This design comes from an exercise in tuning for small area on the open sky130 flow, not from production work.
The RTL was checked by simulation tests, not by an equivalence proof against the original design.
The series may have gaps, and a smaller design here may also do less where the tests do not look.

## flow/design.v in outline (module list and top-level ports)
// module FIR: 6500 lines
// module fa_c: 4 lines
// module maj_c: 3 lines
// module ha_c: 4 lines
// module ha1_c: 4 lines
module FIR (input wire clk, input wire rst, input wire data_i_en, input wire [24:0] data_i,
  output wire data_o_en, output wire [24:0] data_o);
  // ...
==> flow/run.sh <==
#!/bin/bash
# synth_recipe.tcl (not shown) runs the flow's synth.tcl, then flattens the netlist and writes it again
# the make line also repeats each setting of config.mk as NAME=value (left out here)
make -C /OpenROAD-flow-scripts/flow DESIGN_CONFIG=/design/flow/config.mk WORK_HOME=/design/flow/orfs CLKGATE_MAP_FILE= SYNTH_SCRIPT=/design/flow/synth_recipe.tcl finish
==> flow/config.mk <==
export PLATFORM = sky130hd
export DESIGN_NAME = FIR
export DESIGN_NICKNAME = FIR
export VERILOG_FILES = /design/flow/design.v
export SDC_FILE = /design/flow/constraint.sdc
export NUM_CORES = 4
export LEC_CHECK = 0
export CAP_MARGIN = 20
export CORE_MARGIN = 2
export CORE_UTILIZATION = 65
export CTS_BUF_LIST = sky130_fd_sc_hd__clkbuf_4 sky130_fd_sc_hd__clkbuf_8
export SLEW_MARGIN = 20
export SYNTH_HIERARCHICAL = 1
export SYNTH_MINIMUM_KEEP_SIZE = 0
==> flow/constraint.sdc <==
create_clock -name core_clock -period 8.0 [get_ports {clk}]
set_input_delay 1.6000 -clock core_clock [delete_from_list [all_inputs] [get_ports {clk}]]
set_output_delay 1.6000 -clock core_clock [all_outputs]
set_load 0.01 [all_outputs]
run_1/io_fan.png
The bar under the picture is 100 um long.
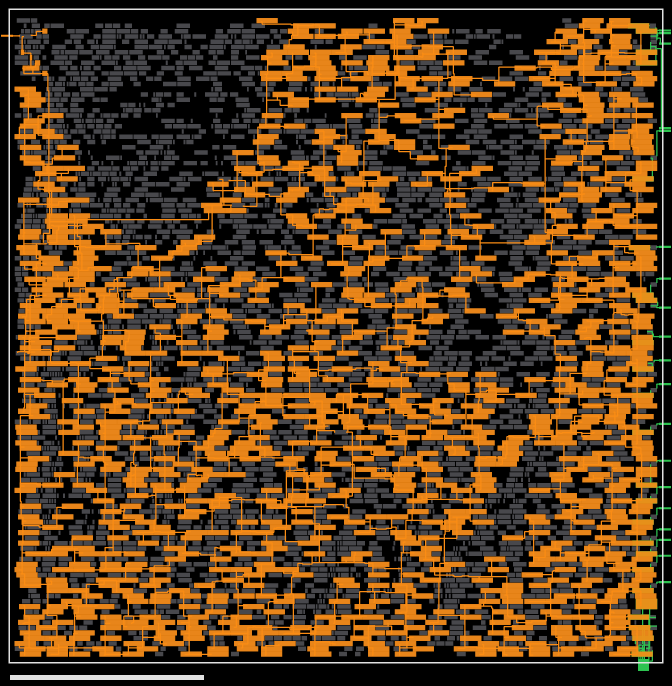
`data_i_en` -> orange  # bits 1, direction input, edge left, end cells 1,197, buffers 13, wire 11,600 um
`data_o` -> green  # bits 25, direction output, edge 19 right, 6 bottom, end cells 25, buffers 25, wire 409 um
I/O Pins: 54
Buffers on Ports: 53

run_1/clocks.png
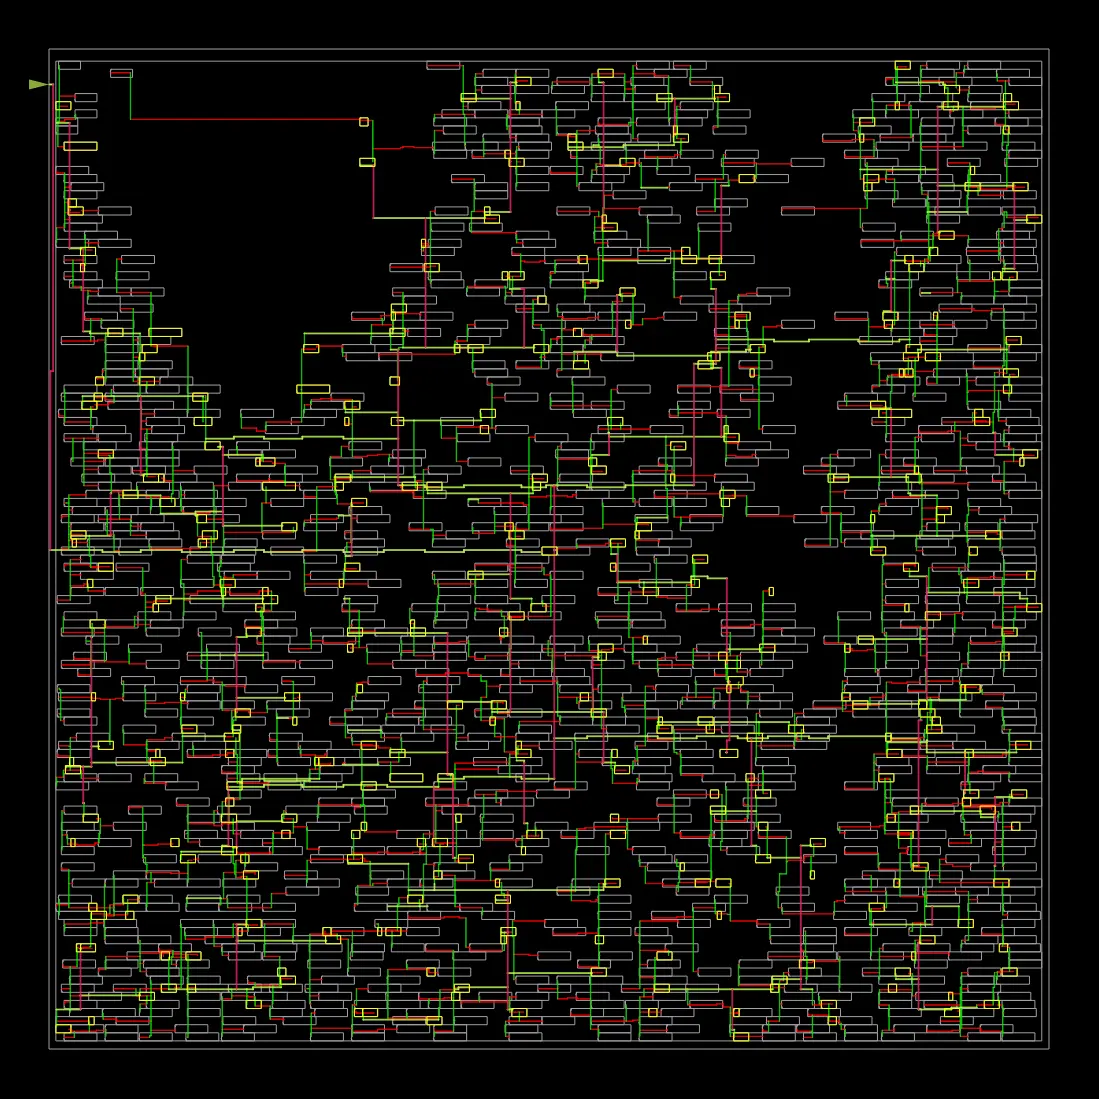
clock buffer count in the final layout: 259
Max Clock Skew: 61.7 ps

run_1/clk_routes.png
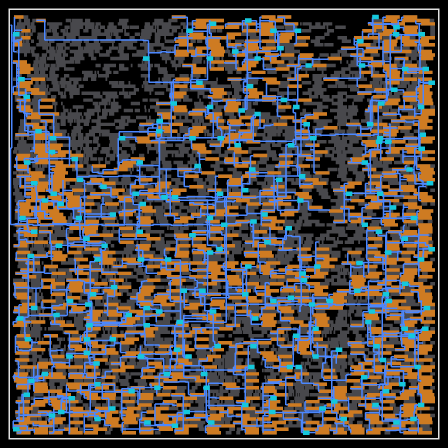
clock drivers -> cyan  # count 197
clock wires -> blue  # length 16,300 um
flip-flops -> orange  # count 1,195
flops lie = all over the die
routed clock nets = 198
clk latency of the worst-skew pair: 900 ps

run_1/cell_density.png
The die is cut into 34 by 34 equal tiles; black is low, pale yellow is high, 0 to 100% covered.
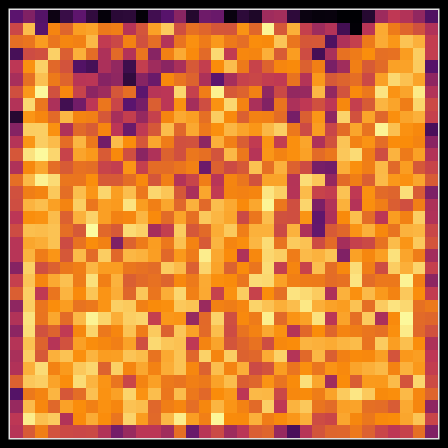
fullest tile = 99%
nearly empty tiles = 0.50%
mean over tiles = 68%
tiles over 75% full = 39%

==> impl_results.html, run 1 <==
<table>
<tr><th>Metric</th><th>Value</th></tr>
<tr><th colspan="2">Setup path</th></tr>
<tr><td>Crit-path cells</td><td>fa_1 &gt; fa_1 &gt; fa_1 &gt; fa_1 &gt; fa_1 &gt; fa_1 &gt; fa_1 &gt; fa_1 &gt; fa_1 &gt; fa_1 &gt; fa_1 &gt; fa_1 &gt; fa_1 &gt; fa_1</td></tr>
<tr><td>Maximum fanout encountered on the critical timing path</td><td>4</td></tr>
<tr><td>Register-to-register setup slack</td><td>660 ps</td></tr>
<tr><td>Max incr delay on CP</td><td>650 ps</td></tr>
<tr><td>CP Data Arrival Time</td><td>7930 ps</td></tr>
<tr><th colspan="2">Placed design</th></tr>
<tr><td>Routability cong.</td><td>0.924</td></tr>
<tr><td>Instance area after placement</td><td>74,200 um^2</td></tr>
<tr><th colspan="2">STA</th></tr>
<tr><td>Worst slew pin tran</td><td>1140 ps</td></tr>
<tr><td>Period minus WS final</td><td>7340 ps</td></tr>
<tr><td>Post-route setup slack</td><td>664 ps</td></tr>
<tr><td>Post-route worst hold slack</td><td>417 ps</td></tr>
<tr><td>RSZ-0062 raised after global routing</td><td>false</td></tr>
<tr><td>Number of failing setup endpoints in the final timing report</td><td>0</td></tr>
<tr><th colspan="2">Status</th></tr>
<tr><td>Result of the run</td><td>timing/DRC/antenna clean</td></tr>
<tr><th colspan="2">Final layout</th></tr>
<tr><td>Layout-stage area growth over the synthesis result</td><td>8.95%</td></tr>
<tr><td>Non-clock buffers</td><td>105</td></tr>
<tr><th colspan="2">Synth</th></tr>
<tr><td>Fraction of registers with async set/reset</td><td>0%</td></tr>
<tr><td>Cell with the most instances after synthesis</td><td>sky130_fd_sc_hd__fa_1</td></tr>
<tr><td>Proportion of netlist area held by the largest area contributor</td><td>49.9%</td></tr>
<tr><td>Proportion of synthesized chip area in sequential cells</td><td>50.0%</td></tr>
<tr><th colspan="2">Clock tree</th></tr>
<tr><td>CTS sink count</td><td>1,195</td></tr>
<tr><td>H-tree levels</td><td>4</td></tr>
<tr><td>Hold-fix buffers at CTS</td><td>0</td></tr>
<tr><td>Clock input transition at the sequential cells of the worst setup and hold paths</td><td>60 ps</td></tr>
<tr><th colspan="2">Global route</th></tr>
<tr><td>Met1 track utilization from global routing</td><td>45.2%</td></tr>
<tr><td>First-pass GRT wire length</td><td>241,000 um</td></tr>
<tr><th colspan="2">Hold path</th></tr>
<tr><td>Number of cells on the worst hold path</td><td>0</td></tr>
<tr><th colspan="2">Floorplanning</th></tr>
<tr><td>Area inside the core boundary</td><td>109,000 um^2</td></tr>
</table>
==> run 2: too many edits to list; what changed since run 1 <==
flow/design.v: 6515 -> 6063 lines; modules unchanged: 4
  FIR: edited, 6500 -> 6048 lines
--- a/flow/config.mk
+++ b/flow/config.mk
@@ -10,4 +10,5 @@
 export CORE_UTILIZATION = 65
 export CTS_BUF_LIST = sky130_fd_sc_hd__clkbuf_4 sky130_fd_sc_hd__clkbuf_8
+export GPL_TIMING_DRIVEN = 0
 export SLEW_MARGIN = 20
 export SYNTH_HIERARCHICAL = 1
run_2/cell_density.png
The die is cut into 33 by 33 equal tiles; black is low, pale yellow is high, 0 to 100% covered.
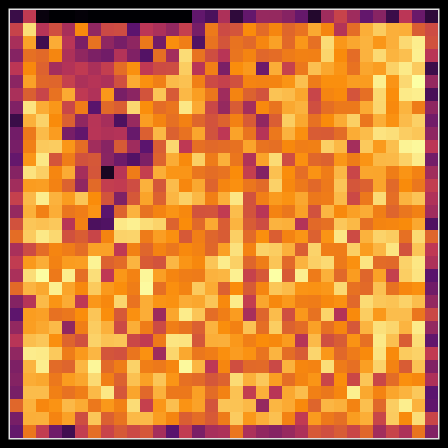
initial standard-cell utilization of the core: 65.8%
share of the core filled with cells: 72.1%

==> impl_results.html, run 2 <==
<table>
<tr><th>Metric</th><th>Value</th></tr>
<tr><th colspan="2">Placed design</th></tr>
<tr><td>Instance area after placement</td><td>71,000 um^2 (-4.3%)</td></tr>
<tr><td>Pre-CTS setup slack</td><td>-700 ps</td></tr>
<tr><td>Routability cong.</td><td>0.947 (+2.5%)</td></tr>
<tr><td>Buffers on Ports</td><td>53 (unchanged)</td></tr>
<tr><th colspan="2">Setup path</th></tr>
<tr><td>Max incr delay on CP</td><td>1040 ps (+390 ps)</td></tr>
<tr><td>Crit-path cells</td><td>buf_4 &gt; buf_8 &gt; fa_2 &gt; fa_2 &gt; fa_2 &gt; fa_2 &gt; fa_1 &gt; fa_1 &gt; fa_1 &gt; fa_1 &gt; fa_1 &gt; fa_1 &gt; fa_1 &gt; fa_1 &gt; fa_1 &gt; fa_1</td></tr>
<tr><td>Maximum fanout encountered on the critical timing path</td><td>8 (+4)</td></tr>
<tr><td>Register-to-register setup slack</td><td>180 ps (-480 ps)</td></tr>
<tr><td>CP Data Arrival Time</td><td>8410 ps (+480 ps)</td></tr>
<tr><th colspan="2">Final layout</th></tr>
<tr><td>Non-clock buffers</td><td>113 (+7.6%)</td></tr>
<tr><td>Layout-stage area growth over the synthesis result</td><td>9.70%</td></tr>
<tr><td>Clock buffer count in the final layout</td><td>233 (-10%)</td></tr>
<tr><td>Layout non-clock buf frac</td><td>1.78%</td></tr>
<tr><td>Final sequential cell count</td><td>1,146</td></tr>
<tr><th colspan="2">STA</th></tr>
<tr><td>Post-route worst hold slack</td><td>407 ps (-10.0 ps)</td></tr>
<tr><td>Number of failing setup endpoints in the final timing report</td><td>0 (unchanged)</td></tr>
<tr><td>Post-route setup slack</td><td>180 ps (-483 ps)</td></tr>
<tr><td>RSZ-0062 raised after global routing</td><td>false</td></tr>
<tr><td>Max Clock Skew</td><td>44.0 ps (-17.7 ps)</td></tr>
<tr><td>Period minus WS final</td><td>7820 ps (+483 ps)</td></tr>
<tr><th colspan="2">Clock tree</th></tr>
<tr><td>Clk latency of the worst-skew pair</td><td>890 ps (about the same)</td></tr>
<tr><td>Clock input transition at the sequential cells of the worst setup and hold paths</td><td>60 ps (about the same)</td></tr>
<tr><td>Maximum clock insertion buffer count</td><td>3</td></tr>
<tr><td>Hold-fix buffers at CTS</td><td>0 (unchanged)</td></tr>
<tr><td>CTS sink count</td><td>1,146 (-4.1%)</td></tr>
<tr><td>H-tree levels</td><td>4 (unchanged)</td></tr>
<tr><th colspan="2">Floorplanning</th></tr>
<tr><td>I/O Pins</td><td>54 (unchanged)</td></tr>
<tr><td>Area inside the core boundary</td><td>104,000 um^2 (-4.8%)</td></tr>
<tr><th colspan="2">Detailed routing</th></tr>
<tr><td>DR top layer</td><td>met4</td></tr>
<tr><th colspan="2">Global route</th></tr>
<tr><td>First-pass GRT wire length</td><td>230,000 um (-4.7%)</td></tr>
<tr><td>Met1 track utilization from global routing</td><td>46.8% (+1.6 points)</td></tr>
<tr><th colspan="2">Synth</th></tr>
<tr><td>Cell with the most instances after synthesis</td><td>sky130_fd_sc_hd__fa_1</td></tr>
<tr><td>Number of enable-type register cells in the synthesized netlist</td><td>1,140</td></tr>
<tr><td>Fraction of registers with async set/reset</td><td>0% (unchanged)</td></tr>
<tr><th colspan="2">Status</th></tr>
<tr><td>Result of the run</td><td>timing/DRC/antenna clean</td></tr>
<tr><th colspan="2">Hold path</th></tr>
<tr><td>Number of cells on the worst hold path</td><td>0 (unchanged)</td></tr>
</table>
run_2/io_fan.png
The bar under the picture is 100 um long.
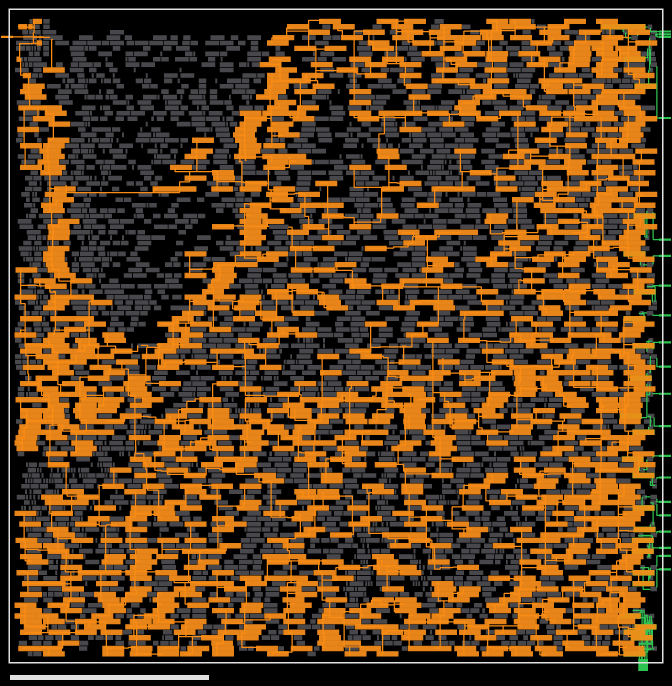

==> run 3: changes to the inputs <==
--- a/flow/config.mk
+++ b/flow/config.mk
@@ -8,7 +8,9 @@
 export CAP_MARGIN = 20
 export CORE_MARGIN = 2
 export CORE_UTILIZATION = 65
-export CTS_BUF_LIST = sky130_fd_sc_hd__clkbuf_4 sky130_fd_sc_hd__clkbuf_8
+export CTS_BUF_LIST = sky130_fd_sc_hd__clkbuf_8 sky130_fd_sc_hd__clkbuf_16
+export CTS_CLUSTER_DIAMETER = 80
+export CTS_CLUSTER_SIZE = 20
 export GPL_TIMING_DRIVEN = 0
 export SLEW_MARGIN = 20
 export SYNTH_HIERARCHICAL = 1
run_3/wires.png
The bar under the picture is 100 um long.
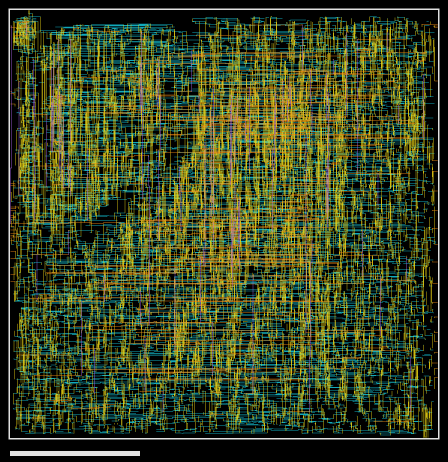
metal 4 -> purple  # wire length 4,130 um
metal 1 -> cyan  # wire length 62.3 mm
metal 2 -> yellow  # wire length 68.8 mm
metal 3 -> orange  # wire length 14,500 um

==> impl_results.html, run 3 <==
<table>
<tr><th>Metric</th><th>Value</th></tr>
<tr><th colspan="2">Status</th></tr>
<tr><td>Result of the run</td><td>timing/DRC/antenna clean</td></tr>
<tr><th colspan="2">Final layout</th></tr>
<tr><td>Layout non-clock buf frac</td><td>1.82% (+0.040 points)</td></tr>
<tr><td>Clock buffer count in the final layout</td><td>74 (-68%)</td></tr>
<tr><td>Non-clock buffers</td><td>113 (unchanged)</td></tr>
<tr><td>Share of the core filled with cells</td><td>70.6% (-1.6 points)</td></tr>
<tr><th colspan="2">Detailed routing</th></tr>
<tr><td>DR top layer</td><td>met4</td></tr>
<tr><th colspan="2">Floorplanning</th></tr>
<tr><td>Initial standard-cell utilization of the core</td><td>65.8% (unchanged)</td></tr>
<tr><td>Area inside the core boundary</td><td>104,000 um^2 (unchanged)</td></tr>
<tr><th colspan="2">Setup path</th></tr>
<tr><td>Maximum fanout encountered on the critical timing path</td><td>10 (+2)</td></tr>
<tr><td>CP Data Arrival Time</td><td>8240 ps (-170 ps)</td></tr>
<tr><td>Register-to-register setup slack</td><td>180 ps (about the same)</td></tr>
<tr><td>Crit-path cells</td><td>fa_1 &gt; fa_1 &gt; fa_1 &gt; fa_1 &gt; fa_1 &gt; fa_1 &gt; fa_1 &gt; fa_1 &gt; fa_1 &gt; fa_1 &gt; fa_1 &gt; fa_1 &gt; fa_1</td></tr>
<tr><th colspan="2">STA</th></tr>
<tr><td>Post-route worst hold slack</td><td>421 ps (+13.9 ps)</td></tr>
<tr><td>Post-route setup slack</td><td>179 ps (-0.658 ps)</td></tr>
<tr><td>Period minus WS final</td><td>7820 ps (+0.658 ps)</td></tr>
<tr><td>RSZ-0062 raised after global routing</td><td>false</td></tr>
<tr><th colspan="2">Synth</th></tr>
<tr><td>Number of enable-type register cells in the synthesized netlist</td><td>1,140 (unchanged)</td></tr>
<tr><td>Cell with the most instances after synthesis</td><td>sky130_fd_sc_hd__fa_1</td></tr>
<tr><td>Fraction of registers with async set/reset</td><td>0% (unchanged)</td></tr>
<tr><th colspan="2">Global route</th></tr>
<tr><td>Met1 track utilization from global routing</td><td>44.4% (-2.4 points)</td></tr>
<tr><td>First-pass GRT wire length</td><td>224,000 um (-2.2%)</td></tr>
<tr><th colspan="2">Clock tree</th></tr>
<tr><td>Maximum clock insertion buffer count</td><td>3 (unchanged)</td></tr>
<tr><td>CTS sink count</td><td>1,146 (unchanged)</td></tr>
<tr><td>H-tree levels</td><td>3 (-1)</td></tr>
<tr><td>Hold-fix buffers at CTS</td><td>0 (unchanged)</td></tr>
<tr><th colspan="2">Placed design</th></tr>
<tr><td>Buffers on Ports</td><td>53 (unchanged)</td></tr>
<tr><td>Routability cong.</td><td>0.947 (unchanged)</td></tr>
<tr><th colspan="2">Hold path</th></tr>
<tr><td>Number of cells on the worst hold path</td><td>0 (unchanged)</td></tr>
</table>
run_3/clk_routes.png
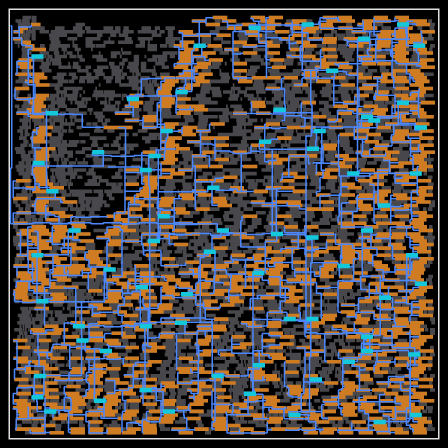
clock drivers -> cyan  # count 71
flip-flops -> orange  # count 1,146
clock wires -> blue  # length 13,500 um
routed clock nets = 72
Max Clock Skew: 34.4 ps
clk latency of the worst-skew pair: 680 ps

==> run 4: changes to the inputs <==
--- a/flow/design.v
+++ b/flow/design.v
@@ -1758,16 +1758,26 @@
 wire w639 = ~d3[24];
 wire w640, w641;
 fa_c u641 (.a(d3[18]), .b(w639), .c(w638), .s(w640), .co(w641));
-wire w642, w643;
-ha1_c u643 (.a(d3[19]), .b(w641), .s(w642), .co(w643));
-wire w644, w645;
-ha1_c u645 (.a(d3[20]), .b(w643), .s(w644), .co(w645));
-wire w646, w647;
-ha1_c u647 (.a(d3[21]), .b(w645), .s(w646), .co(w647));
-wire w648, w649;
-ha1_c u649 (.a(d3[22]), .b(w647), .s(w648), .co(w649));
-wire w650, w651;
-ha1_c u651 (.a(d3[23]), .b(w649), .s(w650), .co(w651));
+wire w642;
+xnor_c u642 (.a(d3[19]), .b(w641), .s(w642));
+wire w643;
+or_c u643 (.a(d3[19]), .b(w641), .co(w643));
+wire w644;
+xnor_c u644 (.a(d3[20]), .b(w643), .s(w644));
+wire w645;
+or_c u645 (.a(d3[20]), .b(w643), .co(w645));
+wire w646;
+xnor_c u646 (.a(d3[21]), .b(w645), .s(w646));
+wire w647;
+or_c u647 (.a(d3[21]), .b(w645), .co(w647));
+wire w648;
+xnor_c u648 (.a(d3[22]), .b(w647), .s(w648));
+wire w649;
+or_c u649 (.a(d3[22]), .b(w647), .co(w649));
+wire w650;
+xnor_c u650 (.a(d3[23]), .b(w649), .s(w650));
+wire w651;
+or_c u651 (.a(d3[23]), .b(w649), .co(w651));
 wire w652 = ~(d3[24] ^ w651);
 wire w653, w654;
 ha_c u654 (.a(w569), .b(w577), .s(w653), .co(w654));
@@ -1922,14 +1932,22 @@
 wire w796 = ~w714;
 wire w797, w798;
 fa_c u798 (.a(r_dl3o10b21_34), .b(w796), .c(w795), .s(w797), .co(w798));
-wire w799, w800;
-ha1_c u800 (.a(r_dl3o9b22_32), .b(w798), .s(w799), .co(w800));
-wire w801, w802;
-ha1_c u802 (.a(r_dl3o8b23_29), .b(w800), .s(w801), .co(w802));
-wire w803, w804;
-ha1_c u804 (.a(r_dl3o8b24_30), .b(w802), .s(w803), .co(w804));
-wire w805, w806;
-ha1_c u806 (.a(r_dl3o6b25_25), .b(w804), .s(w805), .co(w806));
+wire w799;
+xnor_c u799 (.a(r_dl3o9b22_32), .b(w798), .s(w799));
+wire w800;
+or_c u800 (.a(r_dl3o9b22_32), .b(w798), .co(w800));
+wire w801;
+xnor_c u801 (.a(r_dl3o8b23_29), .b(w800), .s(w801));
+wire w802;
+or_c u802 (.a(r_dl3o8b23_29), .b(w800), .co(w802));
+wire w803;
+xnor_c u803 (.a(r_dl3o8b24_30), .b(w802), .s(w803));
+wire w804;
+or_c u804 (.a(r_dl3o8b24_30), .b(w802), .co(w804));
+wire w805;
+xnor_c u805 (.a(r_dl3o6b25_25), .b(w804), .s(w805));
+wire w806;
+or_c u806 (.a(r_dl3o6b25_25), .b(w804), .co(w806));
 wire w807 = ~(r_dl3o5b26_9 ^ w806);
 wire w808 = r_dl25o10b0_100 & w667;
 wire w809;
@@ -2062,10 +2080,14 @@
 wire w927 = ~d4[24];
 wire w928, w929;
 fa_c u929 (.a(d4[21]), .b(w927), .c(w926), .s(w928), .co(w929));
-wire w930, w931;
-ha1_c u931 (.a(d4[22]), .b(w929), .s(w930), .co(w931));
-wire w932, w933;
-ha1_c u933 (.a(d4[23]), .b(w931), .s(w932), .co(w933));
+wire w930;
+xnor_c u930 (.a(d4[22]), .b(w929), .s(w930));
+wire w931;
+or_c u931 (.a(d4[22]), .b(w929), .co(w931));
+wire w932;
+xnor_c u932 (.a(d4[23]), .b(w931), .s(w932));
+wire w933;
+or_c u933 (.a(d4[23]), .b(w931), .co(w933));
 wire w934 = ~(d4[24] ^ w933);
 wire w935 = w570 & w568;
 wire w936 = w573 & w935;
@@ -2149,16 +2171,26 @@
 wire w1006 = ~w203;
 wire w1007, w1008;
 fa_c u1008 (.a(w919), .b(w1006), .c(w1005), .s(w1007), .co(w1008));
-wire w1009, w1010;
-ha1_c u1010 (.a(w922), .b(w1008), .s(w1009), .co(w1010));
-wire w1011, w1012;
-ha1_c u1012 (.a(w925), .b(w1010), .s(w1011), .co(w1012));
-wire w1013, w1014;
-ha1_c u1014 (.a(w928), .b(w1012), .s(w1013), .co(w1014));
-wire w1015, w1016;
-ha1_c u1016 (.a(w930), .b(w1014), .s(w1015), .co(w1016));
-wire w1017, w1018;
-ha1_c u1018 (.a(w932), .b(w1016), .s(w1017), .co(w1018));
+wire w1009;
+xnor_c u1009 (.a(w922), .b(w1008), .s(w1009));
+wire w1010;
+or_c u1010 (.a(w922), .b(w1008), .co(w1010));
+wire w1011;
+xnor_c u1011 (.a(w925), .b(w1010), .s(w1011));
+wire w1012;
+or_c u1012 (.a(w925), .b(w1010), .co(w1012));
+wire w1013;
+xnor_c u1013 (.a(w928), .b(w1012), .s(w1013));
+wire w1014;
+or_c u1014 (.a(w928), .b(w1012), .co(w1014));
+wire w1015;
+xnor_c u1015 (.a(w930), .b(w1014), .s(w1015));
+wire w1016;
+or_c u1016 (.a(w930), .b(w1014), .co(w1016));
+wire w1017;
+xnor_c u1017 (.a(w932), .b(w1016), .s(w1017));
+wire w1018;
+or_c u1018 (.a(w932), .b(w1016), .co(w1018));
 wire w1019 = ~(w934 ^ w1018);
 wire w1020, w1021;
 ha_c u1021 (.a(r_dl63o7b0_125), .b(d2[9]), .s(w1020), .co(w1021));
@@ -2311,12 +2343,18 @@
 wire w1154 = ~r_dl63o1b30_84;
 wire w1155, w1156;
 fa_c u1156 (.a(w1072), .b(w1154), .c(w1153), .s(w1155), .co(w1156));
-wire w1157, w1158;
-ha1_c u1158 (.a(w1074), .b(w1156), .s(w1157), .co(w1158));
-wire w1159, w1160;
-ha1_c u1160 (.a(w1076), .b(w1158), .s(w1159), .co(w1160));
-wire w1161, w1162;
-ha1_c u1162 (.a(w1078), .b(w1160), .s(w1161), .co(w1162));
+wire w1157;
+xnor_c u1157 (.a(w1074), .b(w1156), .s(w1157));
+wire w1158;
+or_c u1158 (.a(w1074), .b(w1156), .co(w1158));
+wire w1159;
+xnor_c u1159 (.a(w1076), .b(w1158), .s(w1159));
+wire w1160;
+or_c u1160 (.a(w1076), .b(w1158), .co(w1160));
+wire w1161;
+xnor_c u1161 (.a(w1078), .b(w1160), .s(w1161));
+wire w1162;
+or_c u1162 (.a(w1078), .b(w1160), .co(w1162));
 wire w1163 = ~(w1080 ^ w1162);
 wire w1164 = d1[4] | w568;
 wire w1165;
@@ -2401,18 +2439,30 @@
 wire w1229 = ~r_dl9o3b28_45;
 wire w1230, w1231;
 fa_c u1231 (.a(w1066), .b(w1229), .c(w1228), .s(w1230), .co(w1231));
-wire w1232, w1233;
-ha1_c u1233 (.a(w1068), .b(w1231), .s(w1232), .co(w1233));
-wire w1234, w1235;
-ha1_c u1235 (.a(w1070), .b(w1233), .s(w1234), .co(w1235));
-wire w1236, w1237;
-ha1_c u1237 (.a(w1072), .b(w1235), .s(w1236), .co(w1237));
-wire w1238, w1239;
-ha1_c u1239 (.a(w1074), .b(w1237), .s(w1238), .co(w1239));
-wire w1240, w1241;
-ha1_c u1241 (.a(w1076), .b(w1239), .s(w1240), .co(w1241));
-wire w1242, w1243;
-ha1_c u1243 (.a(w1078), .b(w1241), .s(w1242), .co(w1243));
+wire w1232;
+xnor_c u1232 (.a(w1068), .b(w1231), .s(w1232));
+wire w1233;
+or_c u1233 (.a(w1068), .b(w1231), .co(w1233));
+wire w1234;
+xnor_c u1234 (.a(w1070), .b(w1233), .s(w1234));
+wire w1235;
+or_c u1235 (.a(w1070), .b(w1233), .co(w1235));
+wire w1236;
+xnor_c u1236 (.a(w1072), .b(w1235), .s(w1236));
+wire w1237;
+or_c u1237 (.a(w1072), .b(w1235), .co(w1237));
+wire w1238;
+xnor_c u1238 (.a(w1074), .b(w1237), .s(w1238));
+wire w1239;
+or_c u1239 (.a(w1074), .b(w1237), .co(w1239));
+wire w1240;
+xnor_c u1240 (.a(w1076), .b(w1239), .s(w1240));
+wire w1241;
+or_c u1241 (.a(w1076), .b(w1239), .co(w1241));
+wire w1242;
+xnor_c u1242 (.a(w1078), .b(w1241), .s(w1242));
+wire w1243;
+or_c u1243 (.a(w1078), .b(w1241), .co(w1243));
 wire w1244 = ~(w1080 ^ w1243);
 wire w1245, w1246;
 ha_c u1246 (.a(d1[0]), .b(w103), .s(w1245), .co(w1246));
@@ -3034,24 +3084,42 @@
 wire w1798 = ~w652;
 wire w1799, w1800;
 fa_c u1800 (.a(w1706), .b(w1798), .c(w1797), .s(w1799), .co(w1800));
-wire w1801, w1802;
-ha1_c u1802 (.a(w1708), .b(r_c40897o0k31_168), .s(w1801), .co(w1802));
-wire w1803, w1804;
-ha1_c u1804 (.a(w1710), .b(w1802), .s(w1803), .co(w1804));
-wire w1805, w1806;
-ha1_c u1806 (.a(w1712), .b(w1804), .s(w1805), .co(w1806));
-wire w1807, w1808;
-ha1_c u1808 (.a(w1714), .b(w1806), .s(w1807), .co(w1808));
-wire w1809, w1810;
-ha1_c u1810 (.a(w1716), .b(w1808), .s(w1809), .co(w1810));
-wire w1811, w1812;
-ha1_c u1812 (.a(w1718), .b(w1810), .s(w1811), .co(w1812));
-wire w1813, w1814;
-ha1_c u1814 (.a(w1720), .b(w1812), .s(w1813), .co(w1814));
-wire w1815, w1816;
-ha1_c u1816 (.a(w1722), .b(w1814), .s(w1815), .co(w1816));
-wire w1817, w1818;
-ha1_c u1818 (.a(w1724), .b(w1816), .s(w1817), .co(w1818));
+wire w1801;
+xnor_c u1801 (.a(w1708), .b(r_c40897o0k31_168), .s(w1801));
+wire w1802;
+or_c u1802 (.a(w1708), .b(r_c40897o0k31_168), .co(w1802));
+wire w1803;
+xnor_c u1803 (.a(w1710), .b(w1802), .s(w1803));
+wire w1804;
+or_c u1804 (.a(w1710), .b(w1802), .co(w1804));
+wire w1805;
+xnor_c u1805 (.a(w1712), .b(w1804), .s(w1805));
+wire w1806;
+or_c u1806 (.a(w1712), .b(w1804), .co(w1806));
+wire w1807;
+xnor_c u1807 (.a(w1714), .b(w1806), .s(w1807));
+wire w1808;
+or_c u1808 (.a(w1714), .b(w1806), .co(w1808));
+wire w1809;
+xnor_c u1809 (.a(w1716), .b(w1808), .s(w1809));
+wire w1810;
+or_c u1810 (.a(w1716), .b(w1808), .co(w1810));
+wire w1811;
+xnor_c u1811 (.a(w1718), .b(w1810), .s(w1811));
+wire w1812;
+or_c u1812 (.a(w1718), .b(w1810), .co(w1812));
+wire w1813;
+xnor_c u1813 (.a(w1720), .b(w1812), .s(w1813));
+wire w1814;
+or_c u1814 (.a(w1720), .b(w1812), .co(w1814));
+wire w1815;
+xnor_c u1815 (.a(w1722), .b(w1814), .s(w1815));
+wire w1816;
+or_c u1816 (.a(w1722), .b(w1814), .co(w1816));
+wire w1817;
+xnor_c u1817 (.a(w1724), .b(w1816), .s(w1817));
+wire w1818;
+or_c u1818 (.a(w1724), .b(w1816), .co(w1818));
 wire w1819 = ~(w1725 ^ w1818);
 wire w1820 = w1749 | w857;
 wire w1821;
@@ -3103,16 +3171,26 @@
 fa_c u1858 (.a(w1805), .b(w924), .c(w1856), .s(w1857), .co(w1858));
 wire w1859, w1860;
 fa_c u1860 (.a(w1807), .b(w927), .c(w1858), .s(w1859), .co(w1860));
-wire w1861, w1862;
-ha1_c u1862 (.a(w1809), .b(w1860), .s(w1861), .co(w1862));
-wire w1863, w1864;
-ha1_c u1864 (.a(w1811), .b(w1862), .s(w1863), .co(w1864));
-wire w1865, w1866;
-ha1_c u1866 (.a(w1813), .b(w1864), .s(w1865), .co(w1866));
-wire w1867, w1868;
-ha1_c u1868 (.a(w1815), .b(w1866), .s(w1867), .co(w1868));
-wire w1869, w1870;
-ha1_c u1870 (.a(w1817), .b(w1868), .s(w1869), .co(w1870));
+wire w1861;
+xnor_c u1861 (.a(w1809), .b(w1860), .s(w1861));
+wire w1862;
+or_c u1862 (.a(w1809), .b(w1860), .co(w1862));
+wire w1863;
+xnor_c u1863 (.a(w1811), .b(w1862), .s(w1863));
+wire w1864;
+or_c u1864 (.a(w1811), .b(w1862), .co(w1864));
+wire w1865;
+xnor_c u1865 (.a(w1813), .b(w1864), .s(w1865));
+wire w1866;
+or_c u1866 (.a(w1813), .b(w1864), .co(w1866));
+wire w1867;
+xnor_c u1867 (.a(w1815), .b(w1866), .s(w1867));
+wire w1868;
+or_c u1868 (.a(w1815), .b(w1866), .co(w1868));
+wire w1869;
+xnor_c u1869 (.a(w1817), .b(w1868), .s(w1869));
+wire w1870;
+or_c u1870 (.a(w1817), .b(w1868), .co(w1870));
 wire w1871 = ~(w1819 ^ w1870);
 wire w1872 = d1[0] & d1[2];
 wire w1873;
@@ -3336,20 +3414,34 @@
 wire w2055 = ~w1625;
 wire w2056, w2057;
 fa_c u2057 (.a(w1968), .b(w2055), .c(w2054), .s(w2056), .co(w2057));
-wire w2058, w2059;
-ha1_c u2059 (.a(w1970), .b(w2057), .s(w2058), .co(w2059));
-wire w2060, w2061;
-ha1_c u2061 (.a(w1972), .b(w2059), .s(w2060), .co(w2061));
-wire w2062, w2063;
-ha1_c u2063 (.a(w1974), .b(w2061), .s(w2062), .co(w2063));
-wire w2064, w2065;
-ha1_c u2065 (.a(w1976), .b(w2063), .s(w2064), .co(w2065));
-wire w2066, w2067;
-ha1_c u2067 (.a(w1978), .b(w2065), .s(w2066), .co(w2067));
-wire w2068, w2069;
-ha1_c u2069 (.a(w1980), .b(w2067), .s(w2068), .co(w2069));
-wire w2070, w2071;
-ha1_c u2071 (.a(w1982), .b(w2069), .s(w2070), .co(w2071));
+wire w2058;
+xnor_c u2058 (.a(w1970), .b(w2057), .s(w2058));
+wire w2059;
+or_c u2059 (.a(w1970), .b(w2057), .co(w2059));
+wire w2060;
+xnor_c u2060 (.a(w1972), .b(w2059), .s(w2060));
+wire w2061;
+or_c u2061 (.a(w1972), .b(w2059), .co(w2061));
+wire w2062;
+xnor_c u2062 (.a(w1974), .b(w2061), .s(w2062));
+wire w2063;
+or_c u2063 (.a(w1974), .b(w2061), .co(w2063));
+wire w2064;
+xnor_c u2064 (.a(w1976), .b(w2063), .s(w2064));
+wire w2065;
+or_c u2065 (.a(w1976), .b(w2063), .co(w2065));
+wire w2066;
+xnor_c u2066 (.a(w1978), .b(w2065), .s(w2066));
+wire w2067;
+or_c u2067 (.a(w1978), .b(w2065), .co(w2067));
+wire w2068;
+xnor_c u2068 (.a(w1980), .b(w2067), .s(w2068));
+wire w2069;
+or_c u2069 (.a(w1980), .b(w2067), .co(w2069));
+wire w2070;
+xnor_c u2070 (.a(w1982), .b(w2069), .s(w2070));
+wire w2071;
+or_c u2071 (.a(w1982), .b(w2069), .co(w2071));
 wire w2072 = ~(w1984 ^ w2071);
 wire w2073 = d1[0] & w1732;
 wire w2074;
@@ -6057,7 +6149,9 @@
 assign s = a ^ b;
 assign co = a & b;
 endmodule
-module ha1_c (input wire a, input wire b, output wire s, output wire co);
+module xnor_c (input wire a, input wire b, output wire s);
 assign s = ~(a ^ b);
+endmodule
+module or_c (input wire a, input wire b, output wire co);
 assign co = a | b;
 endmodule
--- a/flow/config.mk
+++ b/flow/config.mk
@@ -9,8 +9,8 @@
 export CORE_MARGIN = 2
 export CORE_UTILIZATION = 65
 export CTS_BUF_LIST = sky130_fd_sc_hd__clkbuf_8 sky130_fd_sc_hd__clkbuf_16
-export CTS_CLUSTER_DIAMETER = 80
-export CTS_CLUSTER_SIZE = 20
+export CTS_CLUSTER_DIAMETER = 90
+export CTS_CLUSTER_SIZE = 24
 export GPL_TIMING_DRIVEN = 0
 export SLEW_MARGIN = 20
 export SYNTH_HIERARCHICAL = 1
run_4/cell_density.png
The die is cut into 33 by 33 equal tiles; black is low, pale yellow is high, 0 to 100% covered.
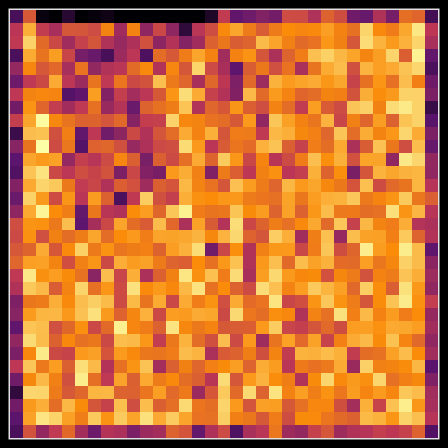
tiles over 75% full = 36%
emptiest ninth of the die = top left
fullest tile = 100%
share of the core filled with cells: 69.9%
initial standard-cell utilization of the core: 65.5%

==> impl_results.html, run 4 <==
<table>
<tr><th>Metric</th><th>Value</th></tr>
<tr><th colspan="2">Synth</th></tr>
<tr><td>Cell with the most instances after synthesis</td><td>sky130_fd_sc_hd__fa_1</td></tr>
<tr><td>Fraction of registers with async set/reset</td><td>0% (unchanged)</td></tr>
<tr><td>Top area cells in the synthesized netlist</td><td>sky130_fd_sc_hd__edfxtp_1 (51%), sky130_fd_sc_hd__fa_1 (37%), sky130_fd_sc_hd__ha_1 (5.4%), sky130_fd_sc_hd__maj3_2 (3.5%), sky130_fd_sc_hd__inv_1 (1.1%)</td></tr>
<tr><td>Xor-xnor portion of the synthesized cell area</td><td>1.28%</td></tr>
<tr><th colspan="2">Final layout</th></tr>
<tr><td>Layout non-clock buf frac</td><td>1.80% (-0.016 points)</td></tr>
<tr><td>Non-clock buffers</td><td>122 (+8.0%)</td></tr>
<tr><td>Clock buffer count in the final layout</td><td>58 (-22%)</td></tr>
<tr><th colspan="2">STA</th></tr>
<tr><td>Post-route setup slack</td><td>139 ps (-40.1 ps)</td></tr>
<tr><td>Max Clock Skew</td><td>55.5 ps (+21.1 ps)</td></tr>
<tr><td>Post-route worst hold slack</td><td>417 ps (-3.81 ps)</td></tr>
<tr><td>RSZ-0062 raised after global routing</td><td>false</td></tr>
<tr><td>Period minus WS final</td><td>7860 ps (+40.1 ps)</td></tr>
<tr><th colspan="2">Global route</th></tr>
<tr><td>Highest-utilization routing layer at the global route stage</td><td>met1</td></tr>
<tr><td>Met1 track utilization from global routing</td><td>46.7% (+2.4 points)</td></tr>
<tr><td>First-pass GRT wire length</td><td>224,000 um (-0.32%)</td></tr>
<tr><th colspan="2">Placed design</th></tr>
<tr><td>Routability cong.</td><td>0.961 (+1.4%)</td></tr>
<tr><td>Buffers on Ports</td><td>53 (unchanged)</td></tr>
<tr><th colspan="2">Setup path</th></tr>
<tr><td>Maximum fanout encountered on the critical timing path</td><td>8 (-2)</td></tr>
<tr><td>CP Data Arrival Time</td><td>8330 ps (+90 ps)</td></tr>
<tr><td>Crit-path cells</td><td>buf_6 &gt; fa_2 &gt; fa_2 &gt; fa_1 &gt; fa_1 &gt; fa_1 &gt; fa_1 &gt; fa_1 &gt; fa_1 &gt; fa_1 &gt; fa_1 &gt; fa_1 &gt; fa_1 &gt; fa_1 &gt; fa_1 &gt; maj3_2</td></tr>
<tr><td>Max incr delay on CP</td><td>740 ps</td></tr>
<tr><td>Register-to-register setup slack</td><td>140 ps (-40 ps)</td></tr>
<tr><th colspan="2">Clock tree</th></tr>
<tr><td>H-tree levels</td><td>2 (-1)</td></tr>
<tr><td>CTS sink count</td><td>1,146 (unchanged)</td></tr>
<tr><td>Hold-fix buffers at CTS</td><td>0 (unchanged)</td></tr>
<tr><th colspan="2">Floorplanning</th></tr>
<tr><td>Area inside the core boundary</td><td>103,000 um^2 (-0.43%)</td></tr>
<tr><td>Well Taps</td><td>1,380</td></tr>
<tr><th colspan="2">Detailed routing</th></tr>
<tr><td>DR top layer</td><td>met4</td></tr>
<tr><td>Detail Route met3 WL</td><td>13,300 um</td></tr>
<tr><th colspan="2">Status</th></tr>
<tr><td>Result of the run</td><td>timing/DRC/antenna clean</td></tr>
</table>
run_4/io_fan.png
The bar under the picture is 100 um long.
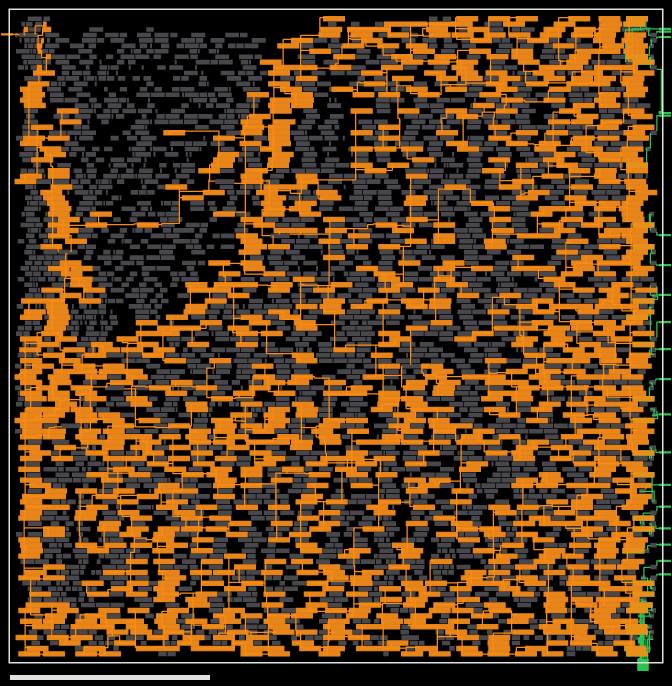

==> run 5: changes to the inputs <==
--- a/flow/config.mk
+++ b/flow/config.mk
@@ -11,7 +11,6 @@
 export CTS_BUF_LIST = sky130_fd_sc_hd__clkbuf_8 sky130_fd_sc_hd__clkbuf_16
 export CTS_CLUSTER_DIAMETER = 90
 export CTS_CLUSTER_SIZE = 24
-export GPL_TIMING_DRIVEN = 0
 export SLEW_MARGIN = 20
 export SYNTH_HIERARCHICAL = 1
 export SYNTH_MINIMUM_KEEP_SIZE = 0
run_5/cell_density.png
The die is cut into 33 by 33 equal tiles; black is low, pale yellow is high, 0 to 100% covered.
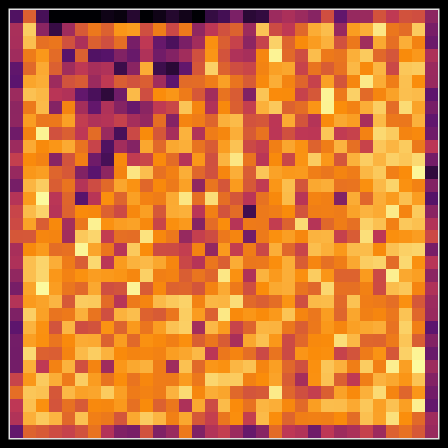
tiles over 75% full = 36%
nearly empty tiles = 0.60%
emptiest ninth of the die = top left
area inside the core boundary: 103,000 um^2
share of the core filled with cells: 69.7%

==> impl_results.html, run 5 <==
<table>
<tr><th>Metric</th><th>Value</th></tr>
<tr><th colspan="2">Clock tree</th></tr>
<tr><td>Hold-fix buffers at CTS</td><td>0 (unchanged)</td></tr>
<tr><td>H-tree levels</td><td>2 (unchanged)</td></tr>
<tr><td>CTS sink count</td><td>1,146 (unchanged)</td></tr>
<tr><td>TritonCTS clock tree</td><td>yes</td></tr>
<tr><th colspan="2">Global route</th></tr>
<tr><td>Met1 track utilization from global routing</td><td>49.1% (+2.4 points)</td></tr>
<tr><td>Highest-utilization routing layer at the global route stage</td><td>met1</td></tr>
<tr><td>First-pass GRT wire length</td><td>232,000 um (+3.8%)</td></tr>
<tr><th colspan="2">Final layout</th></tr>
<tr><td>Sequential portion of the cell area</td><td>47.7%</td></tr>
<tr><td>Non-clock buffers</td><td>134 (+9.8%)</td></tr>
<tr><td>Clock buffer count in the final layout</td><td>57 (-1.7%)</td></tr>
<tr><td>Total number of multi-input combinational cells</td><td>1,940</td></tr>
<tr><td>Layout non-clock buf frac</td><td>1.73% (-0.073 points)</td></tr>
<tr><th colspan="2">Floorplanning</th></tr>
<tr><td>Well Taps</td><td>1,380 (unchanged)</td></tr>
<tr><td>Initial standard-cell utilization of the core</td><td>65.5% (unchanged)</td></tr>
<tr><td>I/O Pins</td><td>54</td></tr>
<tr><th colspan="2">Synth</th></tr>
<tr><td>Number of enable-type register cells in the synthesized netlist</td><td>1,140</td></tr>
<tr><td>Fraction of registers with async set/reset</td><td>0% (unchanged)</td></tr>
<tr><td>Synth Area in Adders</td><td>45.7%</td></tr>
<tr><td>Cell area after technology mapping</td><td>67,700 um^2</td></tr>
<tr><td>Xor-xnor portion of the synthesized cell area</td><td>1.28% (unchanged)</td></tr>
<tr><td>Cell with the most instances after synthesis</td><td>sky130_fd_sc_hd__fa_1</td></tr>
<tr><td>Synth cell count leaders</td><td>sky130_fd_sc_hd__fa_1 (1,244), sky130_fd_sc_hd__edfxtp_1 (1,140), sky130_fd_sc_hd__ha_1 (292)</td></tr>
<tr><td>Top area cells in the synthesized netlist</td><td>sky130_fd_sc_hd__edfxtp_1 (51%), sky130_fd_sc_hd__fa_1 (37%), sky130_fd_sc_hd__ha_1 (5.4%), sky130_fd_sc_hd__maj3_2 (3.5%), sky130_fd_sc_hd__inv_1 (1.1%)</td></tr>
<tr><th colspan="2">STA</th></tr>
<tr><td>RSZ-0062 raised after global routing</td><td>false</td></tr>
<tr><td>Period minus WS final</td><td>7680 ps (-183 ps)</td></tr>
<tr><td>Max Clock Skew</td><td>43.4 ps (-12.1 ps)</td></tr>
<tr><td>Post-route setup slack</td><td>322 ps (+183 ps)</td></tr>
<tr><td>Tightest slew margin relative to the limit</td><td>15.6%</td></tr>
<tr><td>Post-route worst hold slack</td><td>425 ps (+7.57 ps)</td></tr>
<tr><th colspan="2">Setup path</th></tr>
<tr><td>Maximum fanout encountered on the critical timing path</td><td>7 (-1)</td></tr>
<tr><td>Max incr delay on CP</td><td>750 ps (about the same)</td></tr>
<tr><td>Crit-path cells</td><td>inv_1 &gt; fa_1 &gt; fa_1 &gt; fa_1 &gt; fa_1 &gt; fa_1 &gt; fa_1 &gt; fa_1 &gt; inv_1 &gt; fa_1 &gt; fa_1 &gt; fa_1 &gt; fa_1 &gt; fa_1 &gt; fa_1 &gt; fa_1 &gt; maj3_2</td></tr>
<tr><td>Register-to-register setup slack</td><td>320 ps (+180 ps)</td></tr>
<tr><td>CP Data Arrival Time</td><td>8140 ps (-190 ps)</td></tr>
<tr><th colspan="2">Status</th></tr>
<tr><td>Result of the run</td><td>timing/DRC/antenna clean</td></tr>
<tr><th colspan="2">Detailed routing</th></tr>
<tr><td>Detail Route met3 WL</td><td>14,100 um (+6.5%)</td></tr>
<tr><td>DR top layer</td><td>met5</td></tr>
<tr><td>Iteration count of the initial detailed-routing pass</td><td>5</td></tr>
<tr><th colspan="2">Hold path</th></tr>
<tr><td>Hold WC Path Type</td><td>flip-flop to flip-flop</td></tr>
<tr><th colspan="2">Placed design</th></tr>
<tr><td>Sum of net half-perimeters after detailed placement</td><td>123,000 um</td></tr>
<tr><td>Pre-CTS setup slack</td><td>362 ps</td></tr>
<tr><td>Routability cong.</td><td>0.939 (-2.3%)</td></tr>
<tr><td>Buffers on Ports</td><td>53 (unchanged)</td></tr>
</table>
run_5/wires.png
The bar under the picture is 100 um long.
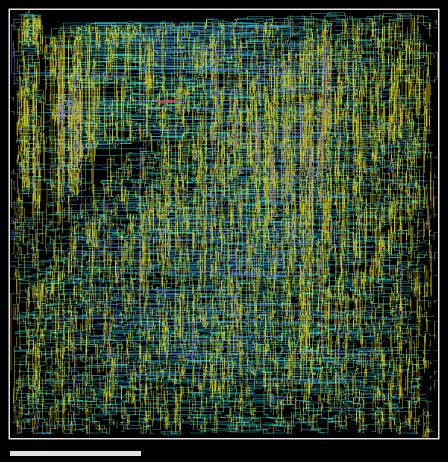
Total GRT Usage: 30.9%
DR vias: 30,300
total wire length: 156,000 um
Wirelength per Cell: 32.0 um

==> run 6: too many edits to list; what changed since run 5 <==
flow/design.v: 6157 -> 6150 lines; modules unchanged: 5
  FIR: edited, 6140 -> 6133 lines
--- a/flow/config.mk
+++ b/flow/config.mk
@@ -8,5 +8,5 @@
 export CAP_MARGIN = 20
 export CORE_MARGIN = 2
-export CORE_UTILIZATION = 65
+export CORE_UTILIZATION = 75
 export CTS_BUF_LIST = sky130_fd_sc_hd__clkbuf_8 sky130_fd_sc_hd__clkbuf_16
 export CTS_CLUSTER_DIAMETER = 90
run_6/wires.png
The bar under the picture is 100 um long.
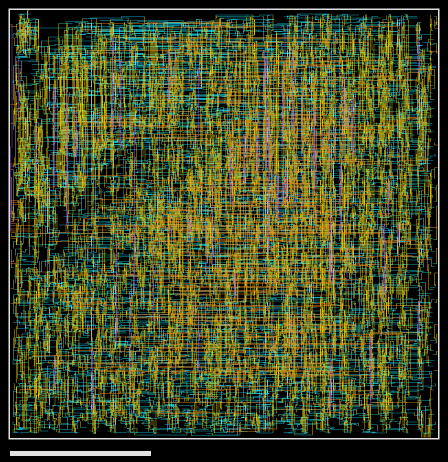
total wire length: 158,000 um
Total GRT Usage: 36.5%
Wirelength per Cell: 34.1 um
DR vias: 31,100

==> impl_results.html, run 6 <==
<table>
<tr><th>Metric</th><th>Value</th></tr>
<tr><th colspan="2">Status</th></tr>
<tr><td>Result of the run</td><td>timing/DRC/antenna clean</td></tr>
<tr><th colspan="2">Clock tree</th></tr>
<tr><td>Hold-fix buffers at CTS</td><td>0 (unchanged)</td></tr>
<tr><td>TritonCTS clock tree</td><td>yes</td></tr>
<tr><td>H-tree levels</td><td>2 (unchanged)</td></tr>
<tr><td>CTS sink count</td><td>1,147 (+0.087%)</td></tr>
<tr><th colspan="2">Final layout</th></tr>
<tr><td>Non-clock buffers</td><td>126 (-6.0%)</td></tr>
<tr><td>Sequential portion of the cell area</td><td>48.0% (+0.31 points)</td></tr>
<tr><td>Total number of multi-input combinational cells</td><td>1,935 (-0.26%)</td></tr>
<tr><td>Share of layout cells above drive strength 1</td><td>10.2%</td></tr>
<tr><td>Share of the core filled with cells</td><td>79.9% (+10 points)</td></tr>
<tr><td>Layout non-clock buf frac</td><td>1.63% (-0.10 points)</td></tr>
<tr><td>Clock buffer count in the final layout</td><td>58 (+1.8%)</td></tr>
<tr><th colspan="2">Detailed routing</th></tr>
<tr><td>Detail Route met3 WL</td><td>19,100 um (+35%)</td></tr>
<tr><td>Via count normalized by instance count</td><td>6.69</td></tr>
<tr><td>Number of DRC violations after detailed routing</td><td>0</td></tr>
<tr><td>Iteration count of the initial detailed-routing pass</td><td>5 (unchanged)</td></tr>
<tr><td>DR top layer</td><td>met4</td></tr>
<tr><th colspan="2">Synth</th></tr>
<tr><td>Cell with the most instances after synthesis</td><td>sky130_fd_sc_hd__fa_1</td></tr>
<tr><td>Number of enable-type register cells in the synthesized netlist</td><td>1,141 (+0.088%)</td></tr>
<tr><td>Fraction of registers with async set/reset</td><td>0% (unchanged)</td></tr>
<tr><td>Cell area after technology mapping</td><td>67,600 um^2 (about the same)</td></tr>
<tr><td>Synth Area in Adders</td><td>45.6% (-0.071 points)</td></tr>
<tr><td>Syn avg cell area</td><td>20.5 um^2</td></tr>
<tr><td>Synth cell count leaders</td><td>sky130_fd_sc_hd__fa_1 (1,244), sky130_fd_sc_hd__edfxtp_1 (1,141), sky130_fd_sc_hd__ha_1 (287)</td></tr>
<tr><td>Synthesized instance count</td><td>3,305</td></tr>
<tr><td>Post-synthesis net count</td><td>4,864</td></tr>
<tr><td>Xor-xnor portion of the synthesized cell area</td><td>1.28% (about the same)</td></tr>
<tr><td>Mux cell area share after synthesis</td><td>0%</td></tr>
<tr><td>Top area cells in the synthesized netlist</td><td>sky130_fd_sc_hd__edfxtp_1 (51%), sky130_fd_sc_hd__fa_1 (37%), sky130_fd_sc_hd__ha_1 (5.3%), sky130_fd_sc_hd__maj3_2 (3.5%), sky130_fd_sc_hd__inv_1 (1.1%)</td></tr>
<tr><th colspan="2">Setup path</th></tr>
<tr><td>Critical Path Start Type</td><td>flip-flop</td></tr>
<tr><td>Max incr delay on CP</td><td>820 ps (+70 ps)</td></tr>
<tr><td>Maximum fanout encountered on the critical timing path</td><td>4 (-3)</td></tr>
<tr><td>Crit-path cells</td><td>inv_1 &gt; fa_1 &gt; fa_1 &gt; fa_1 &gt; fa_1 &gt; fa_1 &gt; buf_4 &gt; inv_1 &gt; fa_1 &gt; fa_1 &gt; fa_1 &gt; fa_1 &gt; fa_1 &gt; fa_1 &gt; fa_1 &gt; fa_1 &gt; fa_1</td></tr>
<tr><td>Register-to-register setup slack</td><td>290 ps (-30 ps)</td></tr>
<tr><td>Master of the slowest instance on the critical path</td><td>sky130_fd_sc_hd__fa_1</td></tr>
<tr><td>CP Data Arrival Time</td><td>8140 ps (about the same)</td></tr>
<tr><th colspan="2">STA</th></tr>
<tr><td>Post-route worst hold slack</td><td>424 ps (-1.39 ps)</td></tr>
<tr><td>RSZ-0062 raised after global routing</td><td>false</td></tr>
<tr><td>Max Clock Skew</td><td>46.4 ps (+3.03 ps)</td></tr>
<tr><td>Post-route setup slack</td><td>290 ps (-31.9 ps)</td></tr>
<tr><td>Tightest slew margin relative to the limit</td><td>25.3% (+9.8 points)</td></tr>
<tr><td>Period minus WS final</td><td>7710 ps (+31.9 ps)</td></tr>
<tr><th colspan="2">Placed design</th></tr>
<tr><td>Sum of net half-perimeters after detailed placement</td><td>124,000 um (+0.99%)</td></tr>
<tr><td>Placed Instances</td><td>4,580</td></tr>
<tr><td>Buffers on Ports</td><td>53 (unchanged)</td></tr>
<tr><td>Routability cong.</td><td>0.978 (+4.2%)</td></tr>
<tr><th colspan="2">Floorplanning</th></tr>
<tr><td>Area inside the core boundary</td><td>89,700 um^2 (-13%)</td></tr>
<tr><td>I/O Pins</td><td>54 (unchanged)</td></tr>
<tr><td>Initial standard-cell utilization of the core</td><td>75.4% (+9.9 points)</td></tr>
<tr><td>Well Taps</td><td>1,176 (-15%)</td></tr>
<tr><th colspan="2">Hold path</th></tr>
<tr><td>Hold WC Path Type</td><td>flip-flop to flip-flop</td></tr>
<tr><th colspan="2">Global route</th></tr>
<tr><td>Met3 Track Usage GR</td><td>10.4%</td></tr>
<tr><td>First-pass GRT wire length</td><td>236,000 um (+1.7%)</td></tr>
<tr><td>Highest-utilization routing layer at the global route stage</td><td>met1</td></tr>
<tr><td>Met1 track utilization from global routing</td><td>54.9% (+5.8 points)</td></tr>
</table>
run_6/io_fan.png
The bar under the picture is 100 um long.
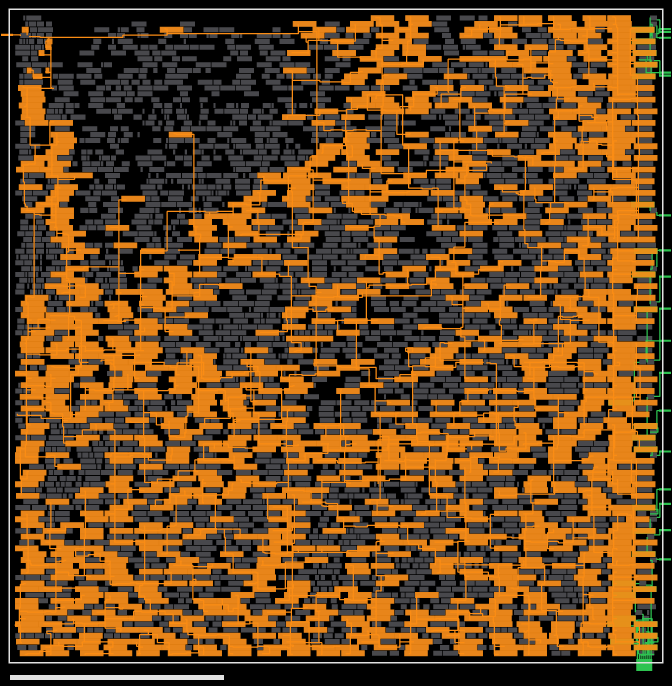

==> run 7: changes to the inputs <==
--- a/flow/config.mk
+++ b/flow/config.mk
@@ -9,7 +9,7 @@
 export CORE_MARGIN = 2
 export CORE_UTILIZATION = 75
 export CTS_BUF_LIST = sky130_fd_sc_hd__clkbuf_8 sky130_fd_sc_hd__clkbuf_16
-export CTS_CLUSTER_DIAMETER = 90
+export CTS_CLUSTER_DIAMETER = 150
 export CTS_CLUSTER_SIZE = 24
 export SLEW_MARGIN = 20
 export SYNTH_HIERARCHICAL = 1
run_7/wires.png
The bar under the picture is 100 um long.
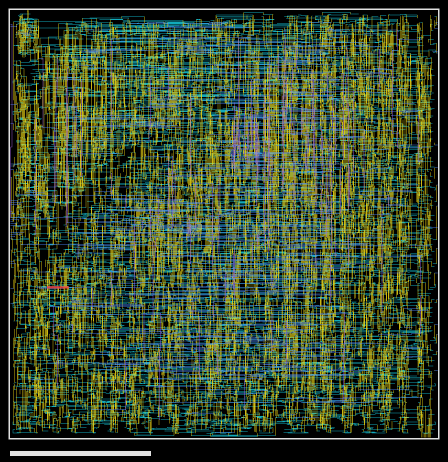
metal 2 -> yellow  # wire length 74.0 mm
metal 1 -> cyan  # wire length 60.3 mm
metal 5 -> red  # wire length 13.8 um
metal 4 -> purple  # wire length 4,640 um
metal 3 -> blue  # wire length 18,500 um

==> impl_results.html, run 7 <==
<table>
<tr><th>Metric</th><th>Value</th></tr>
<tr><th colspan="2">Status</th></tr>
<tr><td>Result of the run</td><td>timing/DRC/antenna clean</td></tr>
<tr><th colspan="2">Synth</th></tr>
<tr><td>Post-synthesis net count</td><td>4,864 (unchanged)</td></tr>
<tr><td>Xor-xnor portion of the synthesized cell area</td><td>1.28% (unchanged)</td></tr>
<tr><td>Synth cell count leaders</td><td>sky130_fd_sc_hd__fa_1 (1,244), sky130_fd_sc_hd__edfxtp_1 (1,141), sky130_fd_sc_hd__ha_1 (287)</td></tr>
<tr><td>Mux cell area share after synthesis</td><td>0% (unchanged)</td></tr>
<tr><th colspan="2">Detailed routing</th></tr>
<tr><td>Total wire length</td><td>158,000 um (-0.57%)</td></tr>
<tr><td>Iteration count of the initial detailed-routing pass</td><td>5 (unchanged)</td></tr>
<tr><td>Wirelength per Cell</td><td>34.0 um (-0.29%)</td></tr>
<tr><th colspan="2">Clock tree</th></tr>
<tr><td>CTS sink count</td><td>1,147 (unchanged)</td></tr>
<tr><th colspan="2">Final layout</th></tr>
<tr><td>Share of the core filled with cells</td><td>79.6% (-0.22 points)</td></tr>
<tr><td>Clock buffer count in the final layout</td><td>54 (-6.9%)</td></tr>
<tr><td>Non-clock buffers</td><td>125 (-0.79%)</td></tr>
<tr><td>Layout non-clock buf frac</td><td>1.59% (-0.034 points)</td></tr>
<tr><th colspan="2">Setup path</th></tr>
<tr><td>CP Data Arrival Time</td><td>8200 ps (+60 ps)</td></tr>
<tr><td>Register-to-register setup slack</td><td>200 ps (-90 ps)</td></tr>
<tr><td>Maximum fanout encountered on the critical timing path</td><td>4 (unchanged)</td></tr>
<tr><td>Master of the slowest instance on the critical path</td><td>sky130_fd_sc_hd__fa_1</td></tr>
<tr><th colspan="2">Global route</th></tr>
<tr><td>Total GRT Usage</td><td>36.2% (-0.28 points)</td></tr>
<tr><td>Highest-utilization routing layer at the global route stage</td><td>met1</td></tr>
<tr><th colspan="2">Floorplanning</th></tr>
<tr><td>Well Taps</td><td>1,176 (unchanged)</td></tr>
<tr><td>I/O Pins</td><td>54 (unchanged)</td></tr>
<tr><td>Area inside the core boundary</td><td>89,700 um^2 (unchanged)</td></tr>
<tr><th colspan="2">Placed design</th></tr>
<tr><td>Sum of net half-perimeters after detailed placement</td><td>124,000 um (unchanged)</td></tr>
<tr><th colspan="2">STA</th></tr>
<tr><td>Period minus WS final</td><td>7800 ps (+87.1 ps)</td></tr>
</table>
run_7/clk_routes.png
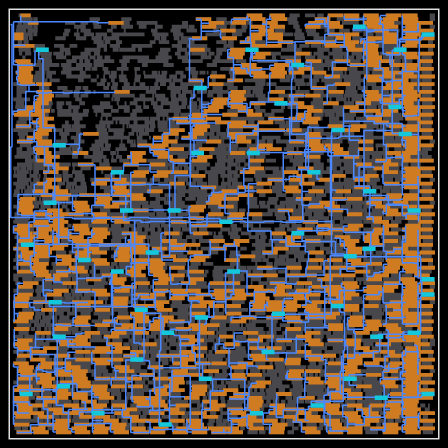
clk latency of the worst-skew pair: 690 ps
Max Clock Skew: 38.0 ps

==> run 8: changes to the inputs <==
--- a/flow/config.mk
+++ b/flow/config.mk
@@ -9,7 +9,7 @@
 export CORE_MARGIN = 2
 export CORE_UTILIZATION = 75
 export CTS_BUF_LIST = sky130_fd_sc_hd__clkbuf_8 sky130_fd_sc_hd__clkbuf_16
-export CTS_CLUSTER_DIAMETER = 150
+export CTS_CLUSTER_DIAMETER = 250
 export CTS_CLUSTER_SIZE = 24
 export SLEW_MARGIN = 20
 export SYNTH_HIERARCHICAL = 1
run_8/clk_routes.png
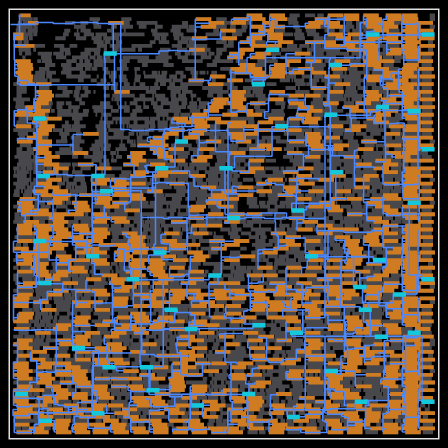
clock wires -> blue  # length 12,000 um
clock drivers -> cyan  # count 53
flip-flops -> orange  # count 1,147
flops lie = all over the die
clk latency of the worst-skew pair: 710 ps
Max Clock Skew: 46.1 ps

==> impl_results.html, run 8 <==
<table>
<tr><th>Metric</th><th>Value</th></tr>
<tr><th colspan="2">Detailed routing</th></tr>
<tr><td>Wirelength per Cell</td><td>34.1 um (+0.37%)</td></tr>
<tr><td>Met1 WL</td><td>60,100 um</td></tr>
<tr><td>Total wire length</td><td>158,000 um (+0.55%)</td></tr>
<tr><th colspan="2">Global route</th></tr>
<tr><td>Total GRT Usage</td><td>36.6% (+0.37 points)</td></tr>
<tr><td>Highest-utilization routing layer at the global route stage</td><td>met2</td></tr>
<tr><th colspan="2">Clock tree</th></tr>
<tr><td>Maximum clock insertion buffer count</td><td>3</td></tr>
<tr><td>CTS sink count</td><td>1,147 (unchanged)</td></tr>
<tr><th colspan="2">Setup path</th></tr>
<tr><td>Master of the slowest instance on the critical path</td><td>sky130_fd_sc_hd__fa_1</td></tr>
<tr><td>Family with the most delay on the worst path</td><td>adder cells</td></tr>
<tr><td>Register-to-register setup slack</td><td>290 ps (+90 ps)</td></tr>
<tr><td>CP Data Arrival Time</td><td>8130 ps (-70 ps)</td></tr>
<tr><th colspan="2">Final layout</th></tr>
<tr><td>Share of the core filled with cells</td><td>79.6% (about the same)</td></tr>
<tr><td>Clock buffer count in the final layout</td><td>54 (unchanged)</td></tr>
<tr><td>Area of all placed cells without fillers</td><td>71,500 um^2</td></tr>
<tr><td>Layout non-clock buf frac</td><td>1.59% (about the same)</td></tr>
<tr><td>Non-clock buffers</td><td>125 (unchanged)</td></tr>
<tr><th colspan="2">Status</th></tr>
<tr><td>Result of the run</td><td>timing/DRC/antenna clean</td></tr>
<tr><th colspan="2">Synth</th></tr>
<tr><td>Post-synthesis net count</td><td>4,864 (unchanged)</td></tr>
<tr><td>Mux cell area share after synthesis</td><td>0% (unchanged)</td></tr>
<tr><th colspan="2">Placed design</th></tr>
<tr><td>Sum of net half-perimeters after detailed placement</td><td>124,000 um (unchanged)</td></tr>
<tr><th colspan="2">Floorplanning</th></tr>
<tr><td>Area inside the core boundary</td><td>89,700 um^2 (unchanged)</td></tr>
<tr><td>I/O Pins</td><td>54 (unchanged)</td></tr>
<tr><th colspan="2">STA</th></tr>
<tr><td>Period minus WS final</td><td>7710 ps (-86.9 ps)</td></tr>
</table>
run_8/wires.png
The bar under the picture is 100 um long.
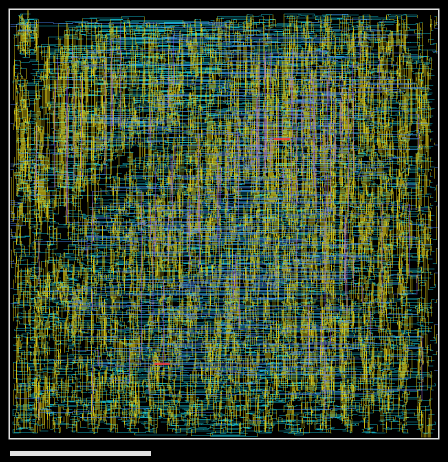
metal 5 -> red  # wire length 19.3 um
metal 3 -> blue  # wire length 19,100 um
metal 2 -> yellow  # wire length 74.9 mm
metal 4 -> purple  # wire length 4,260 um
metal 1 -> cyan  # wire length 60.1 mm

==> run 9: changes to the inputs <==
--- a/flow/config.mk
+++ b/flow/config.mk
@@ -7,10 +7,10 @@
 export LEC_CHECK = 0
 export CAP_MARGIN = 20
 export CORE_MARGIN = 2
-export CORE_UTILIZATION = 75
+export CORE_UTILIZATION = 65
 export CTS_BUF_LIST = sky130_fd_sc_hd__clkbuf_8 sky130_fd_sc_hd__clkbuf_16
-export CTS_CLUSTER_DIAMETER = 250
-export CTS_CLUSTER_SIZE = 24
+export CTS_CLUSTER_DIAMETER = 90
+export CTS_CLUSTER_SIZE = 28
 export SLEW_MARGIN = 20
 export SYNTH_HIERARCHICAL = 1
 export SYNTH_MINIMUM_KEEP_SIZE = 0
run_9/clocks.png
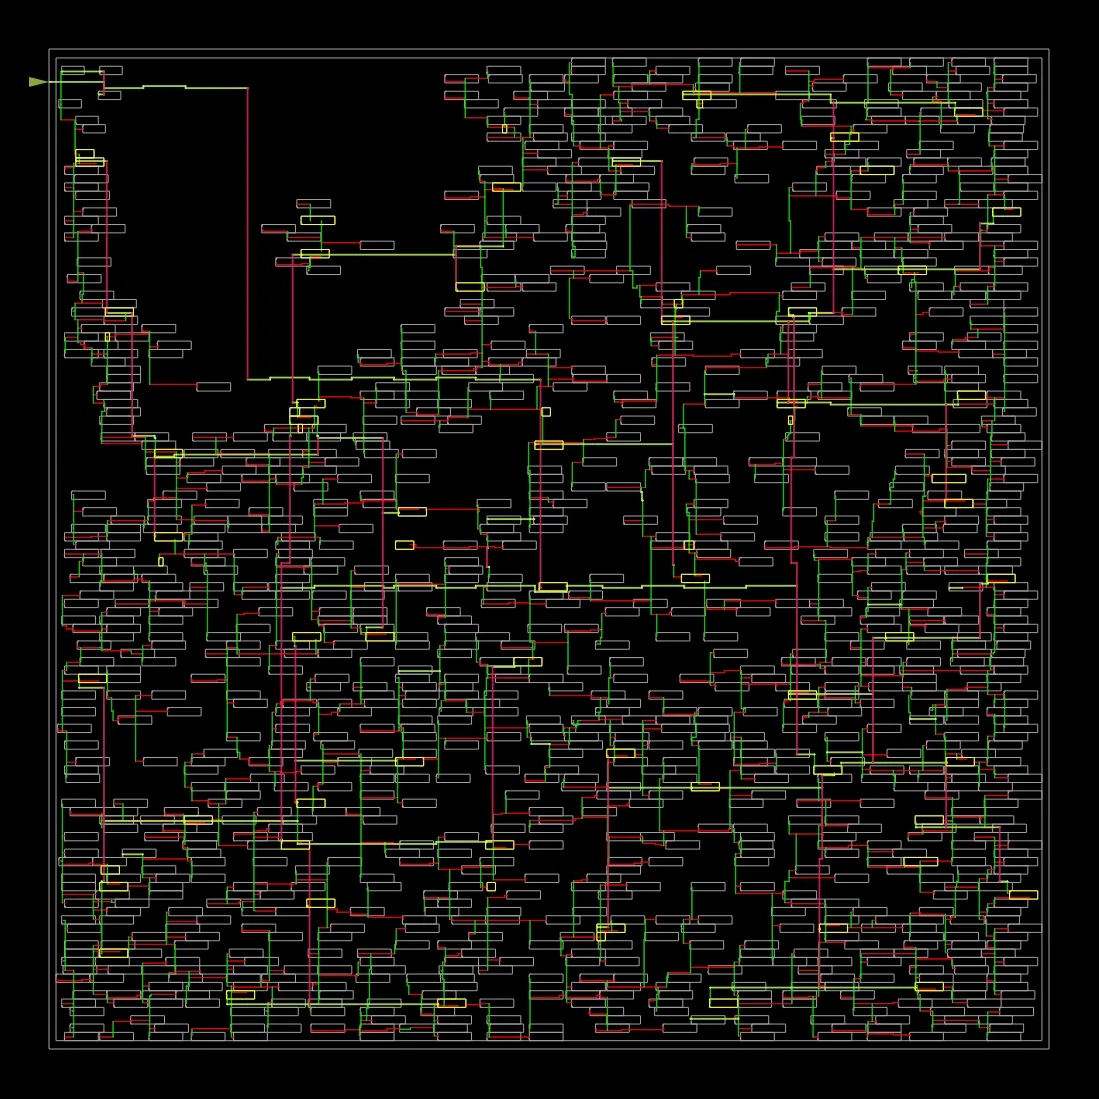
CTS sink count: 1,147
CTS Buf Count: 50
Max Clock Skew: 60.8 ps

==> impl_results.html, run 9 <==
<table>
<tr><th>Metric</th><th>Value</th></tr>
<tr><th colspan="2">Final layout</th></tr>
<tr><td>Fraction of standard cell area in multi-input logic</td><td>44.9%</td></tr>
<tr><td>Antenna diode count</td><td>2</td></tr>
<tr><td>Clock buffer count in the final layout</td><td>51 (-5.6%)</td></tr>
<tr><td>Non-clock buffers</td><td>140 (+12%)</td></tr>
<tr><td>Sequential portion of the cell area</td><td>47.8%</td></tr>
<tr><td>Post-layout nets</td><td>5,030</td></tr>
<tr><td>Area of the multi-input gates</td><td>32,300 um^2</td></tr>
<tr><td>Share of layout cells above drive strength 1</td><td>10.5%</td></tr>
<tr><td>Layout non-clock buf frac</td><td>1.76% (+0.16 points)</td></tr>
<tr><td>Final Non-Filler Cells</td><td>4,871</td></tr>
<tr><td>Share of the core filled with cells</td><td>69.6% (-10 points)</td></tr>
<tr><td>Number of filler instances in the final layout</td><td>6,494</td></tr>
<tr><td>Area of all placed cells without fillers</td><td>72,000 um^2 (+0.69%)</td></tr>
<tr><th colspan="2">Detailed routing</th></tr>
<tr><td>Total wire length</td><td>157,000 um (-0.97%)</td></tr>
<tr><td>Met1 WL</td><td>65,300 um (+8.7%)</td></tr>
<tr><td>Wirelength per Cell</td><td>32.2 um (-5.6%)</td></tr>
<tr><th colspan="2">Placed design</th></tr>
<tr><td>Sum of net half-perimeters after detailed placement</td><td>124,000 um (about the same)</td></tr>
<tr><td>Buffers on Ports</td><td>53</td></tr>
<tr><td>Placed Instances</td><td>4,799</td></tr>
<tr><th colspan="2">Setup path</th></tr>
<tr><td>Family with the most delay on the worst path</td><td>adder cells</td></tr>
<tr><td>Required time of the critical path</td><td>8440 ps</td></tr>
<tr><td>Category of the most critical setup path</td><td>flip-flop to flip-flop</td></tr>
<tr><td>Maximum fanout encountered on the critical timing path</td><td>12</td></tr>
<tr><td>Master of the slowest instance on the critical path</td><td>sky130_fd_sc_hd__fa_1</td></tr>
<tr><td>CP Data Arrival Time</td><td>8270 ps (+140 ps)</td></tr>
<tr><td>Max incr delay on CP</td><td>830 ps</td></tr>
<tr><td>Register-to-register setup slack</td><td>160 ps (-130 ps)</td></tr>
<tr><th colspan="2">Global route</th></tr>
<tr><td>Remaining global-route overflow</td><td>0</td></tr>
<tr><td>Number of global-route vias before repair</td><td>34,300</td></tr>
<tr><td>Grt met2 use</td><td>46.3%</td></tr>
<tr><td>Highest-utilization routing layer at the global route stage</td><td>met1</td></tr>
<tr><td>Total GRT Usage</td><td>31.3% (-5.3 points)</td></tr>
<tr><th colspan="2">Hold path</th></tr>
<tr><td>Number of cells on the worst hold path</td><td>0</td></tr>
<tr><th colspan="2">Synth</th></tr>
<tr><td>Mux cell area share after synthesis</td><td>0% (unchanged)</td></tr>
<tr><td>Flop and latch count out of synthesis</td><td>1,147</td></tr>
<tr><td>Xor-xnor portion of the synthesized cell area</td><td>1.28%</td></tr>
<tr><td>Proportion of netlist area held by the largest area contributor</td><td>50.6%</td></tr>
<tr><td>Synthesized instance count</td><td>3,305</td></tr>
<tr><td>Syn avg cell area</td><td>20.5 um^2</td></tr>
<tr><td>Top cell type by total area after synthesis</td><td>sky130_fd_sc_hd__edfxtp_1</td></tr>
<tr><td>Post-synthesis net count</td><td>4,864 (unchanged)</td></tr>
<tr><td>Synthesized-area fraction occupied by and/or/nand/nor cells</td><td>0.779%</td></tr>
<tr><td>Ys flop type</td><td>sky130_fd_sc_hd__edfxtp_1</td></tr>
<tr><th colspan="2">STA</th></tr>
<tr><td>Period minus WS final</td><td>7840 ps (+125 ps)</td></tr>
<tr><td>Fmax</td><td>128 MHz</td></tr>
<tr><td>Worst slew pin tran</td><td>1080 ps</td></tr>
<tr><td>Total count of hold-check failures in the final report</td><td>0</td></tr>
<tr><th colspan="2">Clock tree</th></tr>
<tr><td>Post-CTS repair timing setup buffer count</td><td>0</td></tr>
<tr><td>Clk latency of the worst-skew pair</td><td>720 ps (about the same)</td></tr>
<tr><td>Maximum clock insertion buffer count</td><td>3 (unchanged)</td></tr>
<tr><td>Post_cts resized</td><td>0</td></tr>
<tr><th colspan="2">Status</th></tr>
<tr><td>Result of the run</td><td>timing/DRC/antenna clean</td></tr>
<tr><th colspan="2">Floorplanning</th></tr>
<tr><td>I/O Pins</td><td>54 (unchanged)</td></tr>
<tr><td>Area inside the core boundary</td><td>103,000 um^2 (+15%)</td></tr>
<tr><td>Number of placement rows</td><td>118</td></tr>
<tr><th colspan="2">Job</th></tr>
<tr><td>Number of max-capacitance violations reported</td><td>0</td></tr>
</table>
run_9/io_fan.png
The bar under the picture is 100 um long.
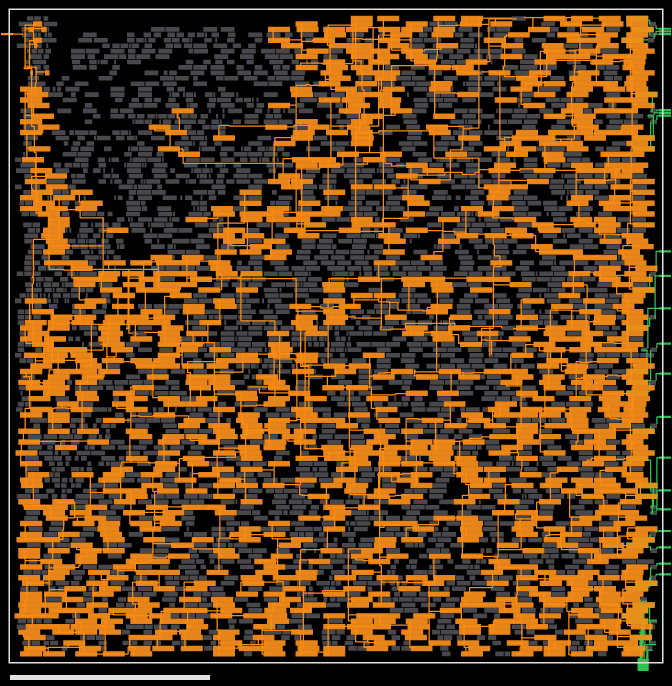
`data_i_en` -> orange  # bits 1, direction input, edge left, end cells 1,149, buffers 13, wire 11,900 um
`data_o` -> green  # bits 25, direction output, edge 19 right, 6 bottom, end cells 25, buffers 25, wire 494 um

==> run 10: changes to the inputs <==
==> flow/config.mk (replaced) <==
export PLATFORM = sky130hd
export DESIGN_NAME = FIR
export DESIGN_NICKNAME = FIR
export VERILOG_FILES = /design/flow/design.v
export SDC_FILE = /design/flow/constraint.sdc
export NUM_CORES = 4
export LEC_CHECK = 0
export CAP_MARGIN = 5
export CORE_MARGIN = 2
export CORE_UTILIZATION = 75
export CTS_BUF_LIST = sky130_fd_sc_hd__clkbuf_8 sky130_fd_sc_hd__clkbuf_16
export CTS_CLUSTER_DIAMETER = 150
export CTS_CLUSTER_SIZE = 24
export SLEW_MARGIN = 5
export SYNTH_HIERARCHICAL = 1
export SYNTH_MINIMUM_KEEP_SIZE = 0
run_10/cell_density.png
The die is cut into 30 by 30 equal tiles; black is low, pale yellow is high, 0 to 100% covered.
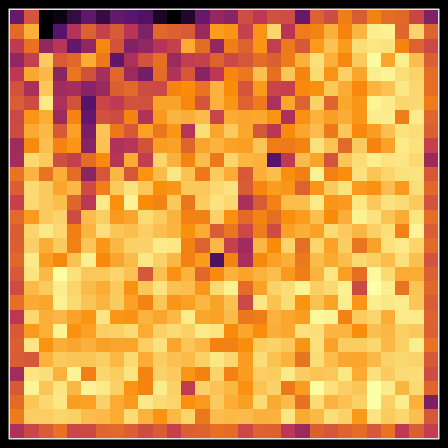
share of the core filled with cells: 79.6%
area inside the core boundary: 89,700 um^2
initial standard-cell utilization of the core: 75.4%

==> impl_results.html, run 10 <==
<table>
<tr><th>Metric</th><th>Value</th></tr>
<tr><th colspan="2">Clock tree</th></tr>
<tr><td>Maximum clock insertion buffer count</td><td>3 (unchanged)</td></tr>
<tr><td>CTS Buf Count</td><td>53 (+6.0%)</td></tr>
<tr><td>CTS sink count</td><td>1,147 (unchanged)</td></tr>
<tr><td>Post-CTS repair timing setup buffer count</td><td>0 (unchanged)</td></tr>
<tr><td>Post_cts resized</td><td>0 (unchanged)</td></tr>
<tr><td>Clk latency of the worst-skew pair</td><td>690 ps (-30 ps)</td></tr>
<tr><th colspan="2">STA</th></tr>
<tr><td>Fmax</td><td>128 MHz (+0.49%)</td></tr>
<tr><td>Total count of hold-check failures in the final report</td><td>0 (unchanged)</td></tr>
<tr><td>Max Clock Skew</td><td>38.0 ps (-22.8 ps)</td></tr>
<tr><th colspan="2">Final layout</th></tr>
<tr><td>Share of layout cells above drive strength 1</td><td>9.88% (-0.61 points)</td></tr>
<tr><td>Layout non-clock buf frac</td><td>1.59% (-0.16 points)</td></tr>
<tr><td>Fraction of standard cell area in multi-input logic</td><td>45.2% (+0.31 points)</td></tr>
<tr><td>Area of all placed cells without fillers</td><td>71,500 um^2 (-0.70%)</td></tr>
<tr><td>Clock buffer count in the final layout</td><td>54 (+5.9%)</td></tr>
<tr><td>Final Non-Filler Cells</td><td>4,637 (-4.8%)</td></tr>
<tr><td>Sequential portion of the cell area</td><td>48.1% (+0.33 points)</td></tr>
<tr><td>Post-layout nets</td><td>5,018 (-0.24%)</td></tr>
<tr><th colspan="2">Detailed routing</th></tr>
<tr><td>Total wire length</td><td>158,000 um (+0.43%)</td></tr>
<tr><td>Routed length on met2</td><td>74,000 um</td></tr>
<tr><td>Met1 WL</td><td>60,300 um (-7.7%)</td></tr>
<tr><th colspan="2">Synth</th></tr>
<tr><td>Proportion of netlist area held by the largest area contributor</td><td>50.6% (unchanged)</td></tr>
<tr><td>Top cell type by total area after synthesis</td><td>sky130_fd_sc_hd__edfxtp_1</td></tr>
<tr><td>Xor-xnor portion of the synthesized cell area</td><td>1.28% (unchanged)</td></tr>
<tr><td>Flop and latch count out of synthesis</td><td>1,147 (unchanged)</td></tr>
<tr><td>Synthesized instance count</td><td>3,305 (unchanged)</td></tr>
<tr><td>Mux cell area share after synthesis</td><td>0% (unchanged)</td></tr>
<tr><td>Ys flop type</td><td>sky130_fd_sc_hd__edfxtp_1</td></tr>
<tr><td>Syn avg cell area</td><td>20.5 um^2 (unchanged)</td></tr>
<tr><th colspan="2">Status</th></tr>
<tr><td>Result of the run</td><td>timing/DRC/antenna clean</td></tr>
<tr><th colspan="2">Setup path</th></tr>
<tr><td>Max incr delay on CP</td><td>820 ps (about the same)</td></tr>
<tr><td>CP Data Arrival Time</td><td>8200 ps (-70 ps)</td></tr>
<tr><td>Family with the most delay on the worst path</td><td>adder cells</td></tr>
<tr><td>Master of the slowest instance on the critical path</td><td>sky130_fd_sc_hd__fa_1</td></tr>
<tr><td>Maximum fanout encountered on the critical timing path</td><td>4 (-8)</td></tr>
<tr><td>Category of the most critical setup path</td><td>flip-flop to flip-flop</td></tr>
<tr><td>Required time of the critical path</td><td>8400 ps (-40 ps)</td></tr>
<tr><td>Register-to-register setup slack</td><td>200 ps (+40 ps)</td></tr>
<tr><th colspan="2">Floorplanning</th></tr>
<tr><td>Number of placement rows</td><td>110 (-6.8%)</td></tr>
<tr><td>I/O Pins</td><td>54 (unchanged)</td></tr>
<tr><th colspan="2">Placed design</th></tr>
<tr><td>Buffers on Ports</td><td>53 (unchanged)</td></tr>
<tr><td>Sum of net half-perimeters after detailed placement</td><td>124,000 um (about the same)</td></tr>
<tr><th colspan="2">Global route</th></tr>
<tr><td>Remaining global-route overflow</td><td>0 (unchanged)</td></tr>
<tr><td>Total GRT Usage</td><td>36.2% (+4.9 points)</td></tr>
<tr><td>Highest-utilization routing layer at the global route stage</td><td>met1</td></tr>
<tr><td>Grt met2 use</td><td>54.4% (+8.0 points)</td></tr>
<tr><td>Number of global-route vias before repair</td><td>35,200 (+2.6%)</td></tr>
<tr><th colspan="2">Job</th></tr>
<tr><td>Number of max-capacitance violations reported</td><td>0 (unchanged)</td></tr>
</table>
run_10/io_fan.png
The bar under the picture is 100 um long.
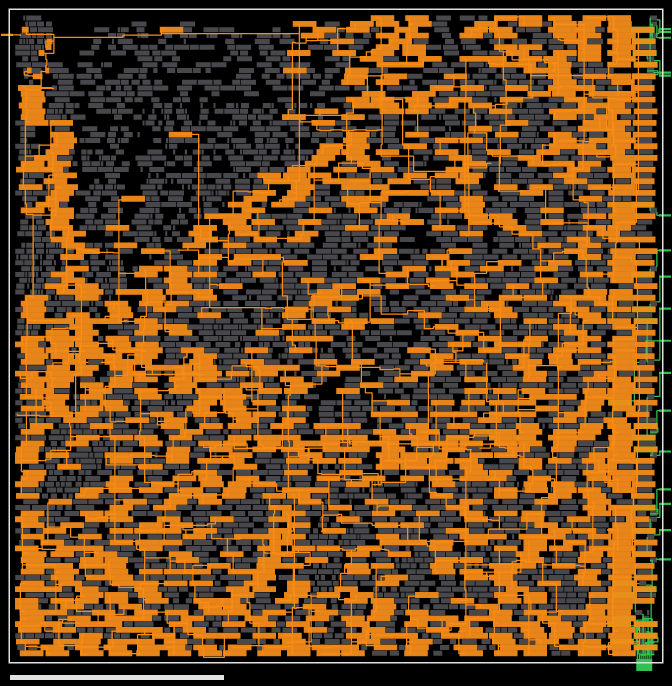
`data_o` -> green  # bits 25, direction output, edge 17 right, 8 bottom, end cells 25, buffers 25, wire 563 um
`data_i_en` -> orange  # bits 1, direction input, edge left, end cells 1,149, buffers 10, wire 10,800 um

==> run 11: changes to the inputs <==
--- a/flow/config.mk
+++ b/flow/config.mk
@@ -5,12 +5,12 @@
 export SDC_FILE = /design/flow/constraint.sdc
 export NUM_CORES = 4
 export LEC_CHECK = 0
-export CAP_MARGIN = 5
+export CAP_MARGIN = 10
 export CORE_MARGIN = 2
 export CORE_UTILIZATION = 75
 export CTS_BUF_LIST = sky130_fd_sc_hd__clkbuf_8 sky130_fd_sc_hd__clkbuf_16
 export CTS_CLUSTER_DIAMETER = 150
 export CTS_CLUSTER_SIZE = 24
-export SLEW_MARGIN = 5
+export SLEW_MARGIN = 10
 export SYNTH_HIERARCHICAL = 1
 export SYNTH_MINIMUM_KEEP_SIZE = 0
run_11/clocks.png
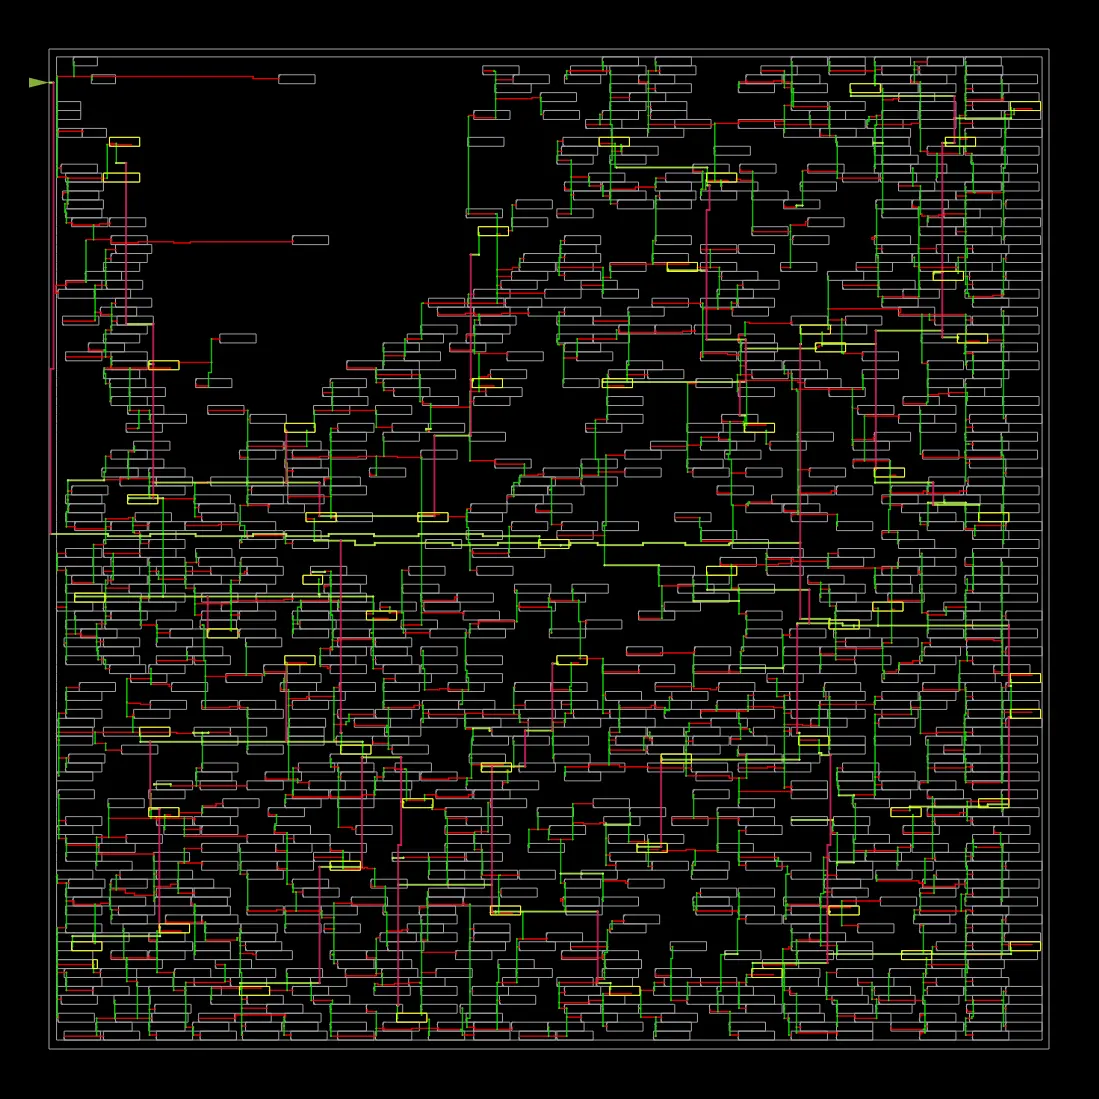
Max Clock Skew: 38.0 ps
clk latency of the worst-skew pair: 690 ps
clock buffer count in the final layout: 54
final sequential cell count: 1,147

==> impl_results.html, run 11 <==
<table>
<tr><th>Metric</th><th>Value</th></tr>
<tr><th colspan="2">Synth</th></tr>
<tr><td>Synth cell count leaders</td><td>sky130_fd_sc_hd__fa_1 (1,244), sky130_fd_sc_hd__edfxtp_1 (1,141), sky130_fd_sc_hd__ha_1 (287)</td></tr>
<tr><td>Synthesized instance count</td><td>3,305 (unchanged)</td></tr>
<tr><td>Flop and latch count out of synthesis</td><td>1,147 (unchanged)</td></tr>
<tr><td>Mux cell area share after synthesis</td><td>0% (unchanged)</td></tr>
<tr><td>Top cell type by total area after synthesis</td><td>sky130_fd_sc_hd__edfxtp_1</td></tr>
<tr><td>Xor-xnor portion of the synthesized cell area</td><td>1.28% (unchanged)</td></tr>
<tr><td>Syn avg cell area</td><td>20.5 um^2 (unchanged)</td></tr>
<tr><th colspan="2">Clock tree</th></tr>
<tr><td>H-tree levels</td><td>2</td></tr>
<tr><td>Post-CTS repair timing setup buffer count</td><td>0 (unchanged)</td></tr>
<tr><td>Maximum clock insertion buffer count</td><td>3 (unchanged)</td></tr>
<tr><td>CTS Buf Count</td><td>53 (unchanged)</td></tr>
<tr><td>CTS sink count</td><td>1,147 (unchanged)</td></tr>
<tr><th colspan="2">Floorplanning</th></tr>
<tr><td>Initial standard-cell utilization of the core</td><td>75.4% (unchanged)</td></tr>
<tr><td>Number of placement rows</td><td>110 (unchanged)</td></tr>
<tr><td>Area inside the core boundary</td><td>89,700 um^2 (unchanged)</td></tr>
<tr><td>Die area</td><td>92,600 um^2</td></tr>
<tr><td>I/O Pins</td><td>54 (unchanged)</td></tr>
<tr><th colspan="2">Setup path</th></tr>
<tr><td>Required time of the critical path</td><td>8400 ps (about the same)</td></tr>
<tr><td>Worst reg-to-reg path cell count</td><td>17</td></tr>
<tr><td>Master of the slowest instance on the critical path</td><td>sky130_fd_sc_hd__fa_1</td></tr>
<tr><td>Family with the most delay on the worst path</td><td>adder cells</td></tr>
<tr><td>CP Data Arrival Time</td><td>8200 ps (about the same)</td></tr>
<tr><td>Category of the most critical setup path</td><td>flip-flop to flip-flop</td></tr>
<tr><td>Register-to-register setup slack</td><td>200 ps (about the same)</td></tr>
<tr><td>Max incr delay on CP</td><td>820 ps (about the same)</td></tr>
<tr><td>Maximum fanout encountered on the critical timing path</td><td>4 (unchanged)</td></tr>
<tr><th colspan="2">Placed design</th></tr>
<tr><td>Buffers on Ports</td><td>53 (unchanged)</td></tr>
<tr><td>Sum of net half-perimeters after detailed placement</td><td>124,000 um (unchanged)</td></tr>
<tr><th colspan="2">Global route</th></tr>
<tr><td>Highest-utilization routing layer at the global route stage</td><td>met1</td></tr>
<tr><td>Total GRT Usage</td><td>36.2% (unchanged)</td></tr>
<tr><td>Remaining global-route overflow</td><td>0 (unchanged)</td></tr>
<tr><td>Grt met2 use</td><td>54.4% (unchanged)</td></tr>
<tr><th colspan="2">Final layout</th></tr>
<tr><td>Area of all placed cells without fillers</td><td>71,500 um^2 (unchanged)</td></tr>
<tr><td>Share of the core filled with cells</td><td>79.6% (unchanged)</td></tr>
<tr><td>Non-clock buffers</td><td>125</td></tr>
<tr><td>Layout-stage area growth over the synthesis result</td><td>5.64%</td></tr>
<tr><td>Clk cell area share</td><td>1.96%</td></tr>
<tr><td>Layout non-clock buf frac</td><td>1.59% (unchanged)</td></tr>
<tr><td>Share of layout cells above drive strength 1</td><td>9.88% (unchanged)</td></tr>
<tr><td>Final Non-Filler Cells</td><td>4,637 (unchanged)</td></tr>
<tr><td>Total number of multi-input combinational cells</td><td>1,935</td></tr>
<tr><td>Fraction of standard cell area in multi-input logic</td><td>45.2% (unchanged)</td></tr>
<tr><td>Sequential portion of the cell area</td><td>48.1% (unchanged)</td></tr>
<tr><td>Post-layout nets</td><td>5,018 (unchanged)</td></tr>
<tr><th colspan="2">Detailed routing</th></tr>
<tr><td>Total wire length</td><td>158,000 um (unchanged)</td></tr>
<tr><td>Routed length on met2</td><td>74,000 um (unchanged)</td></tr>
<tr><th colspan="2">STA</th></tr>
<tr><td>Total count of hold-check failures in the final report</td><td>0 (unchanged)</td></tr>
<tr><td>Fmax</td><td>128 MHz (unchanged)</td></tr>
<tr><th colspan="2">Status</th></tr>
<tr><td>Result of the run</td><td>timing/DRC/antenna clean</td></tr>
</table>
==> run 12: changes to the inputs <==
==> flow/config.mk (replaced) <==
export PLATFORM = sky130hd
export DESIGN_NAME = FIR
export DESIGN_NICKNAME = FIR
export VERILOG_FILES = /design/flow/design.v
export SDC_FILE = /design/flow/constraint.sdc
export NUM_CORES = 4
export LEC_CHECK = 0
export CAP_MARGIN = 20
export CORE_MARGIN = 2
export CORE_UTILIZATION = 75
export CTS_BUF_LIST = sky130_fd_sc_hd__clkbuf_4 sky130_fd_sc_hd__clkbuf_8
export CTS_CLUSTER_DIAMETER = 60
export CTS_CLUSTER_SIZE = 12
export SLEW_MARGIN = 20
export SYNTH_HIERARCHICAL = 1
export SYNTH_MINIMUM_KEEP_SIZE = 0
run_12/clocks.png
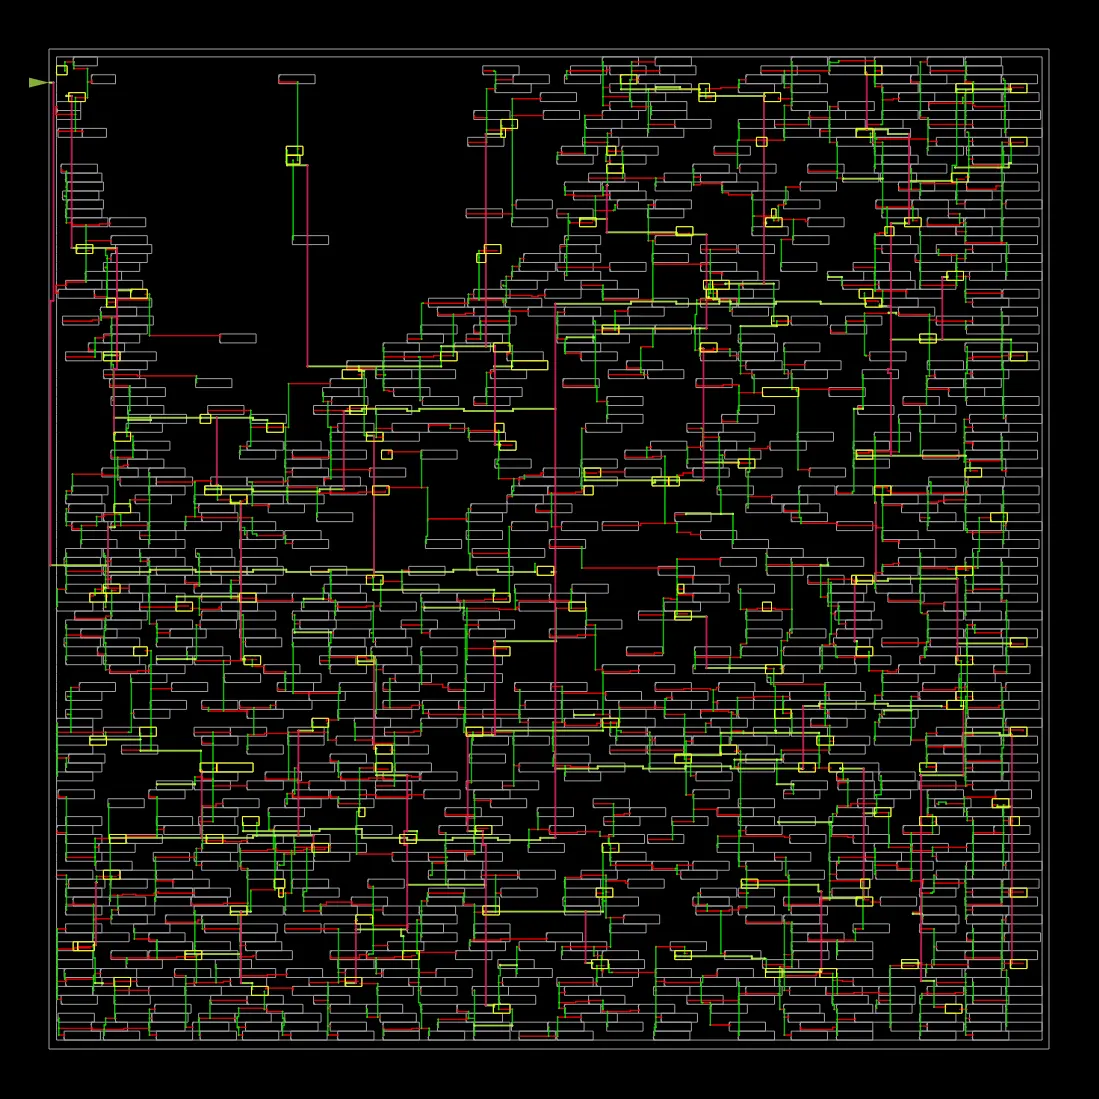
clk latency of the worst-skew pair: 850 ps
Max Clock Skew: 67.2 ps

==> impl_results.html, run 12 <==
<table>
<tr><th>Metric</th><th>Value</th></tr>
<tr><th colspan="2">Setup path</th></tr>
<tr><td>Worst reg-to-reg path cell count</td><td>17 (unchanged)</td></tr>
<tr><td>Category of the most critical setup path</td><td>flip-flop to flip-flop</td></tr>
<tr><td>Required time of the critical path</td><td>8570 ps (+170 ps)</td></tr>
<tr><td>Family with the most delay on the worst path</td><td>adder cells</td></tr>
<tr><th colspan="2">Global route</th></tr>
<tr><td>Total GRT Usage</td><td>36.7% (+0.43 points)</td></tr>
<tr><td>Grt met2 use</td><td>54.3% (-0.075 points)</td></tr>
<tr><th colspan="2">Final layout</th></tr>
<tr><td>Area of all placed cells without fillers</td><td>72,000 um^2 (+0.74%)</td></tr>
<tr><td>Post-layout nets</td><td>5,079 (+1.2%)</td></tr>
<tr><td>Total number of multi-input combinational cells</td><td>1,935 (unchanged)</td></tr>
<tr><td>Layout non-clock buf frac</td><td>1.62% (+0.026 points)</td></tr>
<tr><td>Share of the core filled with cells</td><td>80.2% (+0.59 points)</td></tr>
<tr><td>Share of layout cells above drive strength 1</td><td>12.1% (+2.2 points)</td></tr>
<tr><td>Final sequential cell count</td><td>1,147 (unchanged)</td></tr>
<tr><td>Fraction of standard cell area in multi-input logic</td><td>44.9% (-0.33 points)</td></tr>
<tr><td>Layout-stage area growth over the synthesis result</td><td>6.43%</td></tr>
<tr><td>Final Non-Filler Cells</td><td>4,732 (+2.0%)</td></tr>
<tr><td>Sequential portion of the cell area</td><td>47.8% (-0.35 points)</td></tr>
<tr><th colspan="2">Detailed routing</th></tr>
<tr><td>Total wire length</td><td>158,000 um (+0.53%)</td></tr>
<tr><td>Routed length on met2</td><td>73,600 um (-0.59%)</td></tr>
<tr><th colspan="2">Synth</th></tr>
<tr><td>Xor-xnor portion of the synthesized cell area</td><td>1.28% (unchanged)</td></tr>
<tr><td>Flop and latch count out of synthesis</td><td>1,147 (unchanged)</td></tr>
<tr><td>Synthesized instance count</td><td>3,305 (unchanged)</td></tr>
<tr><td>Syn avg cell area</td><td>20.5 um^2 (unchanged)</td></tr>
<tr><td>Synth cell count leaders</td><td>sky130_fd_sc_hd__fa_1 (1,244), sky130_fd_sc_hd__edfxtp_1 (1,141), sky130_fd_sc_hd__ha_1 (287)</td></tr>
<tr><th colspan="2">Floorplanning</th></tr>
<tr><td>Initial standard-cell utilization of the core</td><td>75.4% (unchanged)</td></tr>
<tr><td>Area inside the core boundary</td><td>89,700 um^2 (unchanged)</td></tr>
<tr><td>Number of placement rows</td><td>110 (unchanged)</td></tr>
<tr><th colspan="2">Clock tree</th></tr>
<tr><td>CTS sink count</td><td>1,147 (unchanged)</td></tr>
<tr><td>H-tree levels</td><td>3 (+1)</td></tr>
<tr><td>CTS Buf Count</td><td>113 (+110%)</td></tr>
<tr><th colspan="2">STA</th></tr>
<tr><td>Fmax</td><td>130 MHz (+1.1%)</td></tr>
<tr><th colspan="2">Placed design</th></tr>
<tr><td>Sum of net half-perimeters after detailed placement</td><td>124,000 um (unchanged)</td></tr>
<tr><th colspan="2">Status</th></tr>
<tr><td>Result of the run</td><td>timing/DRC/antenna clean</td></tr>
</table>
run_12/clk_routes.png
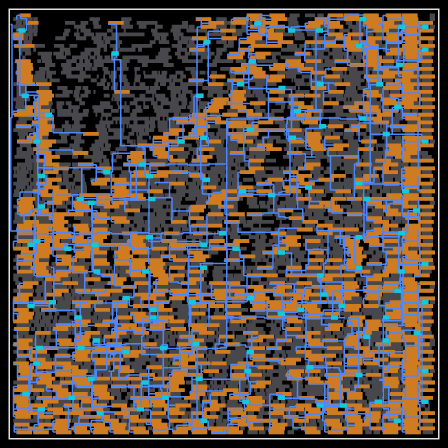
flip-flops -> orange  # count 1,147
clock wires -> blue  # length 13,300 um
clock drivers -> cyan  # count 113
flops lie = all over the die

==> run 13: changes to the inputs <==
==> flow/config.mk (replaced) <==
export PLATFORM = sky130hd
export DESIGN_NAME = FIR
export DESIGN_NICKNAME = FIR
export VERILOG_FILES = /design/flow/design.v
export SDC_FILE = /design/flow/constraint.sdc
export NUM_CORES = 4
export LEC_CHECK = 0
export CAP_MARGIN = 20
export CORE_MARGIN = 2
export CORE_UTILIZATION = 70
export CTS_BUF_LIST = sky130_fd_sc_hd__clkbuf_16
export CTS_CLUSTER_DIAMETER = 150
export CTS_CLUSTER_SIZE = 26
export SLEW_MARGIN = 20
export SYNTH_HIERARCHICAL = 1
export SYNTH_MINIMUM_KEEP_SIZE = 0
run_13/clocks.png
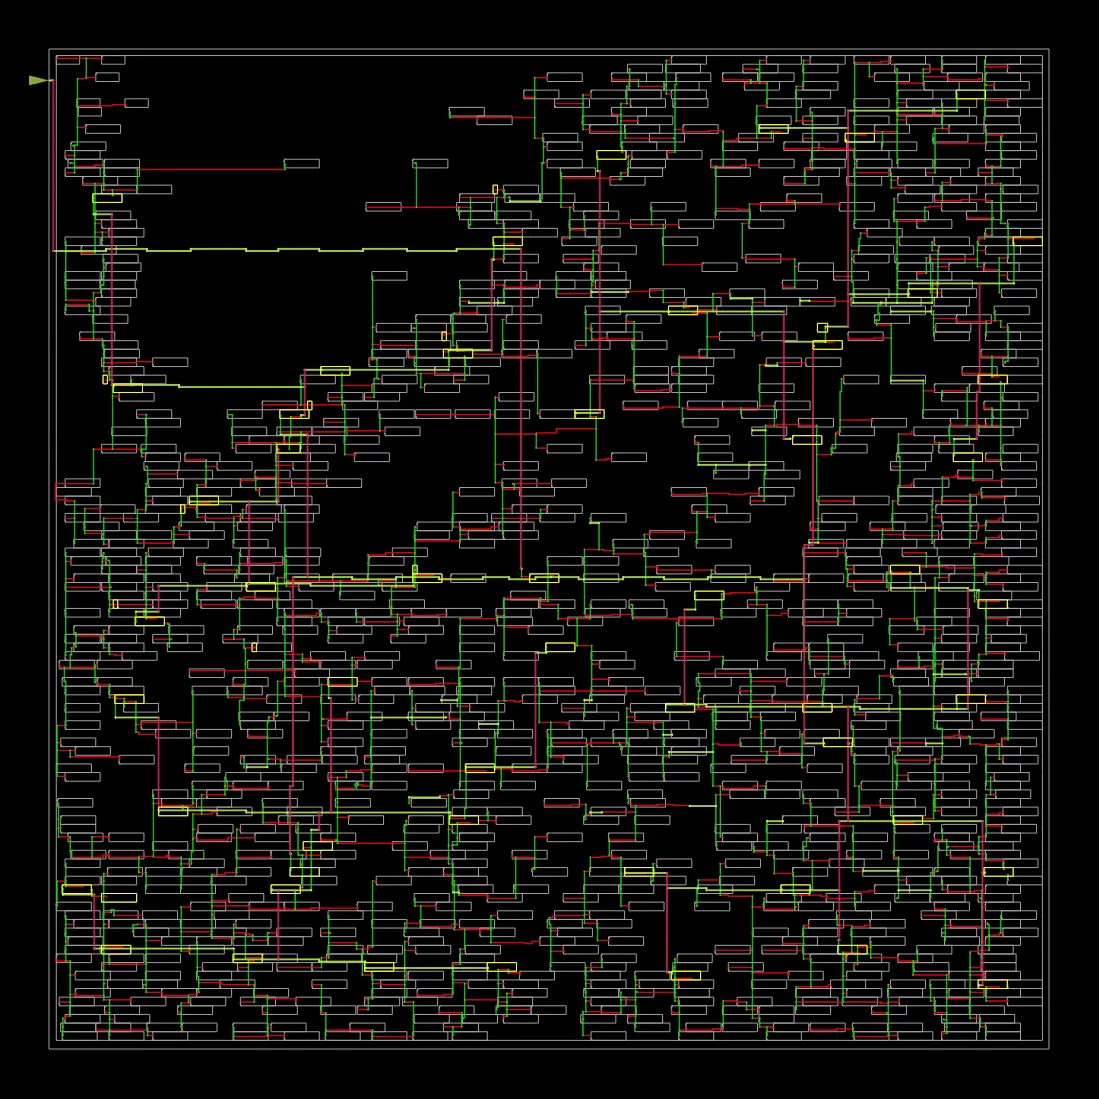
Max Clock Skew: 38.3 ps
clock buffer count in the final layout: 51

==> impl_results.html, run 13 <==
<table>
<tr><th>Metric</th><th>Value</th></tr>
<tr><th colspan="2">Status</th></tr>
<tr><td>Result of the run</td><td>timing/DRC/antenna clean</td></tr>
<tr><th colspan="2">Setup path</th></tr>
<tr><td>Required time of the critical path</td><td>8430 ps (-140 ps)</td></tr>
<tr><td>Family with the most delay on the worst path</td><td>adder cells</td></tr>
<tr><td>Worst reg-to-reg path cell count</td><td>15 (-2)</td></tr>
<tr><td>Category of the most critical setup path</td><td>flip-flop to flip-flop</td></tr>
<tr><th colspan="2">Clock tree</th></tr>
<tr><td>Hold-fix buffers at CTS</td><td>0</td></tr>
<tr><td>Clock input transition at the sequential cells of the worst setup and hold paths</td><td>110 ps</td></tr>
<tr><td>CTS sink count</td><td>1,147 (unchanged)</td></tr>
<tr><td>H-tree levels</td><td>2 (-1)</td></tr>
<tr><td>Maximum clock insertion buffer count</td><td>3</td></tr>
<tr><th colspan="2">Detailed routing</th></tr>
<tr><td>Number of DRC violations after detailed-routing iteration 0</td><td>3,663</td></tr>
<tr><td>Routed length on met2</td><td>72,200 um (-1.8%)</td></tr>
<tr><td>Detail Route met3 WL</td><td>16,800 um</td></tr>
<tr><td>Total wire length</td><td>156,000 um (-1.7%)</td></tr>
<tr><th colspan="2">Final layout</th></tr>
<tr><td>Share of the core filled with cells</td><td>74.4% (-5.8 points)</td></tr>
<tr><td>Final Non-Filler Cells</td><td>4,750 (+0.38%)</td></tr>
<tr><td>Share of layout cells above drive strength 1</td><td>10.0% (-2.1 points)</td></tr>
<tr><td>Final sequential cell count</td><td>1,147 (unchanged)</td></tr>
<tr><td>Sequential portion of the cell area</td><td>48.0% (+0.24 points)</td></tr>
<tr><td>Total number of multi-input combinational cells</td><td>1,935 (unchanged)</td></tr>
<tr><td>Layout non-clock buf frac</td><td>1.70% (+0.082 points)</td></tr>
<tr><td>Post-layout nets</td><td>5,023 (-1.1%)</td></tr>
<tr><td>Fraction of standard cell area in multi-input logic</td><td>45.1% (+0.23 points)</td></tr>
<tr><th colspan="2">Synth</th></tr>
<tr><td>Synth cell count leaders</td><td>sky130_fd_sc_hd__fa_1 (1,244), sky130_fd_sc_hd__edfxtp_1 (1,141), sky130_fd_sc_hd__ha_1 (287)</td></tr>
<tr><td>Flop and latch count out of synthesis</td><td>1,147 (unchanged)</td></tr>
<tr><td>Xor-xnor portion of the synthesized cell area</td><td>1.28% (unchanged)</td></tr>
<tr><td>YS warnings</td><td>7</td></tr>
<tr><td>Synth Area in Adders</td><td>45.6%</td></tr>
<tr><td>Proportion of netlist area held by the largest area contributor</td><td>50.6%</td></tr>
<tr><td>Syn avg cell area</td><td>20.5 um^2 (unchanged)</td></tr>
<tr><td>Ys flop type</td><td>sky130_fd_sc_hd__edfxtp_1</td></tr>
<tr><td>Top area cells in the synthesized netlist</td><td>sky130_fd_sc_hd__edfxtp_1 (51%), sky130_fd_sc_hd__fa_1 (37%), sky130_fd_sc_hd__ha_1 (5.3%), sky130_fd_sc_hd__maj3_2 (3.5%), sky130_fd_sc_hd__inv_1 (1.1%)</td></tr>
<tr><th colspan="2">STA</th></tr>
<tr><td>Period minus WS final</td><td>7740 ps</td></tr>
<tr><td>Post-route setup slack</td><td>261 ps</td></tr>
<tr><td>Fmax</td><td>129 MHz (-0.37%)</td></tr>
<tr><th colspan="2">Floorplanning</th></tr>
<tr><td>Initial standard-cell utilization of the core</td><td>70.3% (-5.1 points)</td></tr>
<tr><td>Area inside the core boundary</td><td>96,300 um^2 (+7.3%)</td></tr>
<tr><td>Number of placement rows</td><td>114 (+3.6%)</td></tr>
<tr><th colspan="2">Global route</th></tr>
<tr><td>Grt met2 use</td><td>50.0% (-4.3 points)</td></tr>
<tr><td>Total GRT Usage</td><td>33.7% (-3.0 points)</td></tr>
<tr><th colspan="2">Placed design</th></tr>
<tr><td>Sum of net half-perimeters after detailed placement</td><td>123,000 um (-0.71%)</td></tr>
<tr><td>Routability cong.</td><td>0.987</td></tr>
<tr><th colspan="2">Hold path</th></tr>
<tr><td>Hold WC Path Type</td><td>flip-flop to flip-flop</td></tr>
</table>
run_13/io_fan.png
The bar under the picture is 100 um long.
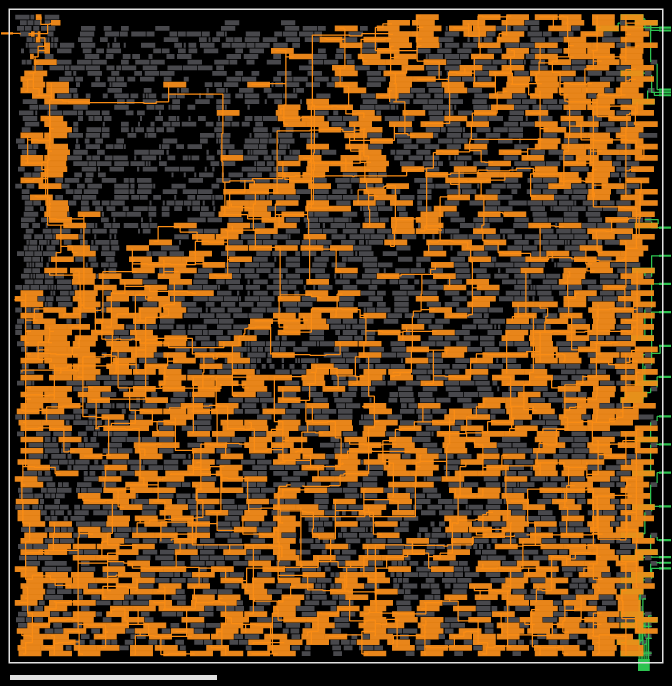


==> notes/layouts.md <==
Pictures saved along the way, in no particular order.

Cell area per tile.
image #1
The die is cut into 31 by 31 equal tiles; black is low, pale yellow is high, 0 to 100% covered.
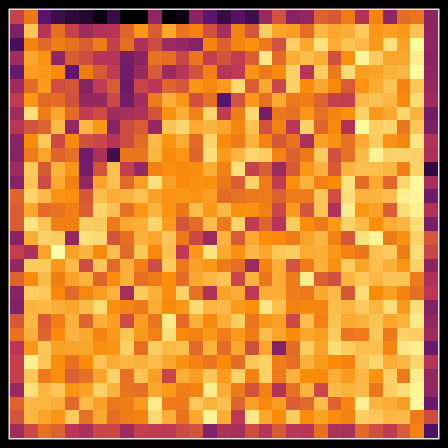
image #2
The die is cut into 33 by 33 equal tiles; black is low, pale yellow is high, 0 to 100% covered.
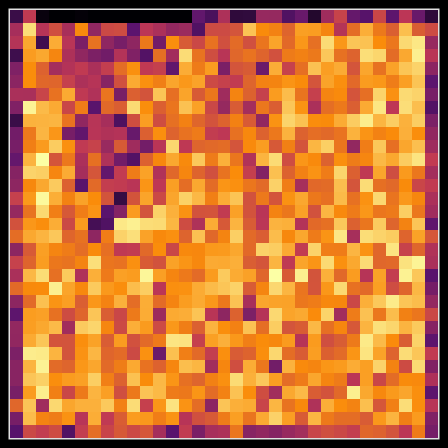
image #3
The die is cut into 30 by 30 equal tiles; black is low, pale yellow is high, 0 to 100% covered.
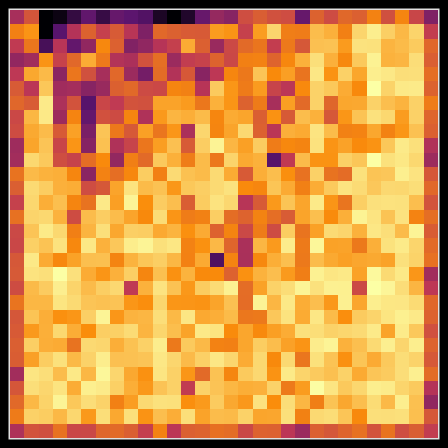
image #3 -> run 12
image #2 -> run 3
image #1 -> run 13


## Gallery

Signal wires by layer.
The bar under the picture is 100 um long.
panel A
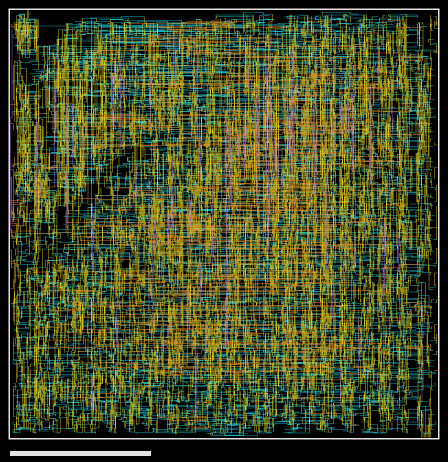
panel B
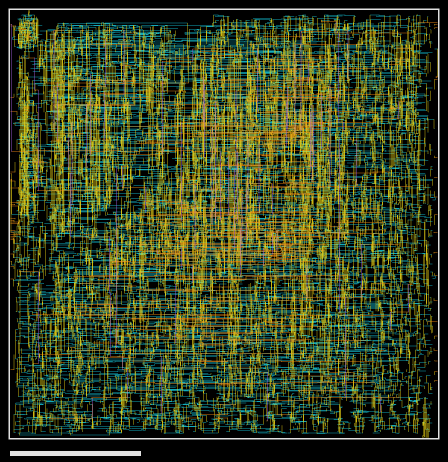
panel B -> run 4
panel A -> run 12

Key to panel A:
metal 1 -> cyan  # wire length 59.8 mm
metal 3 -> orange  # wire length 19,800 um
metal 2 -> yellow  # wire length 73.6 mm
metal 4 -> purple  # wire length 5,220 um

separate check: timing with driven ports:
In the flow no input, the clock included, has a driving cell. The finished layouts below were timed again as built, in two steps.
Step 1 assumes that a clkbuf_16 drives the clock port and a buf_2 every other input.
Step 2, shift: input delay + t, output delay - t, t = (earliest + latest rising clock arrival at the registers) / 2. This alone moves slack from input paths to output paths.
a / b / c = ideal / step 1 / step 2; a / b = the first two.
| run | shift t [ns] | setup WS [ns] | slew at the worst register clock pin (ns) | cell pins on the clock port's net |
|---|---|---|---|---|
| run 1 | 0.940 | 0.664 / 0.664 / 0.664 | 0.09 / 0.09 | 1 |
| run 2 | 0.930 | 0.180 / 0.180 / 0.180 | 0.08 / 0.08 | 1 |
| run 3 | 0.732 | 0.179 / 0.179 / 0.179 | 0.09 / 0.09 | 1 |
| run 4 | 0.764 | 0.139 / 0.139 / 0.139 | 0.10 / 0.10 | 1 |
| run 5 | 0.779 | 0.322 / 0.322 / 0.322 | 0.11 / 0.11 | 1 |
| run 6 | 0.756 | 0.290 / 0.290 / 0.290 | 0.11 / 0.11 | 1 |
| run 7 | 0.734 | 0.203 / 0.203 / 0.203 | 0.11 / 0.11 | 1 |
| run 8 | 0.758 | 0.290 / 0.290 / 0.290 | 0.12 / 0.12 | 1 |
| run 9 | 0.766 | 0.165 / 0.165 / 0.165 | 0.12 / 0.12 | 1 |
| run 10 | 0.734 | 0.203 / 0.203 / 0.203 | 0.11 / 0.11 | 1 |
| run 11 | 0.734 | 0.203 / 0.203 / 0.203 | 0.11 / 0.11 | 1 |
| run 12 | 0.887 | 0.289 / 0.289 / 0.289 | 0.10 / 0.10 | 1 |
| run 13 | 0.748 | 0.261 / 0.261 / 0.261 | 0.12 / 0.12 | 1 |
After both steps every run listed still meets setup and hold.
